This is an optimization exercise on Yosys and OpenROAD, whose aim is small area, not a production implementation. RTL that was checked went through simulation tests only; none was proved equivalent to the original. Some runs may be left out. An edit can pass the tests and still lose a function that they never use. No functional check of the RTL was part of run 5. No activity file was given, so power comes from the tool's default toggle rates.

`flow/config.mk`:
```
export PLATFORM = sky130hd
export DESIGN_NAME = cpu
export DESIGN_NICKNAME = cpu
export VERILOG_FILES = /design/flow/design.v
export SDC_FILE = /design/flow/constraint.sdc
export NUM_CORES = 4
export LEC_CHECK = 0
export CAP_MARGIN = 20
export CORE_MARGIN = 2
export CORE_UTILIZATION = 50
export CTS_BUF_LIST = sky130_fd_sc_hd__clkbuf_4 sky130_fd_sc_hd__clkbuf_8
export PLACE_DENSITY = 0.6
export SLEW_MARGIN = 20
export SYNTH_HIERARCHICAL = 1
export SYNTH_MEMORY_MAX_BITS = 16384
```
`flow/constraint.sdc`:
```
create_clock -name core_clock -period 28.0 [get_ports {clk}]
set_input_delay 5.6000 -clock core_clock [delete_from_list [all_inputs] [get_ports {clk}]]
set_output_delay 5.6000 -clock core_clock [all_outputs]
set_load 0.01 [all_outputs]
```
`flow/design.v`:
```
module alu (
  input [15:0] x, y,
  input [2:0] f,
  input sext,
  output [15:0] out,
  output carry_out,
  output zero,
  output ne,
  output lt
);
wire sub   = (f == 3'd1);
wire f_add = ((f == 3'd0) & ~sext) | sub | (f == 3'd7);
wire f_sx  = (f == 3'd0) & sext;
wire f_and = (f == 3'd2);
wire f_or  = (f == 3'd3);
wire f_shr = (f == 3'd5);
wire f_mrg = (f == 3'd6);
wire big   = |y[15:4];
wire f_l   = (f == 3'd4) & ~big;
wire f_r   = f_shr & ~big;
wire [15:0] yb, p, sum;
wire [16:0] c;
assign c[0] = sub;
genvar i;
generate
  for (i = 0; i < 16; i = i + 1) begin : add
    c_xor2 ux (.a(y[i]), .b(sub), .y(yb[i]));
    c_xor2 up (.a(x[i]), .b(yb[i]), .y(p[i]));
    c_xor2 us (.a(p[i]), .b(c[i]), .y(sum[i]));
    c_maj3 uc (.a(x[i]), .b(yb[i]), .c(c[i]), .y(c[i+1]));
  end
endgenerate
assign carry_out = f_add & (c[16] ^ sub);
assign ne = |p;
assign lt = sum[15] ^ (~p[15] & (x[15] ^ sum[15]));
wire [15:0] s0, s1, s2, s3, s4;
wire na0 = ~y[0], na2 = ~y[2];
generate
  for (i = 0; i < 16; i = i + 1) begin : sh
    c_mux2 ur (.a0(x[i]), .a1(x[15-i]), .s(f_shr), .y(s0[i]));
    if (i >= 1) begin : l0
      c_mux2i m (.a0(s0[i]), .a1(s0[i-1]), .s(y[0]), .y(s1[i]));
    end else begin : z0
      c_nand2 m (.a(s0[i]), .b(na0), .y(s1[i]));
    end
    if (i >= 2) begin : l1
      c_mux2i m (.a0(s1[i]), .a1(s1[i-2]), .s(y[1]), .y(s2[i]));
    end else begin : z1
      c_nor2 m (.a(s1[i]), .b(y[1]), .y(s2[i]));
    end
    if (i >= 4) begin : l2
      c_mux2i m (.a0(s2[i]), .a1(s2[i-4]), .s(y[2]), .y(s3[i]));
    end else begin : z2
      c_nand2 m (.a(s2[i]), .b(na2), .y(s3[i]));
    end
    if (i >= 8) begin : l3
      c_mux2i m (.a0(s3[i]), .a1(s3[i-8]), .s(y[3]), .y(s4[i]));
    end else begin : z3
      c_nor2 m (.a(s3[i]), .b(y[3]), .y(s4[i]));
    end
  end
endgenerate
wire [15:0] sx  = {{8{x[7]}}, x[7:0]};
wire [15:0] mrg = {x[6:0], y[8:0]};
generate
  for (i = 0; i < 16; i = i + 1) begin : res
    wire t1, t2, t3, t4;
    c_a222oi u1 (.a1(f_add), .a2(sum[i]), .b1(f_l), .b2(s4[i]), .c1(f_r), .c2(s4[15-i]), .y(t1));
    c_a22oi  u2 (.a1(f_mrg), .a2(mrg[i]), .b1(f_sx), .b2(sx[i]), .y(t2));
    c_o21ai  u3 (.a1(x[i]), .a2(y[i]), .b1(f_or), .y(t3));
    c_nand3  u4 (.a(f_and), .b(x[i]), .c(y[i]), .y(t4));
    c_nand4  u5 (.a(t1), .b(t2), .c(t3), .d(t4), .y(out[i]));
  end
endgenerate
assign zero = ~|out;
endmodule
module c_a222oi (input a1, a2, b1, b2, c1, c2, output y);
  assign y = ~((a1 & a2) | (b1 & b2) | (c1 & c2));
endmodule
module c_a22oi (input a1, a2, b1, b2, output y);
  assign y = ~((a1 & a2) | (b1 & b2));
endmodule
module c_o21ai (input a1, a2, b1, output y);
  assign y = ~((a1 | a2) & b1);
endmodule
module c_nand4 (input a, b, c, d, output y);
  assign y = ~(a & b & c & d);
endmodule
module c_nand3 (input a, b, c, output y);
  assign y = ~(a & b & c);
endmodule
module c_nand2 (input a, b, output y);
  assign y = ~(a & b);
endmodule
module c_nor2 (input a, b, output y);
  assign y = ~(a | b);
endmodule
module c_or2 (input a, b, output y);
  assign y = a | b;
endmodule
module c_xor2 (input a, b, output y);
  assign y = a ^ b;
endmodule
module c_maj3 (input a, b, c, output y);
  assign y = (a & b) | (a & c) | (b & c);
endmodule
module c_mux2 (input a0, a1, s, output y);
  assign y = s ? a1 : a0;
endmodule
module c_mux2i (input a0, a1, s, output y);
  assign y = ~(s ? a1 : a0);
endmodule
module rd64 (input [63:0] d, input [63:0] s, output y);
  wire [21:0] t;
  genvar i;
  generate
    for (i = 0; i < 21; i = i + 1) begin : g
      c_a222oi u (.a1(d[3*i]), .a2(s[3*i]), .b1(d[3*i+1]), .b2(s[3*i+1]),
                  .c1(d[3*i+2]), .c2(s[3*i+2]), .y(t[i]));
    end
  endgenerate
  c_nand2 u21 (.a(d[63]), .b(s[63]), .y(t[21]));
  wire [5:0] o;
  c_nand4 n0 (.a(t[0]),  .b(t[1]),  .c(t[2]),  .d(t[3]),  .y(o[0]));
  c_nand4 n1 (.a(t[4]),  .b(t[5]),  .c(t[6]),  .d(t[7]),  .y(o[1]));
  c_nand4 n2 (.a(t[8]),  .b(t[9]),  .c(t[10]), .d(t[11]), .y(o[2]));
  c_nand4 n3 (.a(t[12]), .b(t[13]), .c(t[14]), .d(t[15]), .y(o[3]));
  c_nand4 n4 (.a(t[16]), .b(t[17]), .c(t[18]), .d(t[19]), .y(o[4]));
  c_nand2 n5 (.a(t[20]), .b(t[21]), .y(o[5]));
  wire [2:0] p;
  c_nor2 m0 (.a(o[0]), .b(o[1]), .y(p[0]));
  c_nor2 m1 (.a(o[2]), .b(o[3]), .y(p[1]));
  c_nor2 m2 (.a(o[4]), .b(o[5]), .y(p[2]));
  c_nand3 f (.a(p[0]), .b(p[1]), .c(p[2]), .y(y));
endmodule
module rd18 (input [17:0] d, input [17:0] s, output y);
  wire [5:0] t;
  genvar i;
  generate
    for (i = 0; i < 6; i = i + 1) begin : g
      c_a222oi u (.a1(d[3*i]), .a2(s[3*i]), .b1(d[3*i+1]), .b2(s[3*i+1]),
                  .c1(d[3*i+2]), .c2(s[3*i+2]), .y(t[i]));
    end
  endgenerate
  wire x0, x1;
  c_nand3 n0 (.a(t[0]), .b(t[1]), .c(t[2]), .y(x0));
  c_nand3 n1 (.a(t[3]), .b(t[4]), .c(t[5]), .y(x1));
  c_or2 o (.a(x0), .b(x1), .y(y));
endmodule
module rd16 (input [15:0] d, input [15:0] s, output y);
  wire [5:0] t;
  genvar i;
  generate
    for (i = 0; i < 5; i = i + 1) begin : g
      c_a222oi u (.a1(d[3*i]), .a2(s[3*i]), .b1(d[3*i+1]), .b2(s[3*i+1]),
                  .c1(d[3*i+2]), .c2(s[3*i+2]), .y(t[i]));
    end
  endgenerate
  c_nand2 u5 (.a(d[15]), .b(s[15]), .y(t[5]));
  wire x0, x1;
  c_nand3 n0 (.a(t[0]), .b(t[1]), .c(t[2]), .y(x0));
  c_nand3 n1 (.a(t[3]), .b(t[4]), .c(t[5]), .y(x1));
  c_or2 o (.a(x0), .b(x1), .y(y));
endmodule
module rom (
address,   
data       
);
input [7:0] address;
output [47:0] data;
reg [47:0] mem [0:191];
assign data = mem[address];
initial begin
  $readmemb("micro.mem", mem);  
end
endmodule
module cpu (
  reset,
  RAMin,
  RAMout,
  RAMaddr,
  we,
  re,
  be,
  hlt,
  UART_intr,
  cont,
  brk,
  clk
);
input clk, reset, UART_intr, cont;
input [15:0] RAMout;
output we, be, hlt, re, brk;
output [15:0] RAMin;
output [18:0] RAMaddr;
parameter FETCH = 4'd1, FETCHM = 4'd2, DECODE = 4'd3, DECODEM = 4'd4,
          READ = 4'd5, READM = 4'd6, EXEC = 4'd7, EXECM = 4'd8, BREAK = 4'd9;
reg [3:0] state;
reg HLT;
reg [15:0] IR;
reg [15:0] MDR, MAR, Ivec, ptb;
reg [7:0] uCR, sCR;
reg [15:0] op0, op1;
reg t0, t1, t2, t4;
wire [7:0] trapnr = {3'b000, t4, 1'b0, t2, t1, t0};
reg bank, deassert_trap, mar_force;
wire [5:0] opcode = IR[15] ? IR[14:9] : {4'b0000, IR[14:13]};
reg [7:0] ROMaddr;
always @* begin
  case (state)
    FETCH, FETCHM:   ROMaddr = 8'd2;
    DECODE, DECODEM: ROMaddr = {2'b00, opcode};
    READ, READM:     ROMaddr = {2'b01, opcode};
    EXEC, EXECM:     ROMaddr = {2'b10, opcode};
    default:         ROMaddr = 8'd3;
  endcase
end
wire [47:0] R;
rom micro (.address(ROMaddr), .data(R));
wire loadpos = state[0];
wire loadneg = ~state[0];
wire [3:0] xregr0s = R[39:36];
wire [3:0] xregr1s = R[35:32];
wire [3:0] xregws  = R[31:28];
wire [1:0] mdrs    = R[27:26];
wire [2:0] imms    = R[25:23];
wire [1:0] op0s    = R[22:21];
wire [1:0] op1s    = R[20:19];
wire [1:0] condtype = R[18:17];
wire cond_chk      = R[16];
wire [2:0] ALUfunc = R[15:13];
wire [1:0] skipstate = R[12:11];
wire reti          = R[8];
wire ureg          = R[7];
wire ubrk          = R[6];
wire wptb          = R[5];
wire wpte          = R[4];
wire sext          = R[2];
wire mar_load_dec = loadpos & R[47];
wire ir_load      = loadneg & R[46];
wire mdr_load     = loadpos & R[45];
wire reg_load     = loadneg & R[44];
wire ram_load     = loadneg & R[43];
wire incr_pc      = loadneg & R[42];
wire decr_sp      = loadneg & R[41];
wire incr_sp      = loadneg & R[10];
wire fetch_st = (state == FETCH) | (state == FETCHM);
assign be  = R[40];
assign re  = fetch_st | R[3];
assign we  = ram_load;
assign hlt = HLT;
assign brk = (state == BREAK);
wire decodem    = (state == DECODEM);
wire ivec_load  = decodem & (opcode == 6'd44);
wire syscall    = decodem & (opcode == 6'd34);
wire [2:0] arg0 = IR[8:6];
wire [2:0] arg1 = IR[5:3];
wire [2:0] tgt  = IR[2:0];
wire [1:0] tgt2 = IR[1:0];
wire [2:0] arg2 = IR[4:2];    
function [3:0] regsel;
  input [3:0] x;
  input allow_arg2;
  begin
    case (x)
      4'd8:  regsel = {1'b0, arg0};
      4'd9:  regsel = {1'b0, arg1};
      4'd10: regsel = {1'b0, tgt};
      4'd11: regsel = {2'b00, tgt2} + 4'd1;
      4'd12: regsel = allow_arg2 ? {1'b0, arg2} : x;
      default: regsel = x;
    endcase
  end
endfunction
wire [3:0] regr0s = regsel(xregr0s, 1'b1);
wire [3:0] regr1s = regsel(xregr1s, 1'b1);
wire [3:0] regws  = regsel(xregws, 1'b0);
reg [15:0] immir;
always @* begin
  case (arg0)
    3'd0: immir = 16'd1;
    3'd1: immir = 16'd2;
    3'd2: immir = 16'd4;
    3'd3: immir = 16'd8;
    3'd4: immir = 16'hfff8;
    3'd5: immir = 16'hfffc;
    3'd6: immir = 16'hfffe;
    default: immir = 16'hffff;
  endcase
end
reg [15:0] IRimm;
always @* begin
  case (imms)
    3'd0: IRimm = {{9{IR[8]}}, IR[8:2]};
    3'd1: IRimm = {{6{IR[12]}}, IR[12:3]};
    3'd2: IRimm = {{3{IR[12]}}, IR[12:0]};
    3'd3: IRimm = immir;
    3'd4: IRimm = {9'd0, IR[8:2]};
    3'd5: IRimm = {12'd0, IR[8:5]};
    default: IRimm = 16'd0;
  endcase
end
reg [2:0] cond;
always @* begin
  case (condtype)
    2'd1: cond = 3'd1;
    2'd2: cond = tgt;
    default: cond = 3'd0;
  endcase
end
wire fault = trapnr[0] | trapnr[1];
wire irq   = trapnr[2] | trapnr[4];
wire [7:0] CRout  = bank ? sCR : uCR;
wire [7:0] CRread = (ureg | ~bank) ? uCR : sCR;
wire handle_irq = irq & CRout[3];
wire paging = CRout[2];
wire uMode = ~CRout[0];
reg [15:0] R1, R2, R3, R4, R5, R6, PC;
reg [15:0] sR1, sR2, sR3, sR4, sR5, sR6, sPC;
wire uview = ~bank | ureg;
wire op1pt = (op1s == 2'd3);
wire [5:0] tidx  = ptb[5:0] + {1'b0, MAR[15:11]};
reg ph_p, ph_n;
always @(posedge clk) ph_p <= ~reset & ~ph_p;
always @(negedge clk) ph_n <= ph_p;
wire ph2 = ph_p ^ ph_n;
wire [5:0] pt_ra = (ph2 & op1pt) ? MDR[5:0] : tidx;
reg [1023:0] ptf;
wire [63:0] pt_sel = 64'd1 << pt_ra;
wire [15:0] pt_rd;
genvar g, b;
generate
  for (b = 0; b < 16; b = b + 1) begin : ptbit
    wire [63:0] col;
    for (g = 0; g < 64; g = g + 1) begin : ptcol
      assign col[g] = ptf[g*16 + b];
    end
    rd64 rd (.d(col), .s(pt_sel), .y(pt_rd[b]));
  end
endgenerate
reg pw_en;
reg [5:0] pw_idx;
reg [15:0] pw_d;
always @(negedge clk) begin
  pw_en <= wpte;
  pw_idx <= op0[5:0];
  pw_d <= op1;
end
wire [15:0] pt_wd = reset ? 16'd0 : pw_d;
generate
  for (g = 0; g < 64; g = g + 1) begin : ptrow
    always @(posedge clk)
      if (reset | (pw_en & (pw_idx == g)))
        ptf[g*16 +: 16] <= pt_wd;
  end
endgenerate
wire thit = pw_en & (pw_idx == tidx);
wire [9:0] tpte = reset ? 10'd0 : thit ? {pw_d[15:8], pw_d[1:0]} : {pt_rd[15:8], pt_rd[1:0]};
wire page_fault = paging & ~tpte[0];
wire prot_fault = paging & uMode & tpte[1];
wire untrans = &MAR[15:7];
assign RAMaddr = {(paging & ~untrans) ? tpte[9:2] : {3'b000, MAR[15:11]}, MAR[10:0]};
function [17:0] opsel;
  input [1:0] ops;
  input [3:0] r0s, r1s;
  input uv;
  reg [3:0] rs;
  integer j;
  begin
    rs = ops[0] ? r1s : r0s;
    for (j = 1; j < 8; j = j + 1) begin
      opsel[j-1] = ~ops[1] & (rs == j) & uv;
      opsel[j+6] = ~ops[1] & (rs == j) & ~uv;
    end
    opsel[14] = (ops == 2'd2);
    opsel[15] = (ops == 2'd3);
    opsel[16] = (ops == 2'd0) & (r0s == 4'd15) & uv;
    opsel[17] = (ops == 2'd0) & (r0s == 4'd15) & ~uv;
  end
endfunction
wire [17:0] sa = opsel(op0s, regr0s, regr1s, uview);
wire [17:0] sb = opsel(op1s, regr0s, regr1s, uview);
wire [15:0] op0w, op1w;
always @* begin
  op0 = op0w;
  op1 = op1w;
end
generate
  for (b = 0; b < 16; b = b + 1) begin : opbit
    wire [15:0] rv = {MDR[b], sPC[b], sR6[b], sR5[b], sR4[b], sR3[b], sR2[b], sR1[b],
                      PC[b], R6[b], R5[b], R4[b], R3[b], R2[b], R1[b]} ;
    if (b < 8) begin : lo
      rd18 ra (.d({sCR[b], uCR[b], ptb[b], rv[14:0]}), .s(sa), .y(op0w[b]));
      rd18 rb (.d({sCR[b], uCR[b], pt_rd[b], rv[14:0]}), .s(sb), .y(op1w[b]));
    end else begin : hi
      rd16 ra (.d({ptb[b], rv[14:0]}), .s(sa[15:0]), .y(op0w[b]));
      rd16 rb (.d({pt_rd[b], rv[14:0]}), .s(sb[15:0]), .y(op1w[b]));
    end
  end
endgenerate
wire [15:0] ALUout;
wire CRY, zero, ne, lt;
alu alu (.x(op0), .y(op1), .f(ALUfunc), .sext(sext), .out(ALUout), .carry_out(CRY), .zero(zero), .ne(ne), .lt(lt));
reg skip;
always @* begin
  skip = 1'b0;
  if (cond_chk) begin
    if (zero)
      skip = (cond == 3'd0) | (cond == 3'd3) | (cond == 3'd5) | (cond == 3'd7);
    else
      case (cond)
        3'd1: skip = (ALUfunc == 3'd1) | ne;
        3'd2, 3'd3: skip = lt;
        3'd4, 3'd5: skip = ~lt;
        3'd6, 3'd7: skip = CRout[1];
        default: skip = 1'b0;
      endcase
  end
end
wire [15:0] regw = ALUout;
assign RAMin = MDR;
reg [3:0] next_state;
always @* begin
  case (state)
    FETCH:   next_state = FETCHM;
    FETCHM:  next_state = DECODE;
    DECODE:  next_state = DECODEM;
    DECODEM: next_state = (skipstate == 2'd0) ? READ : (skipstate == 2'd1) ? EXEC : FETCH;
    READ:    next_state = READM;
    READM:   next_state = EXEC;
    EXEC:    next_state = EXECM;
    EXECM:   next_state = ubrk ? BREAK : handle_irq ? 4'd0 : FETCH;
    BREAK:   next_state = BREAK;
    default: next_state = FETCH;
  endcase
end
always @(negedge clk) begin
  if (reset) begin
    state <= 4'd0;
    HLT <= 1'b0;
  end else if (IR == 16'hfe00) begin
    state <= 4'd0;
    HLT <= 1'b1;
  end else if ((state == BREAK && cont) || fault) begin
    state <= 4'd0;
  end else begin
    state <= next_state;
    HLT <= 1'b0;
  end
end
wire mar_load = mar_load_dec | mar_force;
always @(posedge clk) begin
  if (reset) begin
    bank <= 1'b1;
    deassert_trap <= 1'b0;
    mar_force <= 1'b0;
  end else if (state == 4'd0 && fault) begin
    bank <= 1'b1;
    mar_force <= 1'b1;
    deassert_trap <= 1'b1;
  end else if (state == 4'd0 && handle_irq) begin
    bank <= 1'b1;
    deassert_trap <= 1'b1;
  end else if (reti) begin
    bank <= 1'b0;
  end else begin
    deassert_trap <= 1'b0;
    mar_force <= 1'b0;
  end
end
reg [15:0] MDRin;
always @* begin
  case (mdrs)
    2'd1: MDRin = RAMout;
    2'd2: MDRin = ALUout;
    default: MDRin = IRimm;
  endcase
end
wire [15:0] aluw = reset ? 16'd0 : ALUout;
always @(posedge clk) begin
  if (reset | mdr_load) MDR <= reset ? 16'd0 : MDRin;
  if (reset | mar_load) MAR <= aluw;
end
wire CRwe = reg_load & (regws == 4'd15);
always @(posedge clk) begin
  if (reset) begin
    uCR <= 8'h8;
    sCR <= 8'h1;
  end else if (CRwe) begin
    if (uview) uCR <= regw[7:0];
    else sCR <= regw[7:0];
  end else if (state == EXEC) begin
    if (~bank) uCR[1] <= CRY;
    else sCR[1] <= CRY;
  end
end
wire s0 = prot_fault;
wire s1 = ~prot_fault & page_fault;
wire s2 = ~prot_fault & ~page_fault & UART_intr;
wire s4 = ~prot_fault & ~page_fault & ~UART_intr & syscall;
wire c0 = deassert_trap & t0;
wire c1 = deassert_trap & ~t0 & t1;
wire c2 = deassert_trap & ~t0 & ~t1 & t2;
wire c4 = deassert_trap & ~t0 & ~t1 & ~t2 & t4;
always @(posedge clk) begin
  if (reset) begin
    t0 <= 1'b0; t1 <= 1'b0; t2 <= 1'b0; t4 <= 1'b0;
  end else begin
    t0 <= (t0 | s0) & ~c0;
    t1 <= (t1 | s1) & ~c1;
    t2 <= (t2 | s2) & ~c2;
    t4 <= (t4 | s4) & ~c4;
  end
end
always @(negedge clk) begin
  if (reset | ir_load) IR <= reset ? 16'd0 : RAMout;
  if (reset | ivec_load) Ivec <= aluw;
  if (reset | wptb) ptb <= reset ? 16'd0 : op0;
end
wire trapw = (irq | fault) & deassert_trap;
wire wr_u = reg_load & uview & ~trapw;
wire wr_s = reg_load & ~uview & ~trapw;
always @(negedge clk) begin
  if (reset | (wr_u && regws == 4'd1)) R1 <= aluw;
  if (reset | (wr_u && regws == 4'd2)) R2 <= aluw;
  if (reset | (wr_u && regws == 4'd3)) R3 <= aluw;
  if (reset | (wr_u && regws == 4'd4)) R4 <= aluw;
  if (reset | (wr_u && regws == 4'd5)) R5 <= aluw;
  if (reset | trapw | (wr_s && regws == 4'd1)) sR1 <= reset ? 16'd0 : trapw ? {8'd0, trapnr} : ALUout;
  if (reset | (wr_s && regws == 4'd2)) sR2 <= aluw;
  if (reset | (wr_s && regws == 4'd3)) sR3 <= aluw;
  if (reset | (wr_s && regws == 4'd4)) sR4 <= aluw;
  if (reset | (wr_s && regws == 4'd5)) sR5 <= aluw;
end
wire spop = incr_sp | decr_sp;
wire [15:0] sp_src = bank ? sR6 : R6;
wire [15:0] sp_nx = {sp_src[15:1] + (incr_sp ? 15'd1 : 15'h7fff), sp_src[0]};
wire rl6 = ~spop & reg_load & (regws == 4'd6);
wire [15:0] sp_d = reset ? 16'd0 : spop ? sp_nx : ALUout;
always @(negedge clk) begin
  if (reset | (spop & ~bank) | (rl6 & uview)) R6 <= sp_d;
  if (reset | (spop & bank) | (rl6 & ~uview)) sR6 <= sp_d;
end
wire incpc = loadneg & (skip | incr_pc);
wire pcop = mar_force | incpc;
wire [15:0] pc_src = (bank & ~mar_force) ? sPC : PC;
wire [15:0] pc_nx = {pc_src[15:1] + (mar_force ? 15'h7fff : 15'd1), pc_src[0]};
wire rl7 = reg_load & (regws == 4'd7);
wire pc_en = ~syscall & (mar_force | (incpc & ~bank) | (~incpc & ~reti & rl7 & uview));
wire spc_en = syscall | (~mar_force & ((incpc & bank) | (~incpc & (reti | (rl7 & ~uview)))));
always @(negedge clk) begin
  if (reset | pc_en) PC <= reset ? 16'd0 : pcop ? pc_nx : ALUout;
  if (reset | spc_en) sPC <= (reset | syscall | (~incpc & reti)) ? Ivec : incpc ? pc_nx : ALUout;
end
endmodule
```
`flow/micro.mem`:
```
001000000000000000000000110000000000100000000000
001000000000000000000001000000000000100000000000
110001000000011100000000001000000000000000001000
000000000000000000000000000000000000000000000000
001000000000000000000000000000000000000000000000
001000000000000000000000000000000000000000000000
001000000000000000000000000000000000000000000000
001000000000000000000000000000000000000000000000
001000000000000000000000000000000000000000000000
001000000000000000000000000000000000000000000000
000100001000100110100000000010000001000000000000
000100001000100110100000000010000011000000000000
000100001001100010100000000010000101000000000000
000100001001100010100000000010000111000000000000
000000000000000000000000000000000000100000000000
000100001000100110100000000010010001000000000000
000100001000100110100000000010110001000000000000
001000000000000000000001100000000000100000000000
001000000000000000000001100000000000100000000000
001000000000000000000001100000000000100000000000
001000000000000000000001100000000000100000000000
000000000000000000000000000000000000000000000000
001000000000000000000001100000000000100000000000
001000000000000000000001100000000000100000000000
000000000000000000000000000000000000000000000000
000000000000000000000000000000000000000000000000
000000000000000000000000000000000000000000000000
000000000000000000000000000000000000000000000000
000100001000000010100000000010000001000000000100
000000000000000000000000000000000000000000000000
001000000000000000000010000000000000100000000000
000000100000000000000000000000000000000000000000
100000000110000000000000000010000000000000000000
000100001010000001110000000010000001000000000000
000000000000000000000000000000000000000000000000
000000000000000000000000000000000001000100000000
000000100000000000000000000000000000000000000000
000000000000000000000000000000000000000001000000
000100001111000010100000000010000001000000000000
000100001000000011110000000010000001000000000000
000000001000100100000000000010000001000000010000
001000001000000000001000000010000000000000000000
000000001000000000000000000000000001000000100000
000100000000000010100000011010000001000000000000
000000001010000000000000000010000001000000000000
001000000000000000000010100000000000000000000000
001000000000000000000010100000000000000000000000
000100001000100110100000000010001001000000000000
000100001000100110100000000010001011000000000000
100000000110000000000000000010000000000000000000
001000001111000000001000000010000000100010000000
001000001000000000001000000010000000100000000000
000000000000000000000000000000000000000000000000
000000000000000000000000000000000000000000000000
000000000000000000000000000000000000000000000000
000000000000000000000000000000000000000000000000
000000000000000000000000000000000000000000000000
000000000000000000000000000000000000000000000000
000000000000000000000000000000000000000000000000
000000000000000000000000000000000000000000000000
000000000000000000000000000000000000000000000000
000000000000000000000000000000000000000000000000
000000000000000000000000000000000000000000000000
000000000000000000000000000000000000000000000000
000000000000000000000000000000000000000000000000
000000000000000000000000000000000000000000000000
000000000000000000000000000000000000000000000000
000000000000000000000000000000000000000000000000
100000000101000000000000010000000000000000000000
100000000101000000000000010000000000000000000000
100000000101000000000000010000000000000000000000
100000000101000000000000010000000000000000000000
100000000101000000000000010000000000000000000000
100000000101000000000000010000000000000000000000
000000000000000000000000000000000000000000000000
000000000000000000000000000000000000000000000000
000000000000000000000000000000000000000000000000
000000000000000000000000000000000000000000000000
000000000000000000000000000000000000000000000000
000000000000000000000000000000000000000000000000
000000000000000000000000000000000000000000000000
000000000000000000000000000000000000000000000000
000000000000000000000000000000000000000000000000
000000000000000000000000000000000000000000000000
000000000000000000000000000000000000000000000000
000000000000000000000000000000000000000000000000
000000000000000000000000000000000000000000000000
000000000000000000000000000000000000000000000000
100000001000100100000000000010000000000000000000
100000001000100100000000000010000000000000000000
100000001000100100000000000010000000000000000000
100000001000100100000000000010000000000000000000
000000000000000000000000000000000000000000000000
000000000000000000000000000000000000000000000000
000000000000000000000000000000000000000000000000
100000000110000000000000000010000000000000000000
001100000000000010100100010000000000000000001000
000000000000000000000000000000000000000000000000
000000000000000000000000000000000000000000000000
000000000000000000000000000000000000000000000000
100000000110000000000000000010000000000000000000
000000000000000000000000000000000000000000000000
000000000000000000000000000000000000000000000000
000000000000000000000000000000000000000000000000
000000000000000000000000000000000000000000000000
000000000000000000000000000000000000000000000000
000000000000000000000000000000000000000000000000
000000000000000000000000000000000000000000000000
000000000000000000000000000000000000000000000000
000000000000000000000000000000000000000000000000
000000000000000000000000000000000000000000000000
000000000000000000000000000000000000000000000000
000000000000000000000000000000000000000000000000
001100000000000010100100010000000000000010001000
000000000000000000000000000000000000000000000000
000000000000000000000000000000000000000000000000
000000000000000000000000000000000000000000000000
000000000000000000000000000000000000000000000000
000000000000000000000000000000000000000000000000
000000000000000000000000000000000000000000000000
000000000000000000000000000000000000000000000000
000000000000000000000000000000000000000000000000
000000000000000000000000000000000000000000000000
000000000000000000000000000000000000000000000000
000000000000000000000000000000000000000000000000
000000000000000000000000000000000000000000000000
000000000000000000000000000000000000000000000000
000000000000000000000000000000000000000000000000
000100000000000010100000010000000000000000000000
000100000111000001110000010000000000000000000000
000000000000000000000000000000000000000000000000
000000000000000000000000000000000000000000000000
001100000000000010110100010000000000000000001000
001100010000000010110100010000000000000000001000
001010001011000000001000000010000000000000000000
001010011011000000001000000010000000000000000000
001010000000000000001000000010000000000000000000
001010010000000000001000000010000000000000000000
000000000000000000000000000000000000000000000000
000000000000000000000000000000000000000000000000
000000000000000000000000000000000000000000000000
000000000000000000000000000000000000000000000000
000000001000100100000000000011010010000000000000
000000000000000000000000000000000000000000000000
000000000000000000000000000000000000000000000000
000100000000100110100000001100000000000000000000
000100000000100110100000001100000010000000000000
000100001001000010100000000100000100000000000000
000100001001000010100000000100000110000000000000
000000000000000000000000000000000000000000000000
000100000000100110100000010010010000000000000000
000100000000100110100000010010110000000000000000
001100000000000010100100010000000000000000001000
001100010000000010100100010000000000000000001000
001010001010000000001000000010000000000000000000
001010011010000000001000000010000000000000000000
000000000000000000000000000000000000000000000000
000000000000000000000000000000000000000000000000
000100000000101110110000010010001100000000000000
001010001010000000001000000010000000000000000000
000000000000000000000000000000000000010000000000
000000000000000000000000000000000000000000000000
000000000000000000000000000000000000000000000000
000000000000000000000000000000000000000000000000
001010001010000000001000000010000000000010000000
000000000000000000000000000000000000000001000000
000000000000000000000000000000000000000000000000
000000000000000000000000000000000000000000000000
000000000000000000000000000000000000000000000000
000100000000000010100000000110000000000000000000
000000000000000000000000000000000000000000000000
000000000000000000000000000000000000000000000000
000000000000000000000000000000000000000000000000
000100001100000010110000000100001000000000000000
000100001100000010110000000100001010000000000000
000000000000000000000000000000000000000000000000
000000000000000000000000000000000000000000000000
000000000000000000000000000000000000010000000000
000100000000000010100000010010000000000000000000
000100000000000011110000010010000000000010000000
000000000000000000000000000000000000000000000000
000000000000000000000000000000000000000000000000
000000000000000000000000000000000000000000000000
000000000000000000000000000000000000000000000000
000000000000000000000000000000000000000000000000
000000000000000000000000000000000000000000000000
000000000000000000000000000000000000000000000000
000000000000000000000000000000000000000000000000
000000000000000000000000000000000000000000000000
000000000000000000000000000000000000000000000000
000000000000000000000000000000000000000000000000
000000000000000000000000000000000000000000000000
```
`flow/run.sh`:
```
#!/bin/bash
# synth_recipe.tcl (not shown) runs the flow's synth.tcl, then flattens the netlist and writes it again
# the make line also repeats each setting of config.mk as NAME=value (left out here)
make -C /OpenROAD-flow-scripts/flow DESIGN_CONFIG=/design/flow/config.mk WORK_HOME=/design/flow/orfs CLKGATE_MAP_FILE= SYNTH_SCRIPT=/design/flow/synth_recipe.tcl finish
```
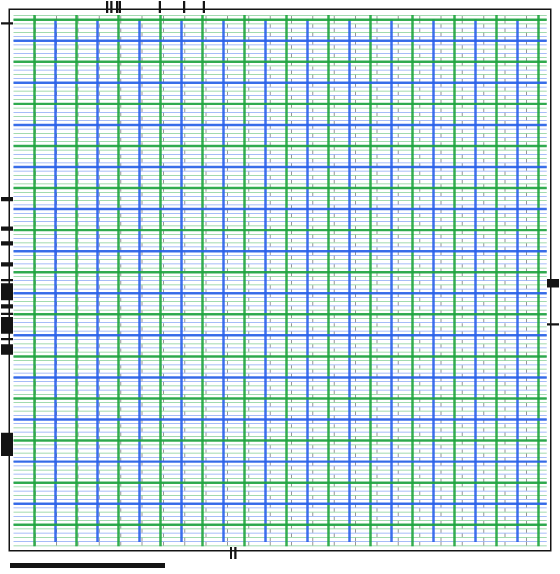
Fig. 1. Supply network (run 1).
Scale bar: 100 um. Pins as bars on the die edge. Tap cells in gray.
legend:
  VDD:
    color: blue
  VSS:
    color: green
signal pins: 60
tap cells: 1,536
met5 straps: 25

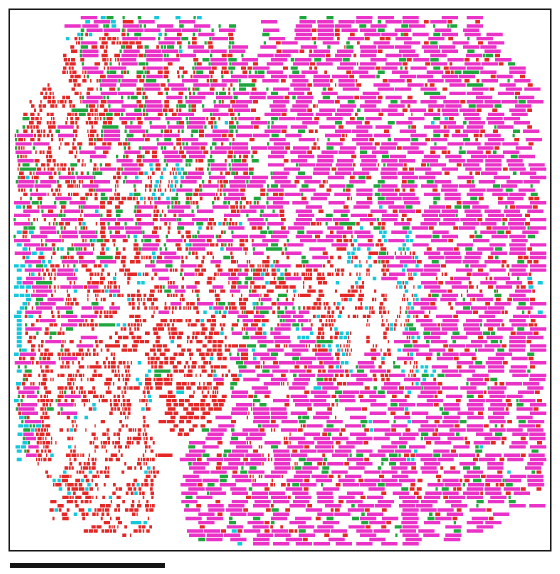
Fig. 2. Placed cells, one color a class (run 1).
Scale bar: 100 um.
legend:
  flip-flops:
    color: magenta
    cells: 1,381
  clock drivers and dummy loads:
    color: green
    cells: 706
  other buffers and delay cells:
    color: cyan
    cells: 277
  all other logic:
    color: red
    cells: 2,488

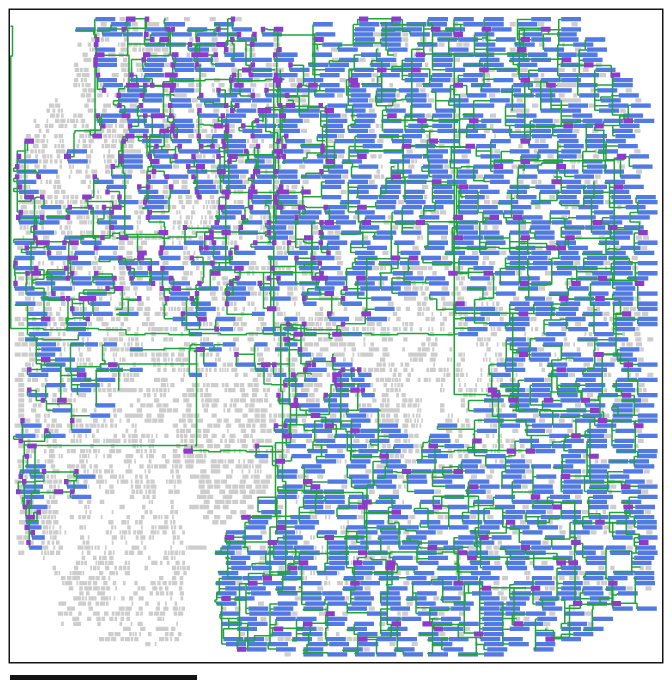
Fig. 3. Clock network drawn from the DEF (run 1).
Scale bar: 100 um.
legend:
  cells driving clock nets:
    color: purple
    count: 522
  flip-flops:
    color: blue
    count: 1,381
  clock wires:
    color: green
    length: 18,200 um
routed clock nets: 523

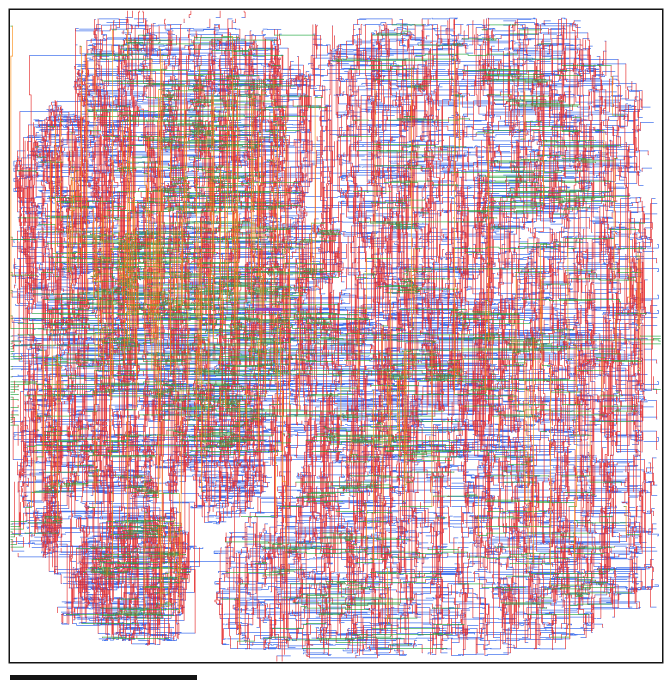
Fig. 4. Metal layers overlaid (run 1).
Scale bar: 100 um.
legend:
  met2:
    color: red
    wire_length: 94.0 mm
  met5:
    color: purple
    wire_length: 12.9 um
  met1:
    color: blue
    wire_length: 77.7 mm
  met3:
    color: green
    wire_length: 21.2 mm
  met4:
    color: orange
    wire_length: 10,600 um

==> out/qor_table.md, run 1 <==
| Item | Reported | Unit |
|:---|:---|:---|
| Peak ir drop on the vdd network | 0.0619 | mV |
| Worst Setup Slack, final | 0.260 | ns |
| Count of clock tree sinks | 1,381 | - |
| Number of placement rows | 126 | - |
| Share of layout cells above drive strength 1 | 0.156 | - |
| Clk pin slew, worst setup/hold paths | 0.06 | ns |
| Finished Layout Cells | 6,391 | - |
| Crit. End Element | output pin | - |
| Outcome | finished clean | - |
| Maximum Capacitance Violations | 0 | - |
| Avg WL per Cell | 31.8 | um |
| Worst path buffer plus inverter count | 6 | - |
| Kind of start point of the critical path | flop | - |
| Number of primary I/O pins | 60 | - |
| Full die area | 0.122 | mm2 |
| Clock latency on the worst-skew pair | 1.01 | ns |
| Post-place setup slack | -0.119 | ns |
| Post-DP Area | 0.0631 | mm2 |
| Hold path depth | 1 | - |
| Largest net degree at the start of global routing | 92 | - |
| Met3 WL | 21,200 | um |
| Capture point of the worst reg-to-reg path | sPC[5]$_DFFE_NP_ | - |
| Number of buffers between clock root and the deepest sink | 3 | - |
| Largest register FFs | 1,024 | - |
| Number of DRC violations after detailed-routing iteration 0 | 7,821 | - |
| Hold slack final | 0.455 | ns |
| Global-route wire length before repair | 287,000 | um |
| Total Routed Length | 203,000 | um |
| Synthesized netlist cell count | 4,030 | - |
| Synthesized area | 0.0595 | mm2 |
| Gr ovfl total | 0 | - |
| Total design power | 6.12 | mW |
| Switching power | 2.12 | mW |
| Logic depth of the worst path, buffers included | 25 | - |
| Met2 wirelength from detailed routing | 94,000 | um |
| Arr. time, crit path | 22.14 | ns |
| Overall die height | 349 | um |
| Post-Synthesis Net Count | 4,088 | - |
| Critical Path Slowest Stage Cell | a222oi_1 | - |
| Final standard cell area without fillers | 0.0690 | mm2 |
| Most frequent cells in the layout | 1,328 x edfxtp_1, 529 x a222oi_1, 356 x inv_1, 259 x nor2_1, 229 x clkbuf_8 | - |
| Logic gate share of total power | 0.234 | - |
| Weighted congestion at the end of routability-driven global placement | 1.00 | - |
| Placeable core region | 0.118 | mm2 |
| Switch share | 0.346 | - |
| Largest clock skew in the final design | 0.163 | ns |
| Power Internal | 4.00 | mW |
| Highest metal used | met5 | - |
| Lkg Pwr | 25.9 | nW |
| Remaining antenna violation count | 0 | - |
| Initial core utilization | 0.504 | - |
| Via count of the first global-routing pass | 41,400 | - |
| Vias per cell | 6.77 | - |
| Avg Cell Area, Syn | 14.8 | um2 |
| Number of buffers created by CTS | 221 | - |
| Setup violations, final | 0 | - |
| H-tree levels | 4 | - |
| Root cell of the clock tree | clkbuf_8 | - |
| Number of vias in the routed layout | 43,300 | - |
| Number of hold-slack violations in the final timing report | 0 | - |
| Total number of nets in the final design | 4,728 | - |
| Filler Cells Inserted | 9,361 | - |
| Reg2reg path depth | 48 | - |
| Actual transition at the worst max-transition pin | 1.18 | ns |
| Remaining routing DRC violations | 0 | - |
| Final HPWL from detailed placement | 136,000 | um |
| Dominant cell type by count on the critical path | buf_4 | - |
| Top Family by Delay on Critical Path | simple AND/OR/NAND/NOR gates | - |
| Count of TritonRoute iterations in the first routing pass | 17 | - |
| Number of placed cells counting well taps | 5,678 | - |
| Antenna violations before repair | 4 | - |
| Largest incremental delay on the critical path | 0.57 | ns |
| Clock tree from TritonCTS | yes | - |
| Required time at the worst-slack endpoint | 22.40 | ns |
| Clock network fraction of design power | 0.322 | - |
| Maximum fanout along the worst path | 16 | - |
| Warning count from the yosys run | 8 | - |
| Commonest non-fill, non-tap cell in the layout | edfxtp_1 | - |
| Overall Global Routing Usage | 0.328 | - |
| First element of the critical path | IR[15]$_SDFFCE_NP0P_ | - |
| Die width | 349 | um |
| Fraction of power consumed by sequential logic | 0.444 | - |
| Worst setup path class | reg2out | - |
| Port Buf Inserts | 59 | - |
| Path category of the worst min-delay check | reg2reg | - |
| Number of pins with negative max-slew slack in the final report | 0 | - |
| Top reg by flops | ptf | - |
| Hold-fix buffers, CTS | 0 | - |
| Routed met1 length | 77,700 | um |
| Synth-to-Final Area Change | 16.0 | % |
| Power per cell area | 88.7 | mW/mm2 |
| R2R setup slack | 0.47 | ns |
| Origin of the critical flop-to-flop path | MAR[11]$_DFFE_PP_ | - |
| Worst setup path end | RAMaddr[16] | - |
| Worst slew margin | 0.208 | - |
run 1: final cells by class:
cell class                 instances  area (um2)  area share
tap                             1536        1920      0.0278
inverter                          44         165     0.00239
antenna                            3        7.51    0.000109
timing repair buffer             277        2260      0.0327
clock buffer                     277        3510      0.0508
multi-input combinational       2444       18000       0.261
clock inverter                   429        2230      0.0323
sequential                      1381       40900       0.593
run 1: worst min path at each step:
stage              endpoint         start
3_5_place_dp   ph_p$_DFF_P_  ph_p$_DFF_P_
6_report       ph_p$_DFF_P_  ph_p$_DFF_P_
5_1_grt        ph_p$_DFF_P_  ph_p$_DFF_P_
4_1_cts        ph_p$_DFF_P_  ph_p$_DFF_P_
3_3_place_gp   ph_p$_DFF_P_  ph_p$_DFF_P_
2_1_floorplan  ph_p$_DFF_P_  ph_p$_DFF_P_
run 1: metrics by stage:
stage	util	TNS [ns]
after floorplan	-	0
final	0.585	0
after detailed placement	0.534	-1.97
after global placement	0.534	0
after CTS	0.583	0
after global routing	0.584	-0.412
run 1: power groups by stage:
stage	Combinational (mW)	Sequential (mW)	Clock, mW
floorplan	0.746	2.66	0.0639
global placement	1.36	2.74	0.0639
detailed placement	1.36	2.75	0.0639
CTS	1.37	2.71	2.00
global route	1.48	2.73	2.12
finish	1.43	2.72	1.97
run 1: metal layers:
| metal | vias up | global-route usage |
|---|---|---|
| met1 | 21600 | 0.434 |
| li1 | 18400 | - |
| met3 | 463 | 0.0733 |
| met4 | 2 | 0.161 |
| met2 | 2768 | 0.512 |
| met5 | - | 0 |
run 1: what timing repair did:
item / 4_1_cts / 5_1_grt
endpoints found under the setup margin: 38 / 73
cloned: 0 / 0
setup buffers: 0 / 2
resized for setup: 6 / 27
pin swaps: 0 / 7
Fig. 5: run 1, routing congestion
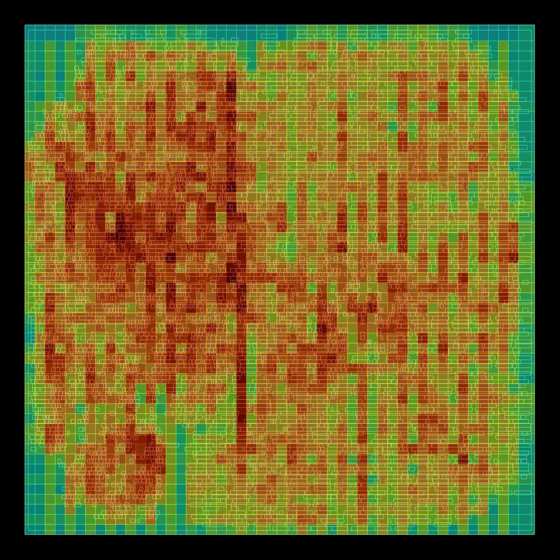

==> run 2: changes to the inputs <==
--- a/flow/design.v
+++ b/flow/design.v
@@ -19,15 +19,38 @@
 wire f_l   = (f == 3'd4) & ~big;
 wire f_r   = f_shr & ~big;
 wire [15:0] yb, p, sum;
-wire [16:0] c;
+wire [16:0] c;       
+wire [15:0] k0, k1;  
 assign c[0] = sub;
 genvar i;
 generate
   for (i = 0; i < 16; i = i + 1) begin : add
     c_xor2 ux (.a(y[i]), .b(sub), .y(yb[i]));
     c_xor2 up (.a(x[i]), .b(yb[i]), .y(p[i]));
-    c_xor2 us (.a(p[i]), .b(c[i]), .y(sum[i]));
-    c_maj3 uc (.a(x[i]), .b(yb[i]), .c(c[i]), .y(c[i+1]));
+    if (i < 4) begin : b0
+      wire cin = (i == 0) ? c[0] : k0[i-1];
+      c_xor2 us (.a(p[i]), .b(cin), .y(sum[i]));
+      c_maj3 uc (.a(x[i]), .b(yb[i]), .c(cin), .y(k0[i]));
+      assign k1[i] = k0[i];
+    end else if (i % 4 == 0) begin : bf
+      c_xor2 us (.a(p[i]), .b(c[i]), .y(sum[i]));
+      c_and2 ua (.a(x[i]), .b(yb[i]), .y(k0[i]));
+      c_or2  uo (.a(x[i]), .b(yb[i]), .y(k1[i]));
+    end else begin : bn
+      wire s0, s1;
+      c_xor2 us0 (.a(p[i]), .b(k0[i-1]), .y(s0));
+      c_xor2 us1 (.a(p[i]), .b(k1[i-1]), .y(s1));
+      c_mux2 um (.a0(s0), .a1(s1), .s(c[i - i % 4]), .y(sum[i]));
+      c_maj3 uc0 (.a(x[i]), .b(yb[i]), .c(k0[i-1]), .y(k0[i]));
+      c_maj3 uc1 (.a(x[i]), .b(yb[i]), .c(k1[i-1]), .y(k1[i]));
+    end
+    if (i % 4 == 3) begin : bc
+      if (i == 3) begin : c0
+        assign c[4] = k0[3];
+      end else begin : cs
+        c_mux2 uk (.a0(k0[i]), .a1(k1[i]), .s(c[i-3]), .y(c[i+1]));
+      end
+    end
   end
 endgenerate
 assign carry_out = f_add & (c[16] ^ sub);
@@ -95,6 +118,9 @@
 module c_nor2 (input a, b, output y);
   assign y = ~(a | b);
 endmodule
+module c_and2 (input a, b, output y);
+  assign y = a & b;
+endmodule
 module c_or2 (input a, b, output y);
   assign y = a | b;
 endmodule
@@ -320,11 +346,12 @@
 wire uview = ~bank | ureg;
 wire op1pt = (op1s == 2'd3);
 wire [5:0] tidx  = ptb[5:0] + {1'b0, MAR[15:11]};
-reg ph_p, ph_n;
+reg ph_p, ph_n, op1pt_p;
 always @(posedge clk) ph_p <= ~reset & ~ph_p;
 always @(negedge clk) ph_n <= ph_p;
+always @(posedge clk) op1pt_p <= op1pt;
 wire ph2 = ph_p ^ ph_n;
-wire [5:0] pt_ra = (ph2 & op1pt) ? MDR[5:0] : tidx;
+wire [5:0] pt_ra = (ph2 & op1pt_p) ? MDR[5:0] : tidx;
 reg [1023:0] ptf;
 wire [63:0] pt_sel = 64'd1 << pt_ra;
 wire [15:0] pt_rd;
--- a/flow/config.mk
+++ b/flow/config.mk
@@ -8,7 +8,9 @@
 export CAP_MARGIN = 20
 export CORE_MARGIN = 2
 export CORE_UTILIZATION = 50
-export CTS_BUF_LIST = sky130_fd_sc_hd__clkbuf_4 sky130_fd_sc_hd__clkbuf_8
+export CTS_BUF_LIST = sky130_fd_sc_hd__clkbuf_8 sky130_fd_sc_hd__clkbuf_16
+export CTS_CLUSTER_DIAMETER = 70
+export CTS_CLUSTER_SIZE = 20
 export PLACE_DENSITY = 0.6
 export SLEW_MARGIN = 20
 export SYNTH_HIERARCHICAL = 1
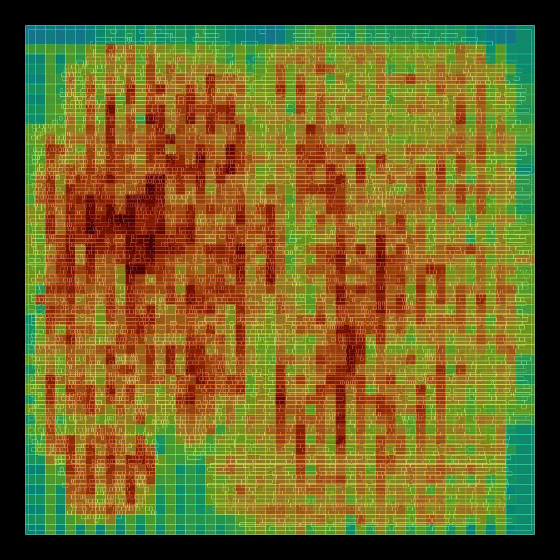
Fig. 6. Routing congestion (run 2).
Avg WL per Cell: 32.7 um
met1 demand-to-capacity share in global routing: 0.437
post-layout utilization of the core: 0.569

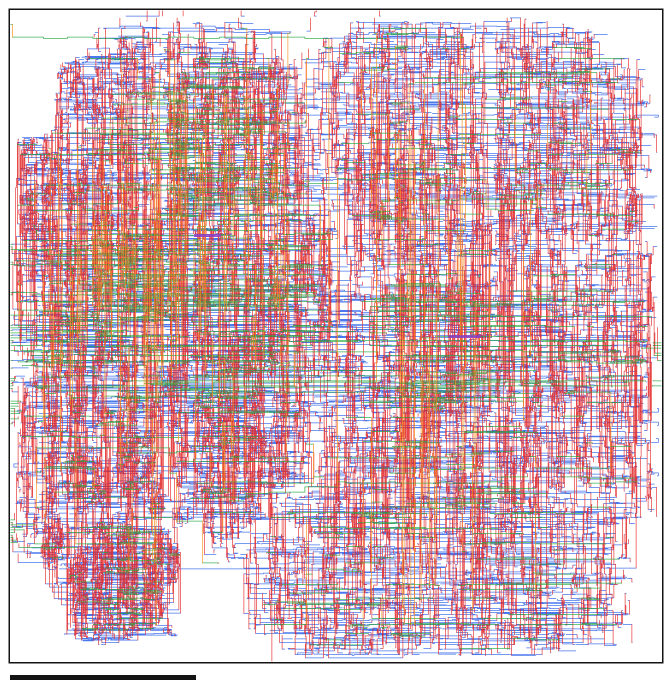
Fig. 7. Metal layers overlaid (run 2).
Scale bar: 100 um.
legend:
  met3:
    color: green
    wire_length: 21.3 mm
  met1:
    color: blue
    wire_length: 77.5 mm
  met4:
    color: orange
    wire_length: 12,100 um
  met2:
    color: red
    wire_length: 94.6 mm
  met5:
    color: purple
    wire_length: 28.5 um

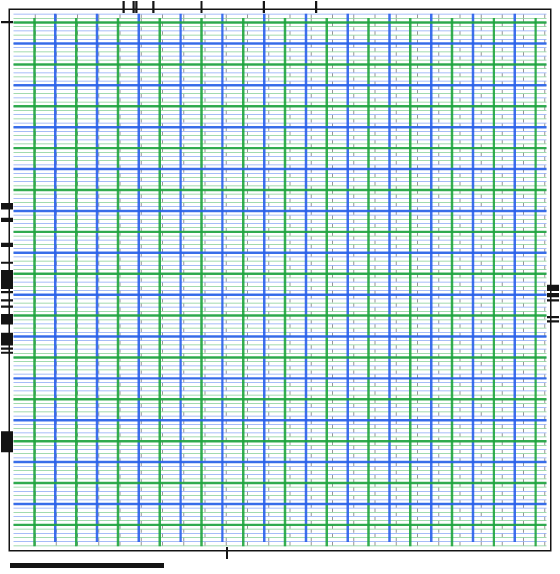
Fig. 8. Supply network (run 2).
Scale bar: 100 um. Pins as bars on the die edge. Tap cells in gray.
legend:
  VDD:
    color: blue
  VSS:
    color: green
met5 straps: 25
signal pins: 60

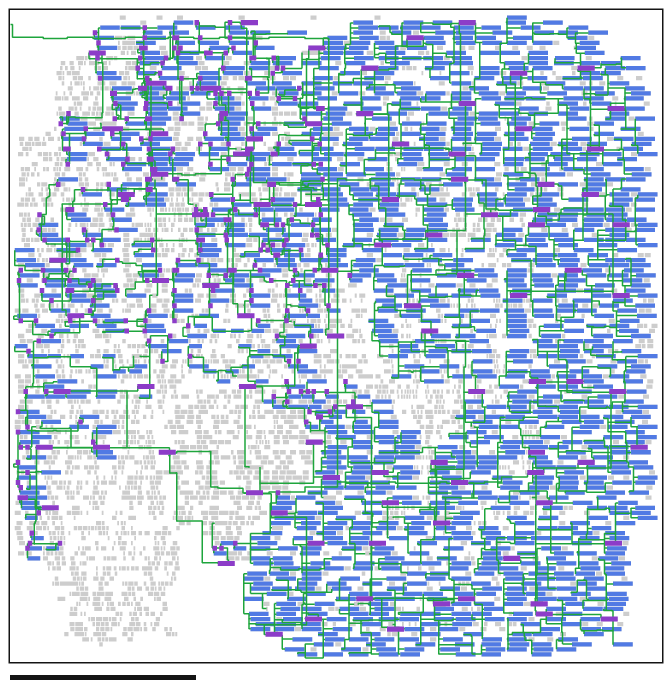
Fig. 9. Clock network drawn from the DEF (run 2).
Scale bar: 100 um.
legend:
  clock wires:
    color: green
    length: 16,300 um
  cells driving clock nets:
    color: purple
    count: 392
  flip-flops:
    color: blue
    count: 1,382
flops lie: spread over the die

==> run 2 against run 1 <==
Still clean. Via count up 0.11%. Clock-buffer cell count down 178. Routed wire length is 1.0% higher. Die area rose by 1.1%. Largest cell class unchanged. Total power is 4.6% lower.
==> out/qor_table.md, run 2 <==
| Item | Reported | Unit | Change |
|:---|:---|:---|:---|
| Maximum Capacitance Violations | 0 | - | unchanged |
| Filler Cells Inserted | 9,705 | - | was 9,361 |
| Commonest non-fill, non-tap cell in the layout | edfxtp_1 | - | unchanged |
| Full die area | 0.123 | mm2 | was 0.122 mm2 |
| Largest incremental delay on the critical path | 0.73 | ns | was 0.57 ns |
| Initial core utilization | 0.503 | - | was 0.504 |
| Worst slew margin | 0.177 | - | was 0.208 |
| Origin of the critical flop-to-flop path | MAR[12]$_DFFE_PP_ | - | was MAR[11]$_DFFE_PP_ |
| Final HPWL from detailed placement | 137,000 | um | was 136,000 um |
| R2R setup slack | 1.66 | ns | was 0.47 ns |
| Finished Layout Cells | 6,292 | - | was 6,391 |
| Count of clock tree sinks | 1,382 | - | was 1,381 |
| Post-Synthesis Net Count | 4,191 | - | was 4,088 |
| Overall die height | 351 | um | was 349 um |
| Post-cts resize count | 0 | - | was 6 |
| Synthesized area | 0.0602 | mm2 | was 0.0595 mm2 |
| Setup violations, final | 0 | - | unchanged |
| Vias per cell | 6.88 | - | was 6.77 |
| Critical Path Slowest Stage Cell | nor2_1 | - | was a222oi_1 |
| Total Routed Length | 206,000 | um | was 203,000 um |
| Worst Hold End | ph_p$_DFF_P_ | - | unchanged |
| Arr. time, crit path | 12.81 | ns | was 22.14 ns |
| Hold-fix buffers, CTS | 0 | - | unchanged |
| Dominant cell type by count on the critical path | maj3_2 | - | was buf_4 |
| Via count of the first global-routing pass | 40,500 | - | was 41,400 |
| Path category of the worst min-delay check | reg2reg | - | unchanged |
| Hold path depth | 1 | - | unchanged |
| Top reg by flops | ptf | - | unchanged |
| Largest net degree at the start of global routing | 74 | - | was 92 |
| Number of placed cells counting well taps | 5,832 | - | was 5,678 |
| Die width | 351 | um | was 349 um |
| Clock tree from TritonCTS | yes | - | unchanged |
| Global-route wire length before repair | 289,000 | um | was 287,000 um |
| Avg Cell Area, Syn | 14.6 | um2 | was 14.8 um2 |
| Gr ovfl total | 0 | - | unchanged |
| Number of pins with negative max-slew slack in the final report | 0 | - | unchanged |
| Capture point of the worst reg-to-reg path | sPC[9]$_DFFE_NP_ | - | was sPC[5]$_DFFE_NP_ |
| Power per cell area | 85.9 | mW/mm2 | was 88.7 mW/mm2 |
| Required time at the worst-slack endpoint | 14.46 | ns | was 22.40 ns |
| Largest clock skew in the final design | 0.0861 | ns | was 0.163 ns |
| Worst setup path class | reg2reg | - | was reg2out |
| Number of placement rows | 127 | - | was 126 |
| Number of vias in the routed layout | 43,300 | - | about the same |
| Hold Path Origin | ph_p$_DFF_P_ | - | unchanged |
| Reg2reg path depth | 34 | - | was 48 |
| Total number of nets in the final design | 4,673 | - | was 4,728 |
| Clock latency on the worst-skew pair | 0.75 | ns | was 1.01 ns |
| Number of primary I/O pins | 60 | - | unchanged |
| Count of TritonRoute iterations in the first routing pass | 15 | - | was 17 |
| Total negative setup slack | 0 | ns | unchanged |
| Lkg Pwr | 25.1 | nW | was 25.9 nW |
| Outcome | finished clean | - | unchanged |
[run 2: power breakdown]
part	switching, mW	internal [mW]
logic	1.06	0.434
clock network	0.854	0.759
registers	0.169	2.56
total	2.09	3.75
[run 2: through the flow]
step	total power [mW]	cell area, um2	setup WS, ns
2_1_floorplan	3.53	60200	3.47
3_3_place_gp	4.25	63700	2.11
3_5_place_dp	4.27	63800	1.89
4_1_cts	5.80	68000	1.71
5_1_grt	6.02	68000	1.48
6_report	5.84	68000	1.66
[run 2: worst max-delay path by stage]
| stage | from | endpoint | depth (start not counted) |
|---|---|---|---|
| global placement | MAR[12]$_DFFE_PP_ | sPC[9]$_DFFE_NP_ | 34 |
| global route | MAR[12]$_DFFE_PP_ | sPC[9]$_DFFE_NP_ | 34 |
| floorplan | MAR[12]$_DFFE_PP_ | sPC[0]$_DFFE_NP_ | 34 |
| finish | MAR[12]$_DFFE_PP_ | sPC[9]$_DFFE_NP_ | 34 |
| detailed placement | MAR[12]$_DFFE_PP_ | sPC[9]$_DFFE_NP_ | 34 |
| CTS | ptb[1]$_SDFFCE_NP0P_ | RAMaddr[14] | 14 |
[run 2: layout make-up]
type	count	area [um2]	area share
inverter	55	209	0.00307
tap	1612	2020	0.0296
timing repair buffer	252	2040	0.0301
clock buffer	99	2480	0.0364
multi-input combinational	2532	18600	0.273
antenna	9	22.5	0.000331
clock inverter	351	1730	0.0255
sequential	1382	41000	0.602
[run 2: worst max-delay path: cells and delay by family, from the launching register on]
kind / cells / cell delay, ns
AO/OA/AOI/OAI: 6 / 2.20
XOR/XNOR: 1 / 0.20
adder cells (fa/ha/maj): 5 / 1.77
buffers and inverters: 2 / 0.55
flip-flops: 1 / 0.47
multiplexers: 6 / 1.96
AND/OR/NAND/NOR: 14 / 4.89
[run 2: metal layers]
layer | share of wire | GRT usage | vias to the layer above
met2 | 0.46 | 0.512 | 2741
li1 | - | - | 18400
met3 | 0.10 | 0.0621 | 482
met1 | 0.38 | 0.437 | 21700
met5 | 0.00014 | 0 | -
met4 | 0.059 | 0.169 | 4
Fig. 10: run 2, placed cells, one color a class
Scale bar: 100 um.
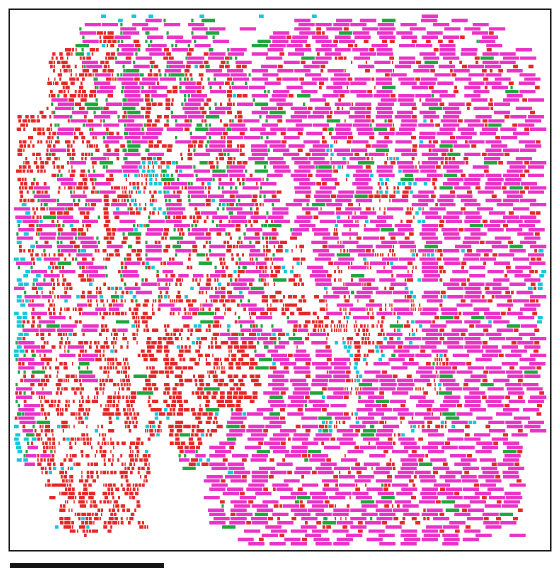

==> run 3: changes to the inputs <==
--- a/flow/design.v
+++ b/flow/design.v
@@ -371,9 +371,9 @@
 always @(negedge clk) begin
   pw_en <= wpte;
   pw_idx <= op0[5:0];
-  pw_d <= op1;
+  pw_d <= reset ? 16'd0 : op1;    
 end
-wire [15:0] pt_wd = reset ? 16'd0 : pw_d;
+wire [15:0] pt_wd = pw_d;
 generate
   for (g = 0; g < 64; g = g + 1) begin : ptrow
     always @(posedge clk)
--- a/flow/config.mk
+++ b/flow/config.mk
@@ -8,9 +8,9 @@
 export CAP_MARGIN = 20
 export CORE_MARGIN = 2
 export CORE_UTILIZATION = 50
-export CTS_BUF_LIST = sky130_fd_sc_hd__clkbuf_8 sky130_fd_sc_hd__clkbuf_16
-export CTS_CLUSTER_DIAMETER = 70
-export CTS_CLUSTER_SIZE = 20
+export CTS_BUF_LIST = sky130_fd_sc_hd__clkbuf_8
+export CTS_CLUSTER_DIAMETER = 60
+export CTS_CLUSTER_SIZE = 14
 export PLACE_DENSITY = 0.6
 export SLEW_MARGIN = 20
 export SYNTH_HIERARCHICAL = 1
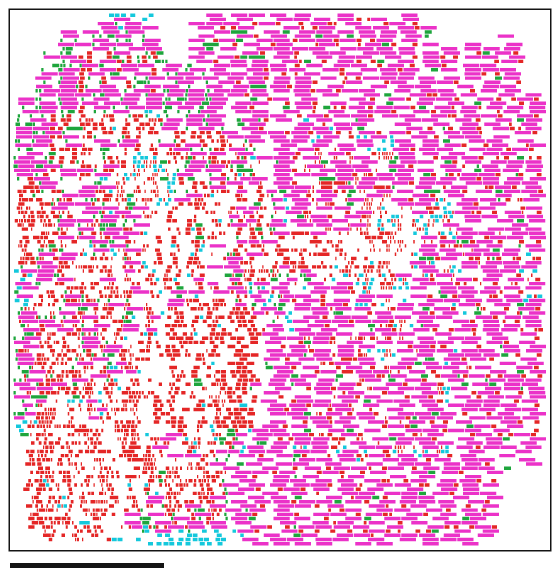
Fig. 11. Placed cells, one color a class (run 3).
Scale bar: 100 um.
legend:
  other buffers and delay cells:
    color: cyan
    cells: 266
  all other logic:
    color: red
    cells: 2,560
  flip-flops:
    color: magenta
    cells: 1,382
  clock drivers and dummy loads:
    color: green
    cells: 500

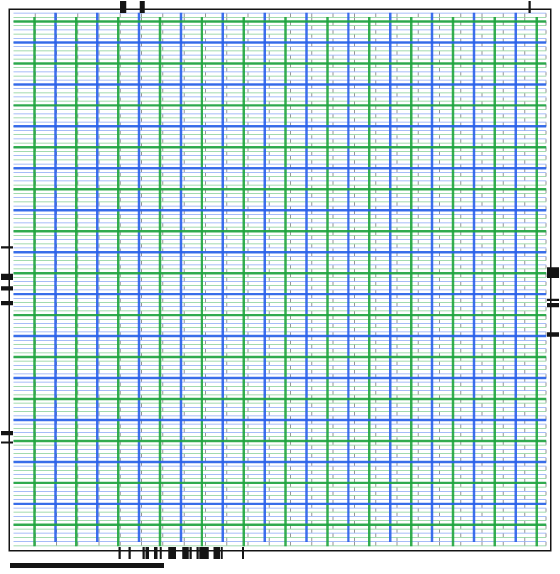
Fig. 12. Supply network (run 3).
Scale bar: 100 um. Pins as bars on the die edge. Tap cells in gray.
legend:
  VSS:
    color: green
  VDD:
    color: blue
tap cells: 1,612
met1 rails: 128
rows: 127

==> run 3 against run 2 <==
Non-clock buffer count is 14 higher. Sequential share of layout area increased by 0.75 points. Critical path type unchanged. Global-route usage is 1.6 points higher. Total power fell by 2.6%. Largest power group unchanged. Flip-flop and latch count did not move. Sequential power about the same. Still clean. Cell count up 0.67%. Hold slack improved by 0.0091 ns. Combinational power increased by 3%. Critical endpoint is now sPC[14]$_DFFE_NP_.
==> out/qor_table.md, run 3 <==
| Item | Reported | Unit | Change |
|:---|:---|:---|:---|
| Maximum Capacitance Violations | 0 | - | unchanged |
| Lkg Pwr | 24.8 | nW | was 25.1 nW |
| Number of pins with negative max-slew slack in the final report | 0 | - | unchanged |
| Final HPWL from detailed placement | 144,000 | um | was 137,000 um |
| Post-cts resize count | 0 | - | unchanged |
| Remaining routing DRC violations | 0 | - | unchanged |
| Number of DRC violations after detailed-routing iteration 0 | 8,489 | - | was 8,087 |
| Hold-fix buffers, CTS | 0 | - | unchanged |
| Hold Path Origin | ph_p$_DFF_P_ | - | unchanged |
| Remaining antenna violation count | 0 | - | unchanged |
| Synthesized area | 0.0599 | mm2 | was 0.0602 mm2 |
| Clk pin slew, worst setup/hold paths | 0.11 | ns | was 0.08 ns |
| Number of placed cells counting well taps | 5,818 | - | was 5,832 |
| Number of buffers between clock root and the deepest sink | 3 | - | unchanged |
| Placeable core region | 0.119 | mm2 | was 0.120 mm2 |
| Maximum fanout along the worst path | 25 | - | was 21 |
| Crit. End Element | flop | - | unchanged |
| Warning count from the yosys run | 8 | - | unchanged |
| Post-Synthesis Net Count | 4,156 | - | was 4,191 |
| Weighted congestion at the end of routability-driven global placement | 1.01 | - | was 1.03 |
| Die width | 350 | um | was 351 um |
| Power per cell area | 84.6 | mW/mm2 | was 85.9 mW/mm2 |
| Number of vias in the routed layout | 43,500 | - | was 43,300 |
| Setup violations, final | 0 | - | unchanged |
| Number of primary I/O pins | 60 | - | unchanged |
| Synth-to-Final Area Change | 12.2 | % | was 13.1% |
| Overall Global Routing Usage | 0.343 | - | was 0.327 |
| Gr ovfl total | 0 | - | unchanged |
| Initial core utilization | 0.502 | - | was 0.503 |
| Avg Cell Area, Syn | 14.6 | um2 | about the same |
| Full die area | 0.123 | mm2 | about the same |
| Largest register FFs | 1,024 | - | unchanged |
| Total number of nets in the final design | 4,689 | - | was 4,673 |
| H-tree levels | 3 | - | unchanged |
| Path category of the worst min-delay check | reg2reg | - | unchanged |
| Clock tree from TritonCTS | yes | - | unchanged |
| Post-place setup slack | 1.80 | ns | was 1.89 ns |
| Peak ir drop on the vdd network | 0.0571 | mV | was 0.0477 mV |
| Count of clock tree sinks | 1,382 | - | unchanged |
| Avg WL per Cell | 34.0 | um | was 32.7 um |
| Origin of the critical flop-to-flop path | MAR[12]$_DFFE_PP_ | - | unchanged |
| Worst Setup Slack, final | 1.35 | ns | was 1.66 ns |
| Filler Cells Inserted | 9,767 | - | was 9,705 |
| Global routing met3 resource utilization | 0.0665 | - | was 0.0621 |
| Largest incremental delay on the critical path | 1.05 | ns | was 0.73 ns |
| Share of layout cells above drive strength 1 | 0.120 | - | about the same |
| Largest net degree at the start of global routing | 66 | - | was 74 |
| First element of the critical path | MAR[12]$_DFFE_PP_ | - | unchanged |
| Outcome | finished clean | - | unchanged |
| Finished Layout Cells | 6,334 | - | was 6,292 |
| Antenna violations before repair | 24 | - | was 6 |
| Count of TritonRoute iterations in the first routing pass | 23 | - | was 15 |
| Worst slew margin | 0.226 | - | was 0.177 |
| Total Routed Length | 215,000 | um | was 206,000 um |
| Worst setup path class | reg2reg | - | unchanged |
| Commonest non-fill, non-tap cell in the layout | edfxtp_1 | - | unchanged |
| Actual transition at the worst max-transition pin | 1.15 | ns | was 1.23 ns |
| Number of buffers created by CTS | 120 | - | was 91 |
| Synthesized netlist cell count | 4,098 | - | was 4,133 |
| Number of hold-slack violations in the final timing report | 0 | - | unchanged |
| Critical Path Slowest Stage Cell | o221ai_2 | - | was nor2_1 |
| Peak-usage layer in the global routing report | met2 | - | unchanged |
| Required time at the worst-slack endpoint | 14.40 | ns | was 14.46 ns |
| Overall die height | 350 | um | was 351 um |
| Arr. time, crit path | 13.04 | ns | was 12.81 ns |
| Dominant cell type by count on the critical path | a222oi_1 | - | was maj3_2 |
| Via count of the first global-routing pass | 40,300 | - | was 40,500 |
| Post-CTS repair timing setup buffer count | 0 | - | unchanged |
| Global-route wire length before repair | 298,000 | um | was 289,000 um |
| Kind of start point of the critical path | flop | - | unchanged |
| Total negative setup slack | 0 | ns | unchanged |
| Total design power | 5.69 | mW | was 5.84 mW |
| Number of placement rows | 127 | - | unchanged |
| Vias per cell | 6.86 | - | was 6.88 |
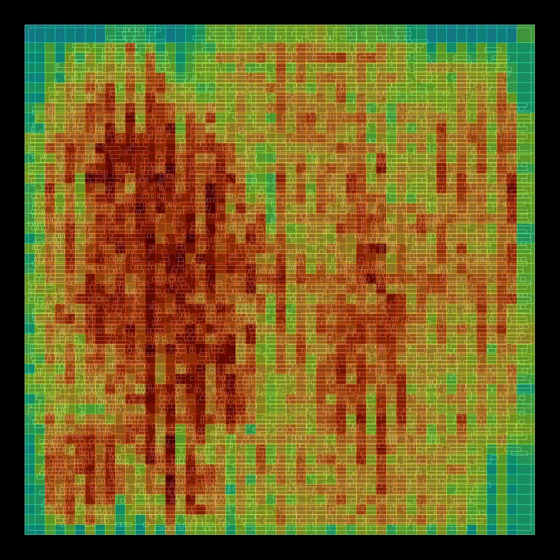
Fig. 13. Routing congestion (run 3).
post-layout utilization of the core: 0.563
global routing met2 resource utilization: 0.536

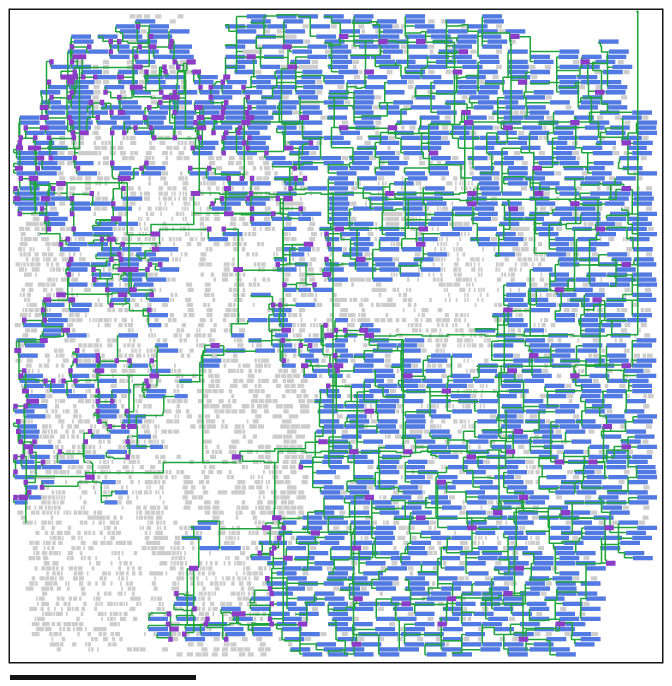
Fig. 14. Clock network drawn from the DEF (run 3).
Scale bar: 100 um.
clock latency on the worst-skew pair: 0.86 ns
largest clock skew in the final design: 0.126 ns
clock group power: 1.39 mW

run 3: metrics by stage:
step / hold WS [ns] / area, um2
2_1_floorplan: 0.406 / 59900
3_5_place_dp: 0.425 / 63600
6_report: 0.455 / 67200
3_3_place_gp: 0.414 / 63600
5_1_grt: 0.466 / 67200
4_1_cts: 0.450 / 67100
run 3: final cells by class:
| cell class | instances | area (um2) | share of cell area |
|---|---|---|---|
| clock inverter | 374 | 1830 | 0.0273 |
| clock buffer | 126 | 1730 | 0.0258 |
| multi-input combinational | 2513 | 18300 | 0.272 |
| timing repair buffer | 266 | 2170 | 0.0323 |
| sequential | 1382 | 41000 | 0.610 |
| inverter | 47 | 179 | 0.00266 |
| tap | 1612 | 2020 | 0.0300 |
| antenna | 14 | 35.0 | 0.000521 |
run 3: worst paths after layout:
path                            slack (ns)  cells after the start                 to
worst min-delay path                  0.45                      1       ph_p$_DFF_P_
worst max register to register        1.35                     32  sPC[14]$_DFFE_NP_
worst min register to register        0.45                      1       ph_p$_DFF_P_
worst max-delay path                  1.35                     32  sPC[14]$_DFFE_NP_
run 3: power breakdown:
part	switching (mW)	internal (mW)	total, mW
Clock	0.820	0.570	1.39
Combinational	1.11	0.437	1.55
Sequential	0.186	2.56	2.75
run 3: routing by layer:
metal | up-vias | wire length [um]
met1 | 21600 | 79700
met3 | 577 | 21800
met5 | - | 117
li1 | 18300 | -
met4 | 12 | 14600
met2 | 2948 | 98900
run 3: worst max-delay path: cells and delay by family (launching register included):
family / cells / cell delay, ns
AO/OA/AOI/OAI: 11 / 3.80
XOR/XNOR: 2 / 0.49
adder cells (fa/ha/maj): 3 / 1.15
buffers and inverters: 2 / 0.56
flip-flops: 1 / 0.49
multiplexers: 3 / 1.03
AND/OR/NAND/NOR: 11 / 4.61
Fig. 15: run 3, metal layers overlaid
Scale bar: 100 um.
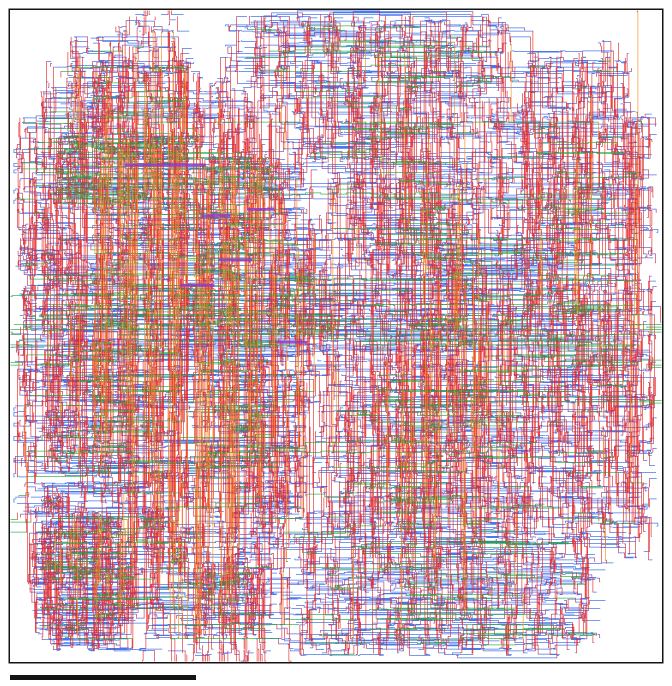

==> run 4: changes to the inputs <==
--- a/flow/design.v
+++ b/flow/design.v
@@ -19,41 +19,46 @@
 wire f_l   = (f == 3'd4) & ~big;
 wire f_r   = f_shr & ~big;
 wire [15:0] yb, p, sum;
-wire [16:0] c;       
 wire [15:0] k0, k1;  
-assign c[0] = sub;
+wire c4, cn8, cn12, cn16;
+wire [3:0] bsel = {cn12, cn8, c4, 1'b0};    
 genvar i;
 generate
   for (i = 0; i < 16; i = i + 1) begin : add
     c_xor2 ux (.a(y[i]), .b(sub), .y(yb[i]));
     c_xor2 up (.a(x[i]), .b(yb[i]), .y(p[i]));
     if (i < 4) begin : b0
-      wire cin = (i == 0) ? c[0] : k0[i-1];
+      wire cin = (i == 0) ? sub : k0[i-1];
       c_xor2 us (.a(p[i]), .b(cin), .y(sum[i]));
       c_maj3 uc (.a(x[i]), .b(yb[i]), .c(cin), .y(k0[i]));
       assign k1[i] = k0[i];
     end else if (i % 4 == 0) begin : bf
-      c_xor2 us (.a(p[i]), .b(c[i]), .y(sum[i]));
+      if (i == 4) begin : t
+        c_xor2 us (.a(p[i]), .b(bsel[i/4]), .y(sum[i]));
+      end else begin : n
+        c_xnor2 us (.a(p[i]), .b(bsel[i/4]), .y(sum[i]));
+      end
       c_and2 ua (.a(x[i]), .b(yb[i]), .y(k0[i]));
       c_or2  uo (.a(x[i]), .b(yb[i]), .y(k1[i]));
     end else begin : bn
-      wire s0, s1;
-      c_xor2 us0 (.a(p[i]), .b(k0[i-1]), .y(s0));
-      c_xor2 us1 (.a(p[i]), .b(k1[i-1]), .y(s1));
-      c_mux2 um (.a0(s0), .a1(s1), .s(c[i - i % 4]), .y(sum[i]));
+      wire s0n, s1n;
+      c_xnor2 us0 (.a(p[i]), .b(k0[i-1]), .y(s0n));
+      c_xnor2 us1 (.a(p[i]), .b(k1[i-1]), .y(s1n));
+      if (i < 8) begin : t
+        c_mux2i um (.a0(s0n), .a1(s1n), .s(bsel[i/4]), .y(sum[i]));
+      end else begin : n
+        c_mux2i um (.a0(s1n), .a1(s0n), .s(bsel[i/4]), .y(sum[i]));
+      end
       c_maj3 uc0 (.a(x[i]), .b(yb[i]), .c(k0[i-1]), .y(k0[i]));
       c_maj3 uc1 (.a(x[i]), .b(yb[i]), .c(k1[i-1]), .y(k1[i]));
     end
-    if (i % 4 == 3) begin : bc
-      if (i == 3) begin : c0
-        assign c[4] = k0[3];
-      end else begin : cs
-        c_mux2 uk (.a0(k0[i]), .a1(k1[i]), .s(c[i-3]), .y(c[i+1]));
-      end
-    end
   end
 endgenerate
-assign carry_out = f_add & (c[16] ^ sub);
+assign c4 = k0[3];
+c_mux2i uk8  (.a0(k0[7]),  .a1(k1[7]),  .s(c4),   .y(cn8));
+c_mux2i uk12 (.a0(k1[11]), .a1(k0[11]), .s(cn8),  .y(cn12));
+c_mux2i uk16 (.a0(k1[15]), .a1(k0[15]), .s(cn12), .y(cn16));
+assign carry_out = f_add & ~(cn16 ^ sub);
 assign ne = |p;
 assign lt = sum[15] ^ (~p[15] & (x[15] ^ sum[15]));
 wire [15:0] s0, s1, s2, s3, s4;
@@ -85,11 +90,16 @@
 endgenerate
 wire [15:0] sx  = {{8{x[7]}}, x[7:0]};
 wire [15:0] mrg = {x[6:0], y[8:0]};
+wire sxh = f_sx & x[7];
 generate
   for (i = 0; i < 16; i = i + 1) begin : res
     wire t1, t2, t3, t4;
     c_a222oi u1 (.a1(f_add), .a2(sum[i]), .b1(f_l), .b2(s4[i]), .c1(f_r), .c2(s4[15-i]), .y(t1));
-    c_a22oi  u2 (.a1(f_mrg), .a2(mrg[i]), .b1(f_sx), .b2(sx[i]), .y(t2));
+    if (i < 8) begin : lo
+      c_a22oi  u2 (.a1(f_mrg), .a2(mrg[i]), .b1(f_sx), .b2(sx[i]), .y(t2));
+    end else begin : hi
+      c_a21oi  u2 (.a1(f_mrg), .a2(mrg[i]), .b1(sxh), .y(t2));
+    end
     c_o21ai  u3 (.a1(x[i]), .a2(y[i]), .b1(f_or), .y(t3));
     c_nand3  u4 (.a(f_and), .b(x[i]), .c(y[i]), .y(t4));
     c_nand4  u5 (.a(t1), .b(t2), .c(t3), .d(t4), .y(out[i]));
@@ -103,6 +113,12 @@
 module c_a22oi (input a1, a2, b1, b2, output y);
   assign y = ~((a1 & a2) | (b1 & b2));
 endmodule
+module c_a21oi (input a1, a2, b1, output y);
+  assign y = ~((a1 & a2) | b1);
+endmodule
+module c_xnor2 (input a, b, output y);
+  assign y = ~(a ^ b);
+endmodule
 module c_o21ai (input a1, a2, b1, output y);
   assign y = ~((a1 | a2) & b1);
 endmodule
--- a/flow/config.mk
+++ b/flow/config.mk
@@ -7,11 +7,11 @@
 export LEC_CHECK = 0
 export CAP_MARGIN = 20
 export CORE_MARGIN = 2
-export CORE_UTILIZATION = 50
+export CORE_UTILIZATION = 60
 export CTS_BUF_LIST = sky130_fd_sc_hd__clkbuf_8
 export CTS_CLUSTER_DIAMETER = 60
 export CTS_CLUSTER_SIZE = 14
-export PLACE_DENSITY = 0.6
+export PLACE_DENSITY = 0.7
 export SLEW_MARGIN = 20
 export SYNTH_HIERARCHICAL = 1
 export SYNTH_MEMORY_MAX_BITS = 16384
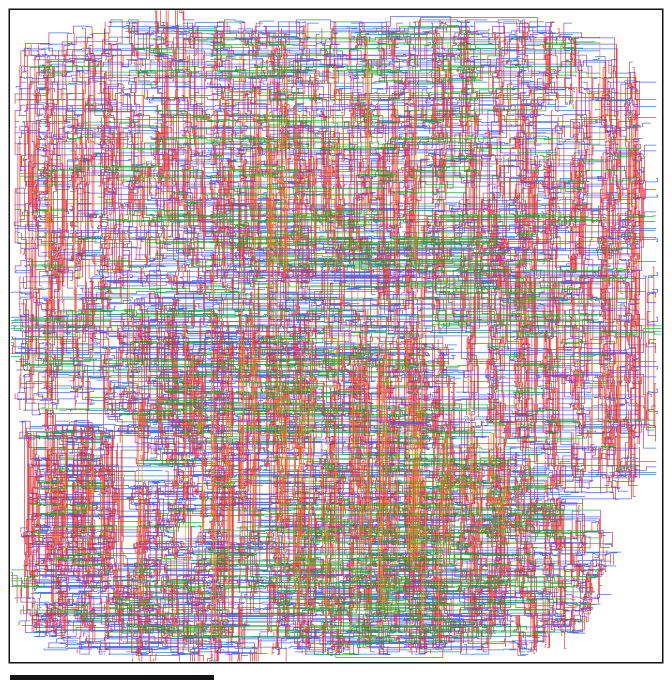
Fig. 16. Metal layers overlaid (run 4).
Scale bar: 100 um.
legend:
  met2:
    color: red
    wire_length: 84.7 mm
  met1:
    color: blue
    wire_length: 73.6 mm
  met4:
    color: orange
    wire_length: 9,200 um
  met3:
    color: green
    wire_length: 30.3 mm
  met5:
    color: purple
    wire_length: 16.6 um

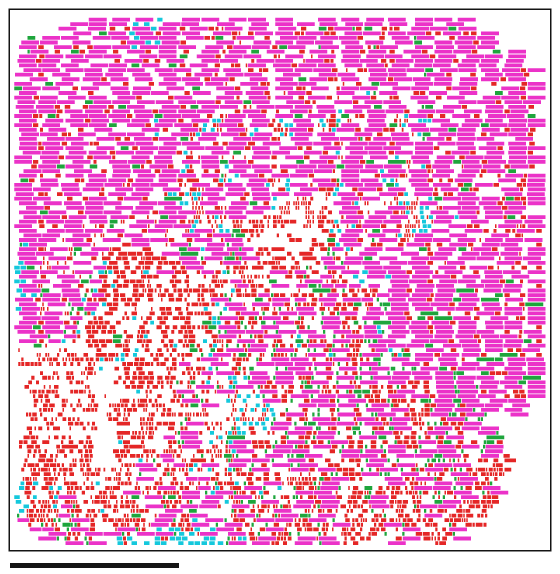
Fig. 17. Placed cells, one color a class (run 4).
Scale bar: 100 um.
legend:
  all other logic:
    color: red
    cells: 2,560
  other buffers and delay cells:
    color: cyan
    cells: 246
  clock drivers and dummy loads:
    color: green
    cells: 479
  flip-flops:
    color: magenta
    cells: 1,382

==> run 4 against run 3 <==
Combinational power fell by 4%. Clock power barely moved. Non-clock buffer count fell by 20. Sequential share of layout area rose by 0.74 points. Clock skew fell by 0.025 ns. Sequential power barely moved. Cell count fell by 5.9%.
==> out/qor_table.md, run 4 <==
| Item | Reported | Unit | Change |
|:---|:---|:---|:---|
| Outcome | finished clean | - | unchanged |
| Warning count from the yosys run | 8 | - | unchanged |
| R2R setup slack | 1.81 | ns | was 1.35 ns |
| Synthesized area | 0.0598 | mm2 | was 0.0599 mm2 |
| Post-cts resize count | 0 | - | unchanged |
| Total Routed Length | 198,000 | um | was 215,000 um |
| Worst slew margin | 0.162 | - | was 0.226 |
| Avg WL per Cell | 33.2 | um | was 34.0 um |
| Antenna violations before repair | 11 | - | was 24 |
| First element of the critical path | ptb[1]$_SDFFCE_NP0P_ | - | was MAR[12]$_DFFE_PP_ |
| Top reg by flops | ptf | - | unchanged |
| Peak ir drop on the vdd network | 0.0629 | mV | was 0.0571 mV |
| Number of hold-slack violations in the final timing report | 0 | - | unchanged |
| Count of clock tree sinks | 1,382 | - | unchanged |
| Clk pin slew, worst setup/hold paths | 0.08 | ns | was 0.11 ns |
| Largest net degree at the start of global routing | 73 | - | was 66 |
| Remaining antenna violation count | 0 | - | unchanged |
| Number of DRC violations after detailed-routing iteration 0 | 9,946 | - | was 8,489 |
| Weighted congestion at the end of routability-driven global placement | 1.05 | - | was 1.01 |
| Initial core utilization | 0.607 | - | was 0.502 |
| Worst setup path class | reg2out | - | was reg2reg |
| Reg2reg path depth | 37 | - | was 32 |
| Most frequent cells in the layout | 1,328 x edfxtp_1, 529 x a222oi_1, 364 x inv_1, 299 x nand2_1, 284 x nor2_1 | - | was 1,328 x edfxtp_1, 529 x a222oi_1, 376 x inv_1, 299 x nand2_1, 287 x nor2_1 |
| Full die area | 0.102 | mm2 | was 0.123 mm2 |
| Count of TritonRoute iterations in the first routing pass | 17 | - | was 23 |
| Hold-fix buffers, CTS | 0 | - | unchanged |
| Path category of the worst min-delay check | reg2reg | - | unchanged |
| Placeable core region | 0.0986 | mm2 | was 0.119 mm2 |
| Vias per cell | 7.32 | - | was 6.86 |
| Gr ovfl total | 0 | - | unchanged |
| Port Buf Inserts | 59 | - | unchanged |
| Crit. End Element | output pin | - | was flop |
| Post-CTS repair timing setup buffer count | 0 | - | unchanged |
| Synthesized netlist cell count | 4,098 | - | unchanged |
| Commonest non-fill, non-tap cell in the layout | edfxtp_1 | - | unchanged |
| Setup violations, final | 0 | - | unchanged |
| Power per cell area | 84.4 | mW/mm2 | was 84.6 mW/mm2 |
| Number of placed cells counting well taps | 5,474 | - | was 5,818 |
| Number of buffers between clock root and the deepest sink | 3 | - | unchanged |
| Global-route wire length before repair | 280,000 | um | was 298,000 um |
| Origin of the critical flop-to-flop path | MAR[12]$_DFFE_PP_ | - | unchanged |
| Number of vias in the routed layout | 43,600 | - | was 43,500 |
| Hold path depth | 1 | - | unchanged |
| Overall Global Routing Usage | 0.380 | - | was 0.343 |
| Synth-to-Final Area Change | 11.0 | % | was 12.2% |
| Actual transition at the worst max-transition pin | 1.25 | ns | was 1.15 ns |
| Clock tree from TritonCTS | yes | - | unchanged |
| Arr. time, crit path | 20.60 | ns | was 13.04 ns |
| Final HPWL from detailed placement | 133,000 | um | was 144,000 um |
| Total number of nets in the final design | 4,664 | - | was 4,689 |
| Post-Synthesis Net Count | 4,156 | - | unchanged |
| Largest clock skew in the final design | 0.101 | ns | was 0.126 ns |
| Finished Layout Cells | 5,963 | - | was 6,334 |
| Clock latency on the worst-skew pair | 0.86 | ns | about the same |
| Required time at the worst-slack endpoint | 22.40 | ns | was 14.40 ns |
| Maximum fanout along the worst path | 16 | - | was 25 |
| Number of placement rows | 115 | - | was 127 |
| Number of primary I/O pins | 60 | - | unchanged |
| Lkg Pwr | 24.5 | nW | was 24.8 nW |
| H-tree levels | 3 | - | unchanged |
| Capture point of the worst reg-to-reg path | sPC[12]$_DFFE_NP_ | - | was sPC[14]$_DFFE_NP_ |
| Die width | 320 | um | was 350 um |
| Overall die height | 320 | um | was 350 um |
| Root cell of the clock tree | clkbuf_8 | - | unchanged |
| Number of pins with negative max-slew slack in the final report | 0 | - | unchanged |
| Share of layout cells above drive strength 1 | 0.113 | - | was 0.120 |
| Worst Setup Slack, final | 1.80 | ns | was 1.35 ns |
| Remaining routing DRC violations | 0 | - | unchanged |
| Avg Cell Area, Syn | 14.6 | um2 | about the same |
| Maximum Capacitance Violations | 0 | - | unchanged |
| Total negative setup slack | 0 | ns | unchanged |
| Hold slack final | 0.464 | ns | was 0.455 ns |
| Post-place setup slack | 1.99 | ns | was 1.80 ns |
| Number of buffers created by CTS | 115 | - | was 120 |
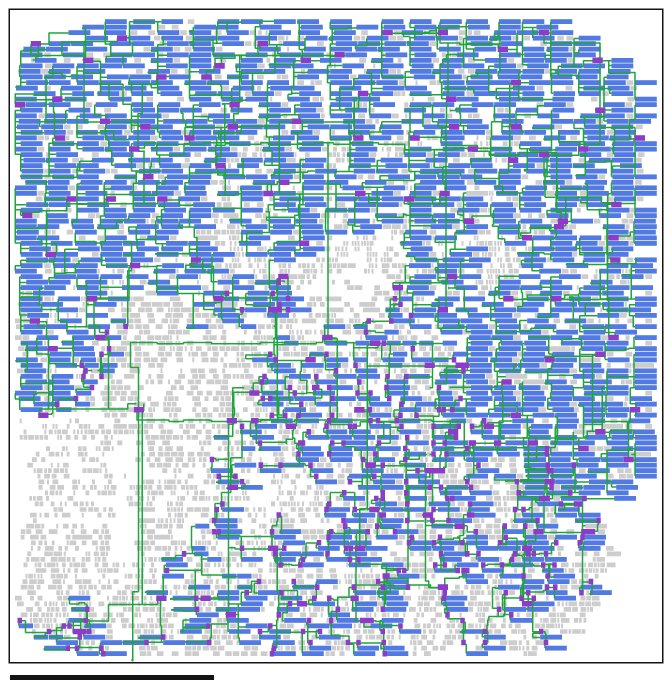
Fig. 18. Clock network drawn from the DEF (run 4).
Scale bar: 100 um.
legend:
  clock wires:
    color: green
    length: 15,400 um
  flip-flops:
    color: blue
    count: 1,382
  cells driving clock nets:
    color: purple
    count: 416
flops lie: spread over the die

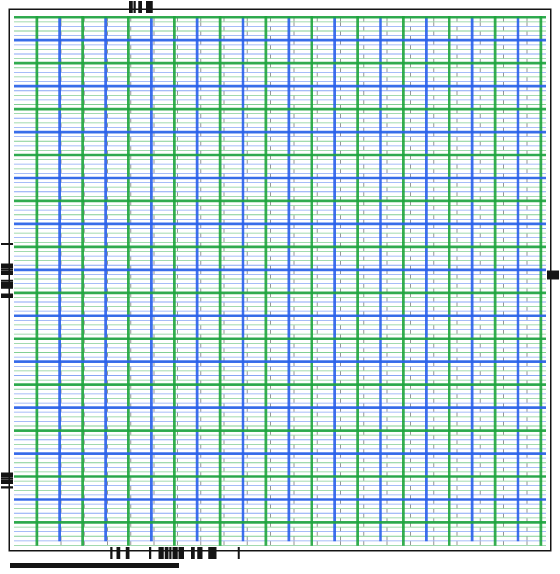
Fig. 19. Supply network (run 4).
Scale bar: 100 um. Pins as bars on the die edge. Tap cells in gray.
legend:
  VSS:
    color: green
  VDD:
    color: blue
met5 straps: 23
rows: 115
signal pins: 60
tap cells: 1,287
met4 straps: 23

==> run 4: routing by layer <==
metal	wire length [um]	global-route usage	share of wire	vias to the layer above
met1	73600	0.541	0.37	21500
met4	9200	0.155	0.047	2
li1	-	-	-	18200
met3	30300	0.120	0.15	480
met5	16	0	0.000081	-
met2	84700	0.546	0.43	3511
==> run 4: how the worst min path moves through the flow <==
stage / startpoint / endpoint / slack [ns]
after floorplan: ph_p$_DFF_P_ / ph_p$_DFF_P_ / 0.41
after global placement: ph_p$_DFF_P_ / ph_p$_DFF_P_ / 0.42
after detailed placement: ph_p$_DFF_P_ / ph_p$_DFF_P_ / 0.44
after CTS: ph_p$_DFF_P_ / ph_p$_DFF_P_ / 0.46
after global routing: ph_p$_DFF_P_ / ph_p$_DFF_P_ / 0.49
final: ph_p$_DFF_P_ / ph_p$_DFF_P_ / 0.46
==> run 4: area by class of cell <==
cell class | instances | area (um2)
diodes | 9 | 22.5
fillers | 6969 | 32100
multi-input cells | 2514 | 18100
clock inverters | 360 | 1850
clock buffers | 119 | 1640
well taps | 1287 | 1610
repair buffers | 246 | 2000
flip-flops and latches | 1382 | 41000
inverters | 46 | 175
==> run 4: stage by stage <==
step	util	instance area [um2]	power [mW]
after floorplan	-	59800	3.53
after global placement	0.638	62900	4.22
after detailed placement	0.638	62900	4.23
after CTS	0.673	66400	5.52
after global routing	0.674	66400	5.76
final	0.674	66400	5.60
==> run 4: worst max-delay path, stage by stage (launching register included) <==
cell and delay (ns):
edfxtp_1 0.49, ha_1 0.33, a211oi_2 0.21, o21bai_1 0.11, a21oi_1 0.25, xnor2_1 0.14, mux2i_1 0.28, nand2_1 0.31
nor2_1 0.94, a222oi_1 0.49, nand4_1 0.29, nor2_1 0.22, nand3_1 0.20, mux2i_1 0.08, o21ai_0 0.76, clkdlybuf4s50_1 0.69
==> run 4: report_power, final <==
part           total [mW]  internal [mW]  switching [mW]
logic                1.49          0.416            1.07
clock network        1.38          0.593           0.788
registers            2.74           2.56           0.175
total                5.60           3.57            2.03
Fig. 20: run 4, routing congestion
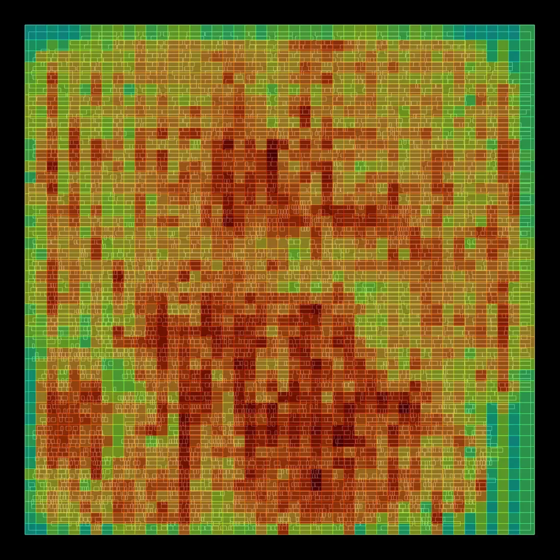

==> run 5: too many edits to list; what changed since run 4 <==
flow/design.v: 598 -> 847 lines; modules unchanged: 1
  alu: edited, 109 -> 45 lines
  register: new, 17 lines
  register_posedge: new, 17 lines
  controlreg: new, 36 lines
  irq_encoder: new, 59 lines
  decoder: new, 253 lines
  cpu: edited, 380 -> 408 lines
  removed: c_a222oi, c_a22oi, c_a21oi, c_xnor2, c_o21ai, c_nand4, c_nand3, c_nand2, c_nor2, c_and2, c_or2, c_xor2, c_maj3, c_mux2, c_mux2i, rd64, rd18, rd16
==> module decoder as of run 5 <==
module decoder (
  instr,
  MAR_LOAD,
  IR_LOAD,
  MDR_LOAD,
  REG_LOAD,
  RAM_LOAD,
  INCR_PC,
	DECR_SP,
	INCR_SP,
  BE,
	RE,
  REGR0S,
  REGR1S,
  REGWS,
  OP0S,
  OP1S,
  IRimm,
  MDRS,
  ALUfunc,
  COND_CHK,
  cond,
  state,
  reset,
	HLT,
	fault_r,
	irq_r,
	SYSCALL,
	RETI,
	cont_r,
	WPTB,
	WPTE,
	IVEC_LOAD,
	UREG,
	SEXT,
  clk
);
input clk, reset, fault_r, irq_r, cont_r;
input [15:0] instr;
output MDR_LOAD, REG_LOAD, MAR_LOAD, IR_LOAD, RAM_LOAD, INCR_PC, BE, COND_CHK, HLT, RE, SYSCALL, RETI, DECR_SP, INCR_SP;
output WPTB, WPTE, IVEC_LOAD, UREG, SEXT;
output [1:0] MDRS, OP0S, OP1S;
output [15:0] IRimm;
output [2:0] ALUfunc, cond;
output [3:0] REGWS, REGR0S, REGR1S;
output [3:0] state;
reg [15:0] IRimm;
reg HLT;
wire brk;
reg [3:0] state;
wire [3:0] next_state;
parameter FETCH = 4'b0001, FETCHM = 4'b0010, DECODE = 4'b0011, DECODEM = 4'b0100, READ = 4'b0101, READM = 4'b0110, EXEC = 4'b0111, EXECM = 4'b1000, BREAK = 4'b1001;
parameter ARG0 = 8, ARG1 = 9, TGT = 10, TGT2 = 11, ARG2 = 12, FLAGS = 15;
parameter IMM7 = 0, IMM10 = 1, IMM13 = 2, IMMIR = 3, IMM7U = 4, IMM4 = 5;
assign next_state = fsm_function(state, skipstate);
function [3:0] fsm_function;
	input [3:0] state;
  input [2:0] skipstate;
	case(state)
		FETCH: fsm_function = FETCHM;
		FETCHM: fsm_function = DECODE;
		DECODE: fsm_function = DECODEM;
		DECODEM:
      begin
        if(skipstate == 0) begin
          fsm_function = READ;
        end else if(skipstate == 1) begin
          fsm_function = EXEC;
        end else begin
          fsm_function = FETCH;
        end
      end
		READ: fsm_function = READM;
		READM: fsm_function = EXEC;
		EXEC: fsm_function = EXECM;
		EXECM:
			begin
					if (brk == 1) begin
						fsm_function = BREAK;
					end else if (irq_r == 1) begin
						fsm_function = 0;
					end else begin
						fsm_function = FETCH;
					end
			end
		BREAK: fsm_function = BREAK;
		default: fsm_function = FETCH;
	endcase
endfunction
reg [7:0] ROMaddr;
wire [47:0] ROMread;
rom micro (
  .address (ROMaddr),
  .data    (ROMread)
);
always @(negedge clk)
begin
  if(reset == 1) begin
    state <= 0;
		HLT <= 0;
  end
	else if (instr == 16'hfe00) begin
		state <= 0;
		HLT <= 1;
	end
	else if (state == BREAK && cont_r == 1) begin
		state <= 0;
	end
	else if (fault_r == 1) begin
		state <= 0;
	end else begin
	  state <= next_state;
		HLT <= 0;
  end
end
wire codetype;
wire [5:0] opcodelong;
wire [1:0] opcodeshort;
reg [5:0] opcode;
assign codetype = instr[15];
assign opcodelong = instr[14:9];
assign opcodeshort = instr[14:13];
wire [12:0] imm13;
wire [9:0] imm10;
wire [6:0] imm7;
wire [3:0] imm4;
reg [15:0] immir;
assign imm7 = instr[8:2];
assign imm10 = instr[12:3];
assign imm13 = instr[12:0];
assign imm4 = instr[8:5];
wire [2:0] tgt, arg0, arg1, arg2;
wire [1:0] tgt2;
assign arg0 = instr[8:6];
assign arg1 = instr[5:3];
assign tgt = instr[2:0];
assign tgt2 = instr[1:0];
assign arg2 = instr[5:2];
wire [3:0] xregr0s, xregr1s, xregws, imms;
reg [3:0] REGR0S, REGR1S, REGWS;
wire [1:0] MDRS, condtype, skipstate;
wire [2:0] ALUfunc;
reg [2:0] cond;
assign xregr0s = ROMread[39:36];
assign xregr1s = ROMread[35:32];
assign xregws = ROMread[31:28];
assign MDRS = ROMread[27:26];
assign imms = ROMread[25:23];
assign OP0S = ROMread[22:21];
assign OP1S = ROMread[20:19];
assign condtype = ROMread[18:17];
assign COND_CHK = ROMread[16];
assign ALUfunc = ROMread[15:13];
assign skipstate = ROMread[12:11];
assign RETI = ROMread[8];
assign UREG = ROMread[7];
assign brk = ROMread[6];
wire loadpos, loadneg;
assign loadpos = state[0];
not(loadneg, state[0]);
and( MAR_LOAD, loadpos, ROMread[47]);
and( IR_LOAD, loadneg, ROMread[46]);
and( MDR_LOAD, loadpos, ROMread[45]);
and( REG_LOAD, loadneg, ROMread[44]);
and( RAM_LOAD, loadneg, ROMread[43]);
and( INCR_PC, loadneg, ROMread[42]);
and( DECR_SP, loadneg, ROMread[41]);
and( INCR_SP, loadneg, ROMread[10]);
reg RE_fetch;
assign BE = ROMread[40];
assign WPTB = ROMread[5];
assign WPTE = ROMread[4];
or(RE, RE_fetch, ROMread[3]);
assign SEXT = ROMread[2];
assign IVEC_LOAD = (opcode == 6'd44 && state == DECODEM) ? 1'b1 : 1'b0;
assign SYSCALL = (opcode == 6'd34 && state == DECODEM) ? 1'b1 : 1'b0;
always @* begin
	RE_fetch = 0;
  ROMaddr = 3;  
  if(codetype != 1) begin
    opcode = {4'b0, opcodeshort};
  end else begin
    opcode = opcodelong;
  end
  case(state)
    FETCH:
			begin
				ROMaddr = 2;
				RE_fetch = 1'b1;
			end
    FETCHM:
			begin
				ROMaddr = 2;
				RE_fetch = 1'b1;
			end
    DECODE: ROMaddr = opcode;
    DECODEM: ROMaddr = opcode;
    READ: ROMaddr = opcode + 64;
    READM: ROMaddr = opcode + 64;
    EXEC: ROMaddr = opcode + 128;
    EXECM: ROMaddr = opcode + 128;
    default: ROMaddr = 3;
  endcase
  case(xregr0s)
    ARG0: REGR0S = arg0;
    ARG1: REGR0S = arg1;
    TGT: REGR0S = tgt;
    TGT2: REGR0S = tgt2 + 1;  
    ARG2: REGR0S = arg2;
    default: REGR0S = xregr0s[3:0];
  endcase
  case(xregr1s)
    ARG0: REGR1S = arg0;
    ARG1: REGR1S = arg1;
    TGT: REGR1S = tgt;
    TGT2: REGR1S = tgt2 + 1;  
	 	ARG2: REGR1S = arg2;
    default: REGR1S = xregr1s[3:0];
  endcase
  case(xregws)
    ARG0: REGWS = arg0;
    ARG1: REGWS = arg1;
    TGT: REGWS = tgt;
    TGT2: REGWS = tgt2 + 1;  
    default: REGWS = xregws[3:0];
  endcase
  case(arg0)
    0: immir = 1;
    1: immir = 2;
    2: immir = 4;
    3: immir = 8;
    4: immir = -8;
    5: immir = -4;
    6: immir = -2;
    7: immir = -1;
  endcase
  case(imms)
    IMM7: IRimm = { {9{imm7[6]}}, {imm7}} ;
    IMM10: IRimm = { {6{imm10[9]}}, {imm10}} ;
    IMM13: IRimm = { {3{imm13[12]}}, {imm13}} ;
    IMMIR: IRimm = immir;  
		IMM7U: IRimm = { {9'b000000000}, {imm7} };
		IMM4: IRimm = { {12'b000000000000}, {imm4} };
    default: IRimm = 0;
  endcase
  case(condtype)
    0: cond = 0;
    1: cond = 1;
    2: cond = tgt;
    default: cond = 0;
  endcase
end
endmodule
==> module register as of run 5 <==
module register(
in, reset, load, clk, out
);
input [15:0] in;
input load, reset, clk;
output [15:0] out;
reg [15:0] out;
always @(negedge clk)
begin
if (reset && load)
	out <= 0;
else if (reset)
	out <= 0;
else if (load)
	out <= in;
end
endmodule
==> module irq_encoder as of run 5 <==
module irq_encoder(
	reset,
	uart_irq,
	timer_irq,
	disk_irq,
	syscall_irq,
	page_fault,
	prot_fault,
	trapnr,
	irq,
	deassert,
	fault,
	clk
);
input reset, uart_irq, timer_irq, disk_irq, syscall_irq, page_fault, prot_fault, deassert, clk;
output irq, fault;
output [7:0] trapnr;
reg [7:0] trapnr;
wire irq, fault;
assign fault = (trapnr[0] | trapnr[1]);
assign irq = (trapnr[2] | trapnr[3] | trapnr[4] | trapnr[5]);
always @(posedge clk)
begin
	if (reset == 1) begin
		trapnr <= 0;
	end else if (prot_fault == 1) begin
		trapnr <= trapnr | 8'b00000001;
  end else if (page_fault == 1) begin
   	trapnr <= trapnr | 8'b00000010;
  end else if (uart_irq == 1) begin
   	trapnr <= trapnr | 8'b00000100;
  end else if (disk_irq == 1) begin
   	trapnr <= trapnr | 8'b00001000;
  end else if (syscall_irq == 1) begin
   	trapnr <= trapnr | 8'b00010000;
  end else if (timer_irq == 1) begin
   	trapnr <= trapnr | 8'b00100000;
	end
	if (deassert == 1) begin
		if (trapnr[0] == 1) begin
			trapnr[0] <= 0;
		end else if (trapnr[1] == 1) begin
			trapnr[1] <= 0;
		end else if (trapnr[2] == 1) begin
			trapnr[2] <= 0;
		end else if (trapnr[3] == 1) begin
			trapnr[3] <= 0;
		end else if (trapnr[4] == 1) begin
			trapnr[4] <= 0;
		end else if (trapnr[5] == 1) begin
			trapnr[5] <= 0;
		end else if (trapnr[6] == 1) begin
			trapnr[6] <= 0;
		end else if (trapnr[7] == 1) begin
			trapnr[7] <= 0;
		end
	end
end
endmodule
==> flow/config.mk (replaced) <==
export PLATFORM = sky130hd
export DESIGN_NAME = cpu
export DESIGN_NICKNAME = cpu
export VERILOG_FILES = /design/flow/design.v
export SDC_FILE = /design/flow/constraint.sdc
export NUM_CORES = 4
export LEC_CHECK = 0
export CAP_MARGIN = 20
export CORE_MARGIN = 2
export CORE_UTILIZATION = 30
export PLACE_DENSITY = 0.5
export SLEW_MARGIN = 20
export SYNTH_MEMORY_MAX_BITS = 16384
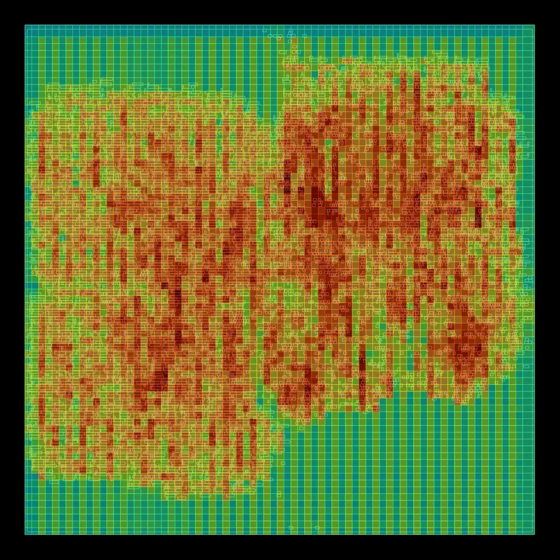
Fig. 21. Routing congestion (run 5).
global routing met3 resource utilization: 0.0588
peak-usage layer in the global routing report: met2
met1 demand-to-capacity share in global routing: 0.332
post-layout utilization of the core: 0.362

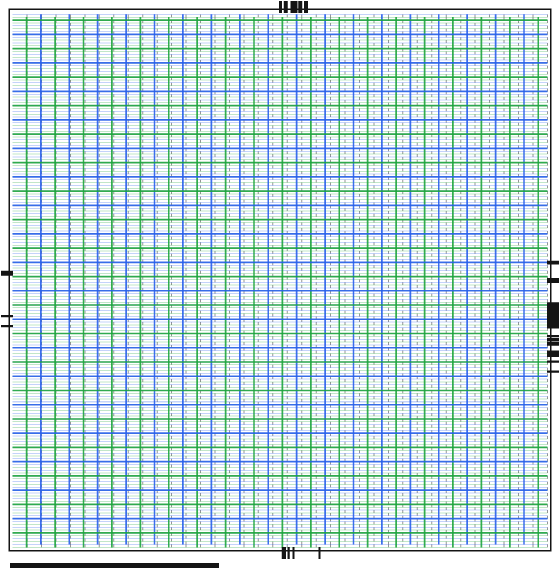
Fig. 22. Supply network (run 5).
Scale bar: 200 um. Pins as bars on the die edge. Tap cells in gray.
die width: 516 um
peak ir drop on the vdd network: 0.0563 mV

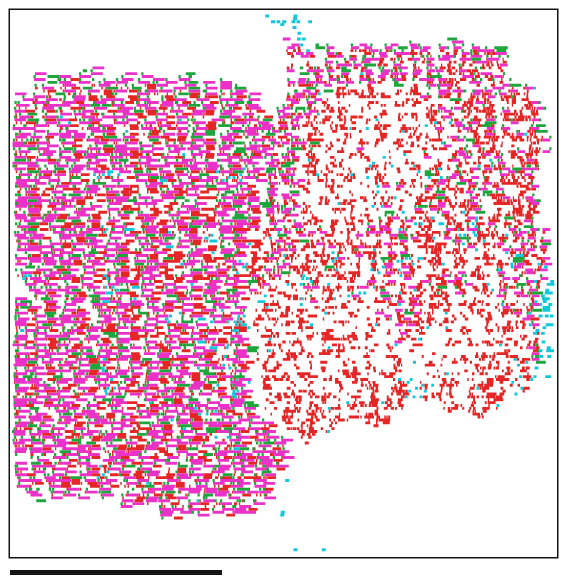
Fig. 23. Placed cells, one color a class (run 5).
Scale bar: 200 um.
fraction of area in registers: 0.405
placeable core region: 0.260 mm2
number of placement rows: 187
final standard cell area without fillers: 0.0941 mm2

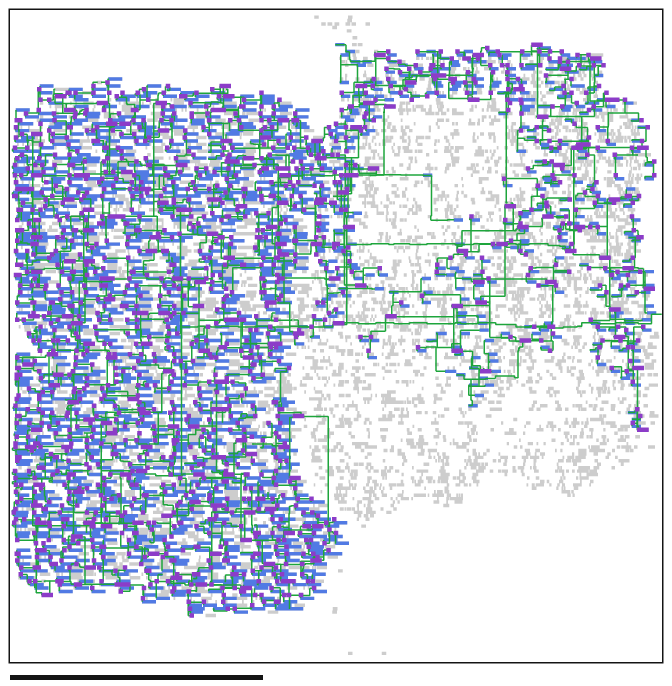
Fig. 24. Clock network drawn from the DEF (run 5).
Scale bar: 200 um.
clock latency on the worst-skew pair: 0.89 ns
clock group power: 3.10 mW
clock network fraction of design power: 0.477

==> run 5 against run 4 <==
Still clean. Clock-buffer cell count rose by 62. Clock skew rose by 0.013 ns. Worst setup slack improved by 0.037 ns. Via count rose by 58%. Flip-flop and latch count fell by 1. Routed wire length rose by 81%. First-iteration DRC count fell by 14%. Global-route usage fell by 12 points. Cell count rose by 100%. Non-clock buffer count rose by 75. Total power rose by 16%.
==> out/qor_table.md, run 5 <==
| Item | Reported | Unit | Change |
|:---|:---|:---|:---|
| Outcome | finished clean | - | unchanged |
| Required time at the worst-slack endpoint | 28.73 | ns | was 22.40 ns |
| Dominant cell type by count on the critical path | nor2_1 | - |  |
| Count of flip-flops and latches | 1,381 | - | was 1,382 |
| Avg WL per Cell | 30.0 | um | was 33.2 um |
| Finished Layout Cells | 11,900 | - | was 5,963 |
| Overall Global Routing Usage | 0.263 | - | was 0.380 |
| Count of clock tree sinks | 1,381 | - | was 1,382 |
| Total negative setup slack | 0 | ns | unchanged |
| Actual transition at the worst max-transition pin | 1.22 | ns | was 1.25 ns |
| Worst path buffer plus inverter count | 4 | - | was 1 |
| H-tree levels | 4 | - | was 3 |
| Avg Cell Area, Syn | 10.9 | um2 | was 14.6 um2 |
| Number of signal-net buffers in the layout | 321 | - | was 246 |
| Number of DRC violations after detailed-routing iteration 0 | 8,587 | - | was 9,946 |
| Post-place setup slack | 2.04 | ns | was 1.99 ns |
| Cell kind with the greatest summed area | flip-flops and latches | - | unchanged |
| Number of pins with negative max-slew slack in the final report | 0 | - | unchanged |
| Number of primary I/O pins | 60 | - | unchanged |
| Number of placed cells counting well taps | 10,300 | - | was 5,474 |
| First element of the critical path | decoder.state[3]$_SDFF_NP0_ | - | was ptb[1]$_SDFFCE_NP0P_ |
| Clk pin slew, worst setup/hold paths | 0.06 | ns | was 0.08 ns |
| Count of TritonRoute iterations in the first routing pass | 6 | - | was 17 |
| Number of vias in the routed layout | 68,800 | - | was 43,600 |
| R2R setup slack | 1.84 | ns | was 1.81 ns |
| Origin of the critical flop-to-flop path | decoder.state[3]$_SDFF_NP0_ | - | was MAR[12]$_DFFE_PP_ |
| Setup violations, final | 0 | - | unchanged |
| Reg2reg path depth | 38 | - | was 37 |
| Largest net degree at the start of global routing | 110 | - | was 73 |
| Top reg by flops | pagetable | - | was ptf |
| Kind of start point of the critical path | flop | - | unchanged |
| Capture point of the worst reg-to-reg path | MDR.out[15]$_SDFFE_PP0P_ | - | was sPC[12]$_DFFE_NP_ |
| Path category of the worst min-delay check | reg2reg | - | unchanged |
| Largest clock skew in the final design | 0.114 | ns | was 0.101 ns |
| Final HPWL from detailed placement | 242,000 | um | was 133,000 um |
| Power per cell area | 69.2 | mW/mm2 | was 84.4 mW/mm2 |
| Hold slack final | 0.458 | ns | was 0.464 ns |
| Clock tree buffer count of the final layout | 181 | - | was 119 |
| Tap cell count | 3,496 | - | was 1,287 |
| Crit. End Element | flop | - | was output pin |
| Post-Synthesis Net Count | 7,290 | - | was 4,156 |
| Post-DP Area | 0.0833 | mm2 | was 0.0629 mm2 |
| Post-cts resize count | 0 | - | unchanged |
| Remaining routing DRC violations | 0 | - | unchanged |
| Worst setup path end | MDR.out[15]$_SDFFE_PP0P_ | - | was RAMaddr[13] |
| Initial core utilization | 0.302 | - | was 0.607 |
| Most frequent cells in the layout | 1,554 x nor2_1, 1,430 x inv_1, 1,040 x edfxtp_1, 540 x mux4_2, 488 x nand2_1 | - | was 1,328 x edfxtp_1, 529 x a222oi_1, 364 x inv_1, 299 x nand2_1, 284 x nor2_1 |
| Total Routed Length | 358,000 | um | was 198,000 um |
| Footprint of the multi-input gates | 0.0378 | mm2 | was 0.0181 mm2 |
| Data buffer area share | 0.0289 | - | was 0.0300 |
| Via count of the first global-routing pass | 68,600 | - | was 40,600 |
| Ant. Diodes | 4 | - | was 9 |
| Full die area | 0.266 | mm2 | was 0.102 mm2 |
| #MultiIn Comb | 5,015 | - | was 2,514 |
| Area fraction of clock buffers and clock inverters | 0.114 | - | was 0.0525 |
| Logic depth of the worst path, buffers included | 38 | - | was 15 |
| Root cell of the clock tree | clkbuf_16 | - | was clkbuf_8 |
| Hold-fix buffers, CTS | 0 | - | unchanged |
| Remaining antenna violation count | 0 | - | unchanged |
| Total design power | 6.51 | mW | was 5.60 mW |
run 5: cell types whose count changed in the layout (fill, tap and decap cells not counted), sizes merged, moves of 194 or more:
cell	before	now
nor2	294	1571
inv	378	1446
mux4	3	540
a222oi	529	2
edfxtp	1328	1040
dfxtp	54	341
a21oi	96	359
a211oi	20	229
nand2	299	493
run 5: worst min-delay path by stage:
stage	from	depth (start not counted)	endpoint	slack, ns
2_1_floorplan	ptb[14]$_SDFFE_NP0P_	2	ptb[14]$_SDFFE_NP0P_	0.43
3_3_place_gp	ptb[14]$_SDFFE_NP0P_	2	ptb[14]$_SDFFE_NP0P_	0.44
3_5_place_dp	ptb[7]$_SDFFE_NP0P_	2	ptb[7]$_SDFFE_NP0P_	0.45
4_1_cts	ptb[7]$_SDFFE_NP0P_	2	ptb[7]$_SDFFE_NP0P_	0.46
5_1_grt	ptb[6]$_SDFFE_NP0P_	2	ptb[6]$_SDFFE_NP0P_	0.48
6_report	ptb[6]$_SDFFE_NP0P_	2	ptb[6]$_SDFFE_NP0P_	0.46
run 5: per-layer routing:
layer / up-vias / share of wire / GRT usage
met5: - / 0.00011 / 0
met3: 693 / 0.087 / 0.0588
met4: 6 / 0.047 / 0.128
met2: 3846 / 0.47 / 0.422
li1: 29300 / - / -
met1: 35000 / 0.39 / 0.332
run 5: kinds of logic (layout without fill, tap and decap cells):
family,after synthesis,in the layout,share of synthesized area
xor gates and xnor gates,50,50,0.00558
AOI/OAI and AO/OA,1415,1415,0.124
and+or+nand+nor,2704,2704,0.148
buffers and inverters,795,2026,0.0405
muxes,767,767,0.184
other,0,4,0
DFF,1381,1381,0.485
adders and majority gates,79,79,0.0129
run 5: power breakdown:
| part | leakage [nW] | internal, mW | total (mW) | switching, mW |
|---|---|---|---|---|
| logic | 11.9 | 0.330 | 1.08 | 0.751 |
| clock network | 9.85 | 1.68 | 3.10 | 1.42 |
| registers | 13.5 | 2.28 | 2.33 | 0.0505 |
| total | 35.3 | 4.29 | 6.51 | 2.22 |
run 5: worst register-to-register path, delay by kind of cell, from the launching register on:
kind                     cells  cell delay, ns
AO/OA/AOI/OAI               17            5.38
flip-flops                   1            0.75
AND/OR/NAND/NOR             15            3.86
buffers and inverters        4            0.89
adder cells (fa/ha/maj)      2            1.18
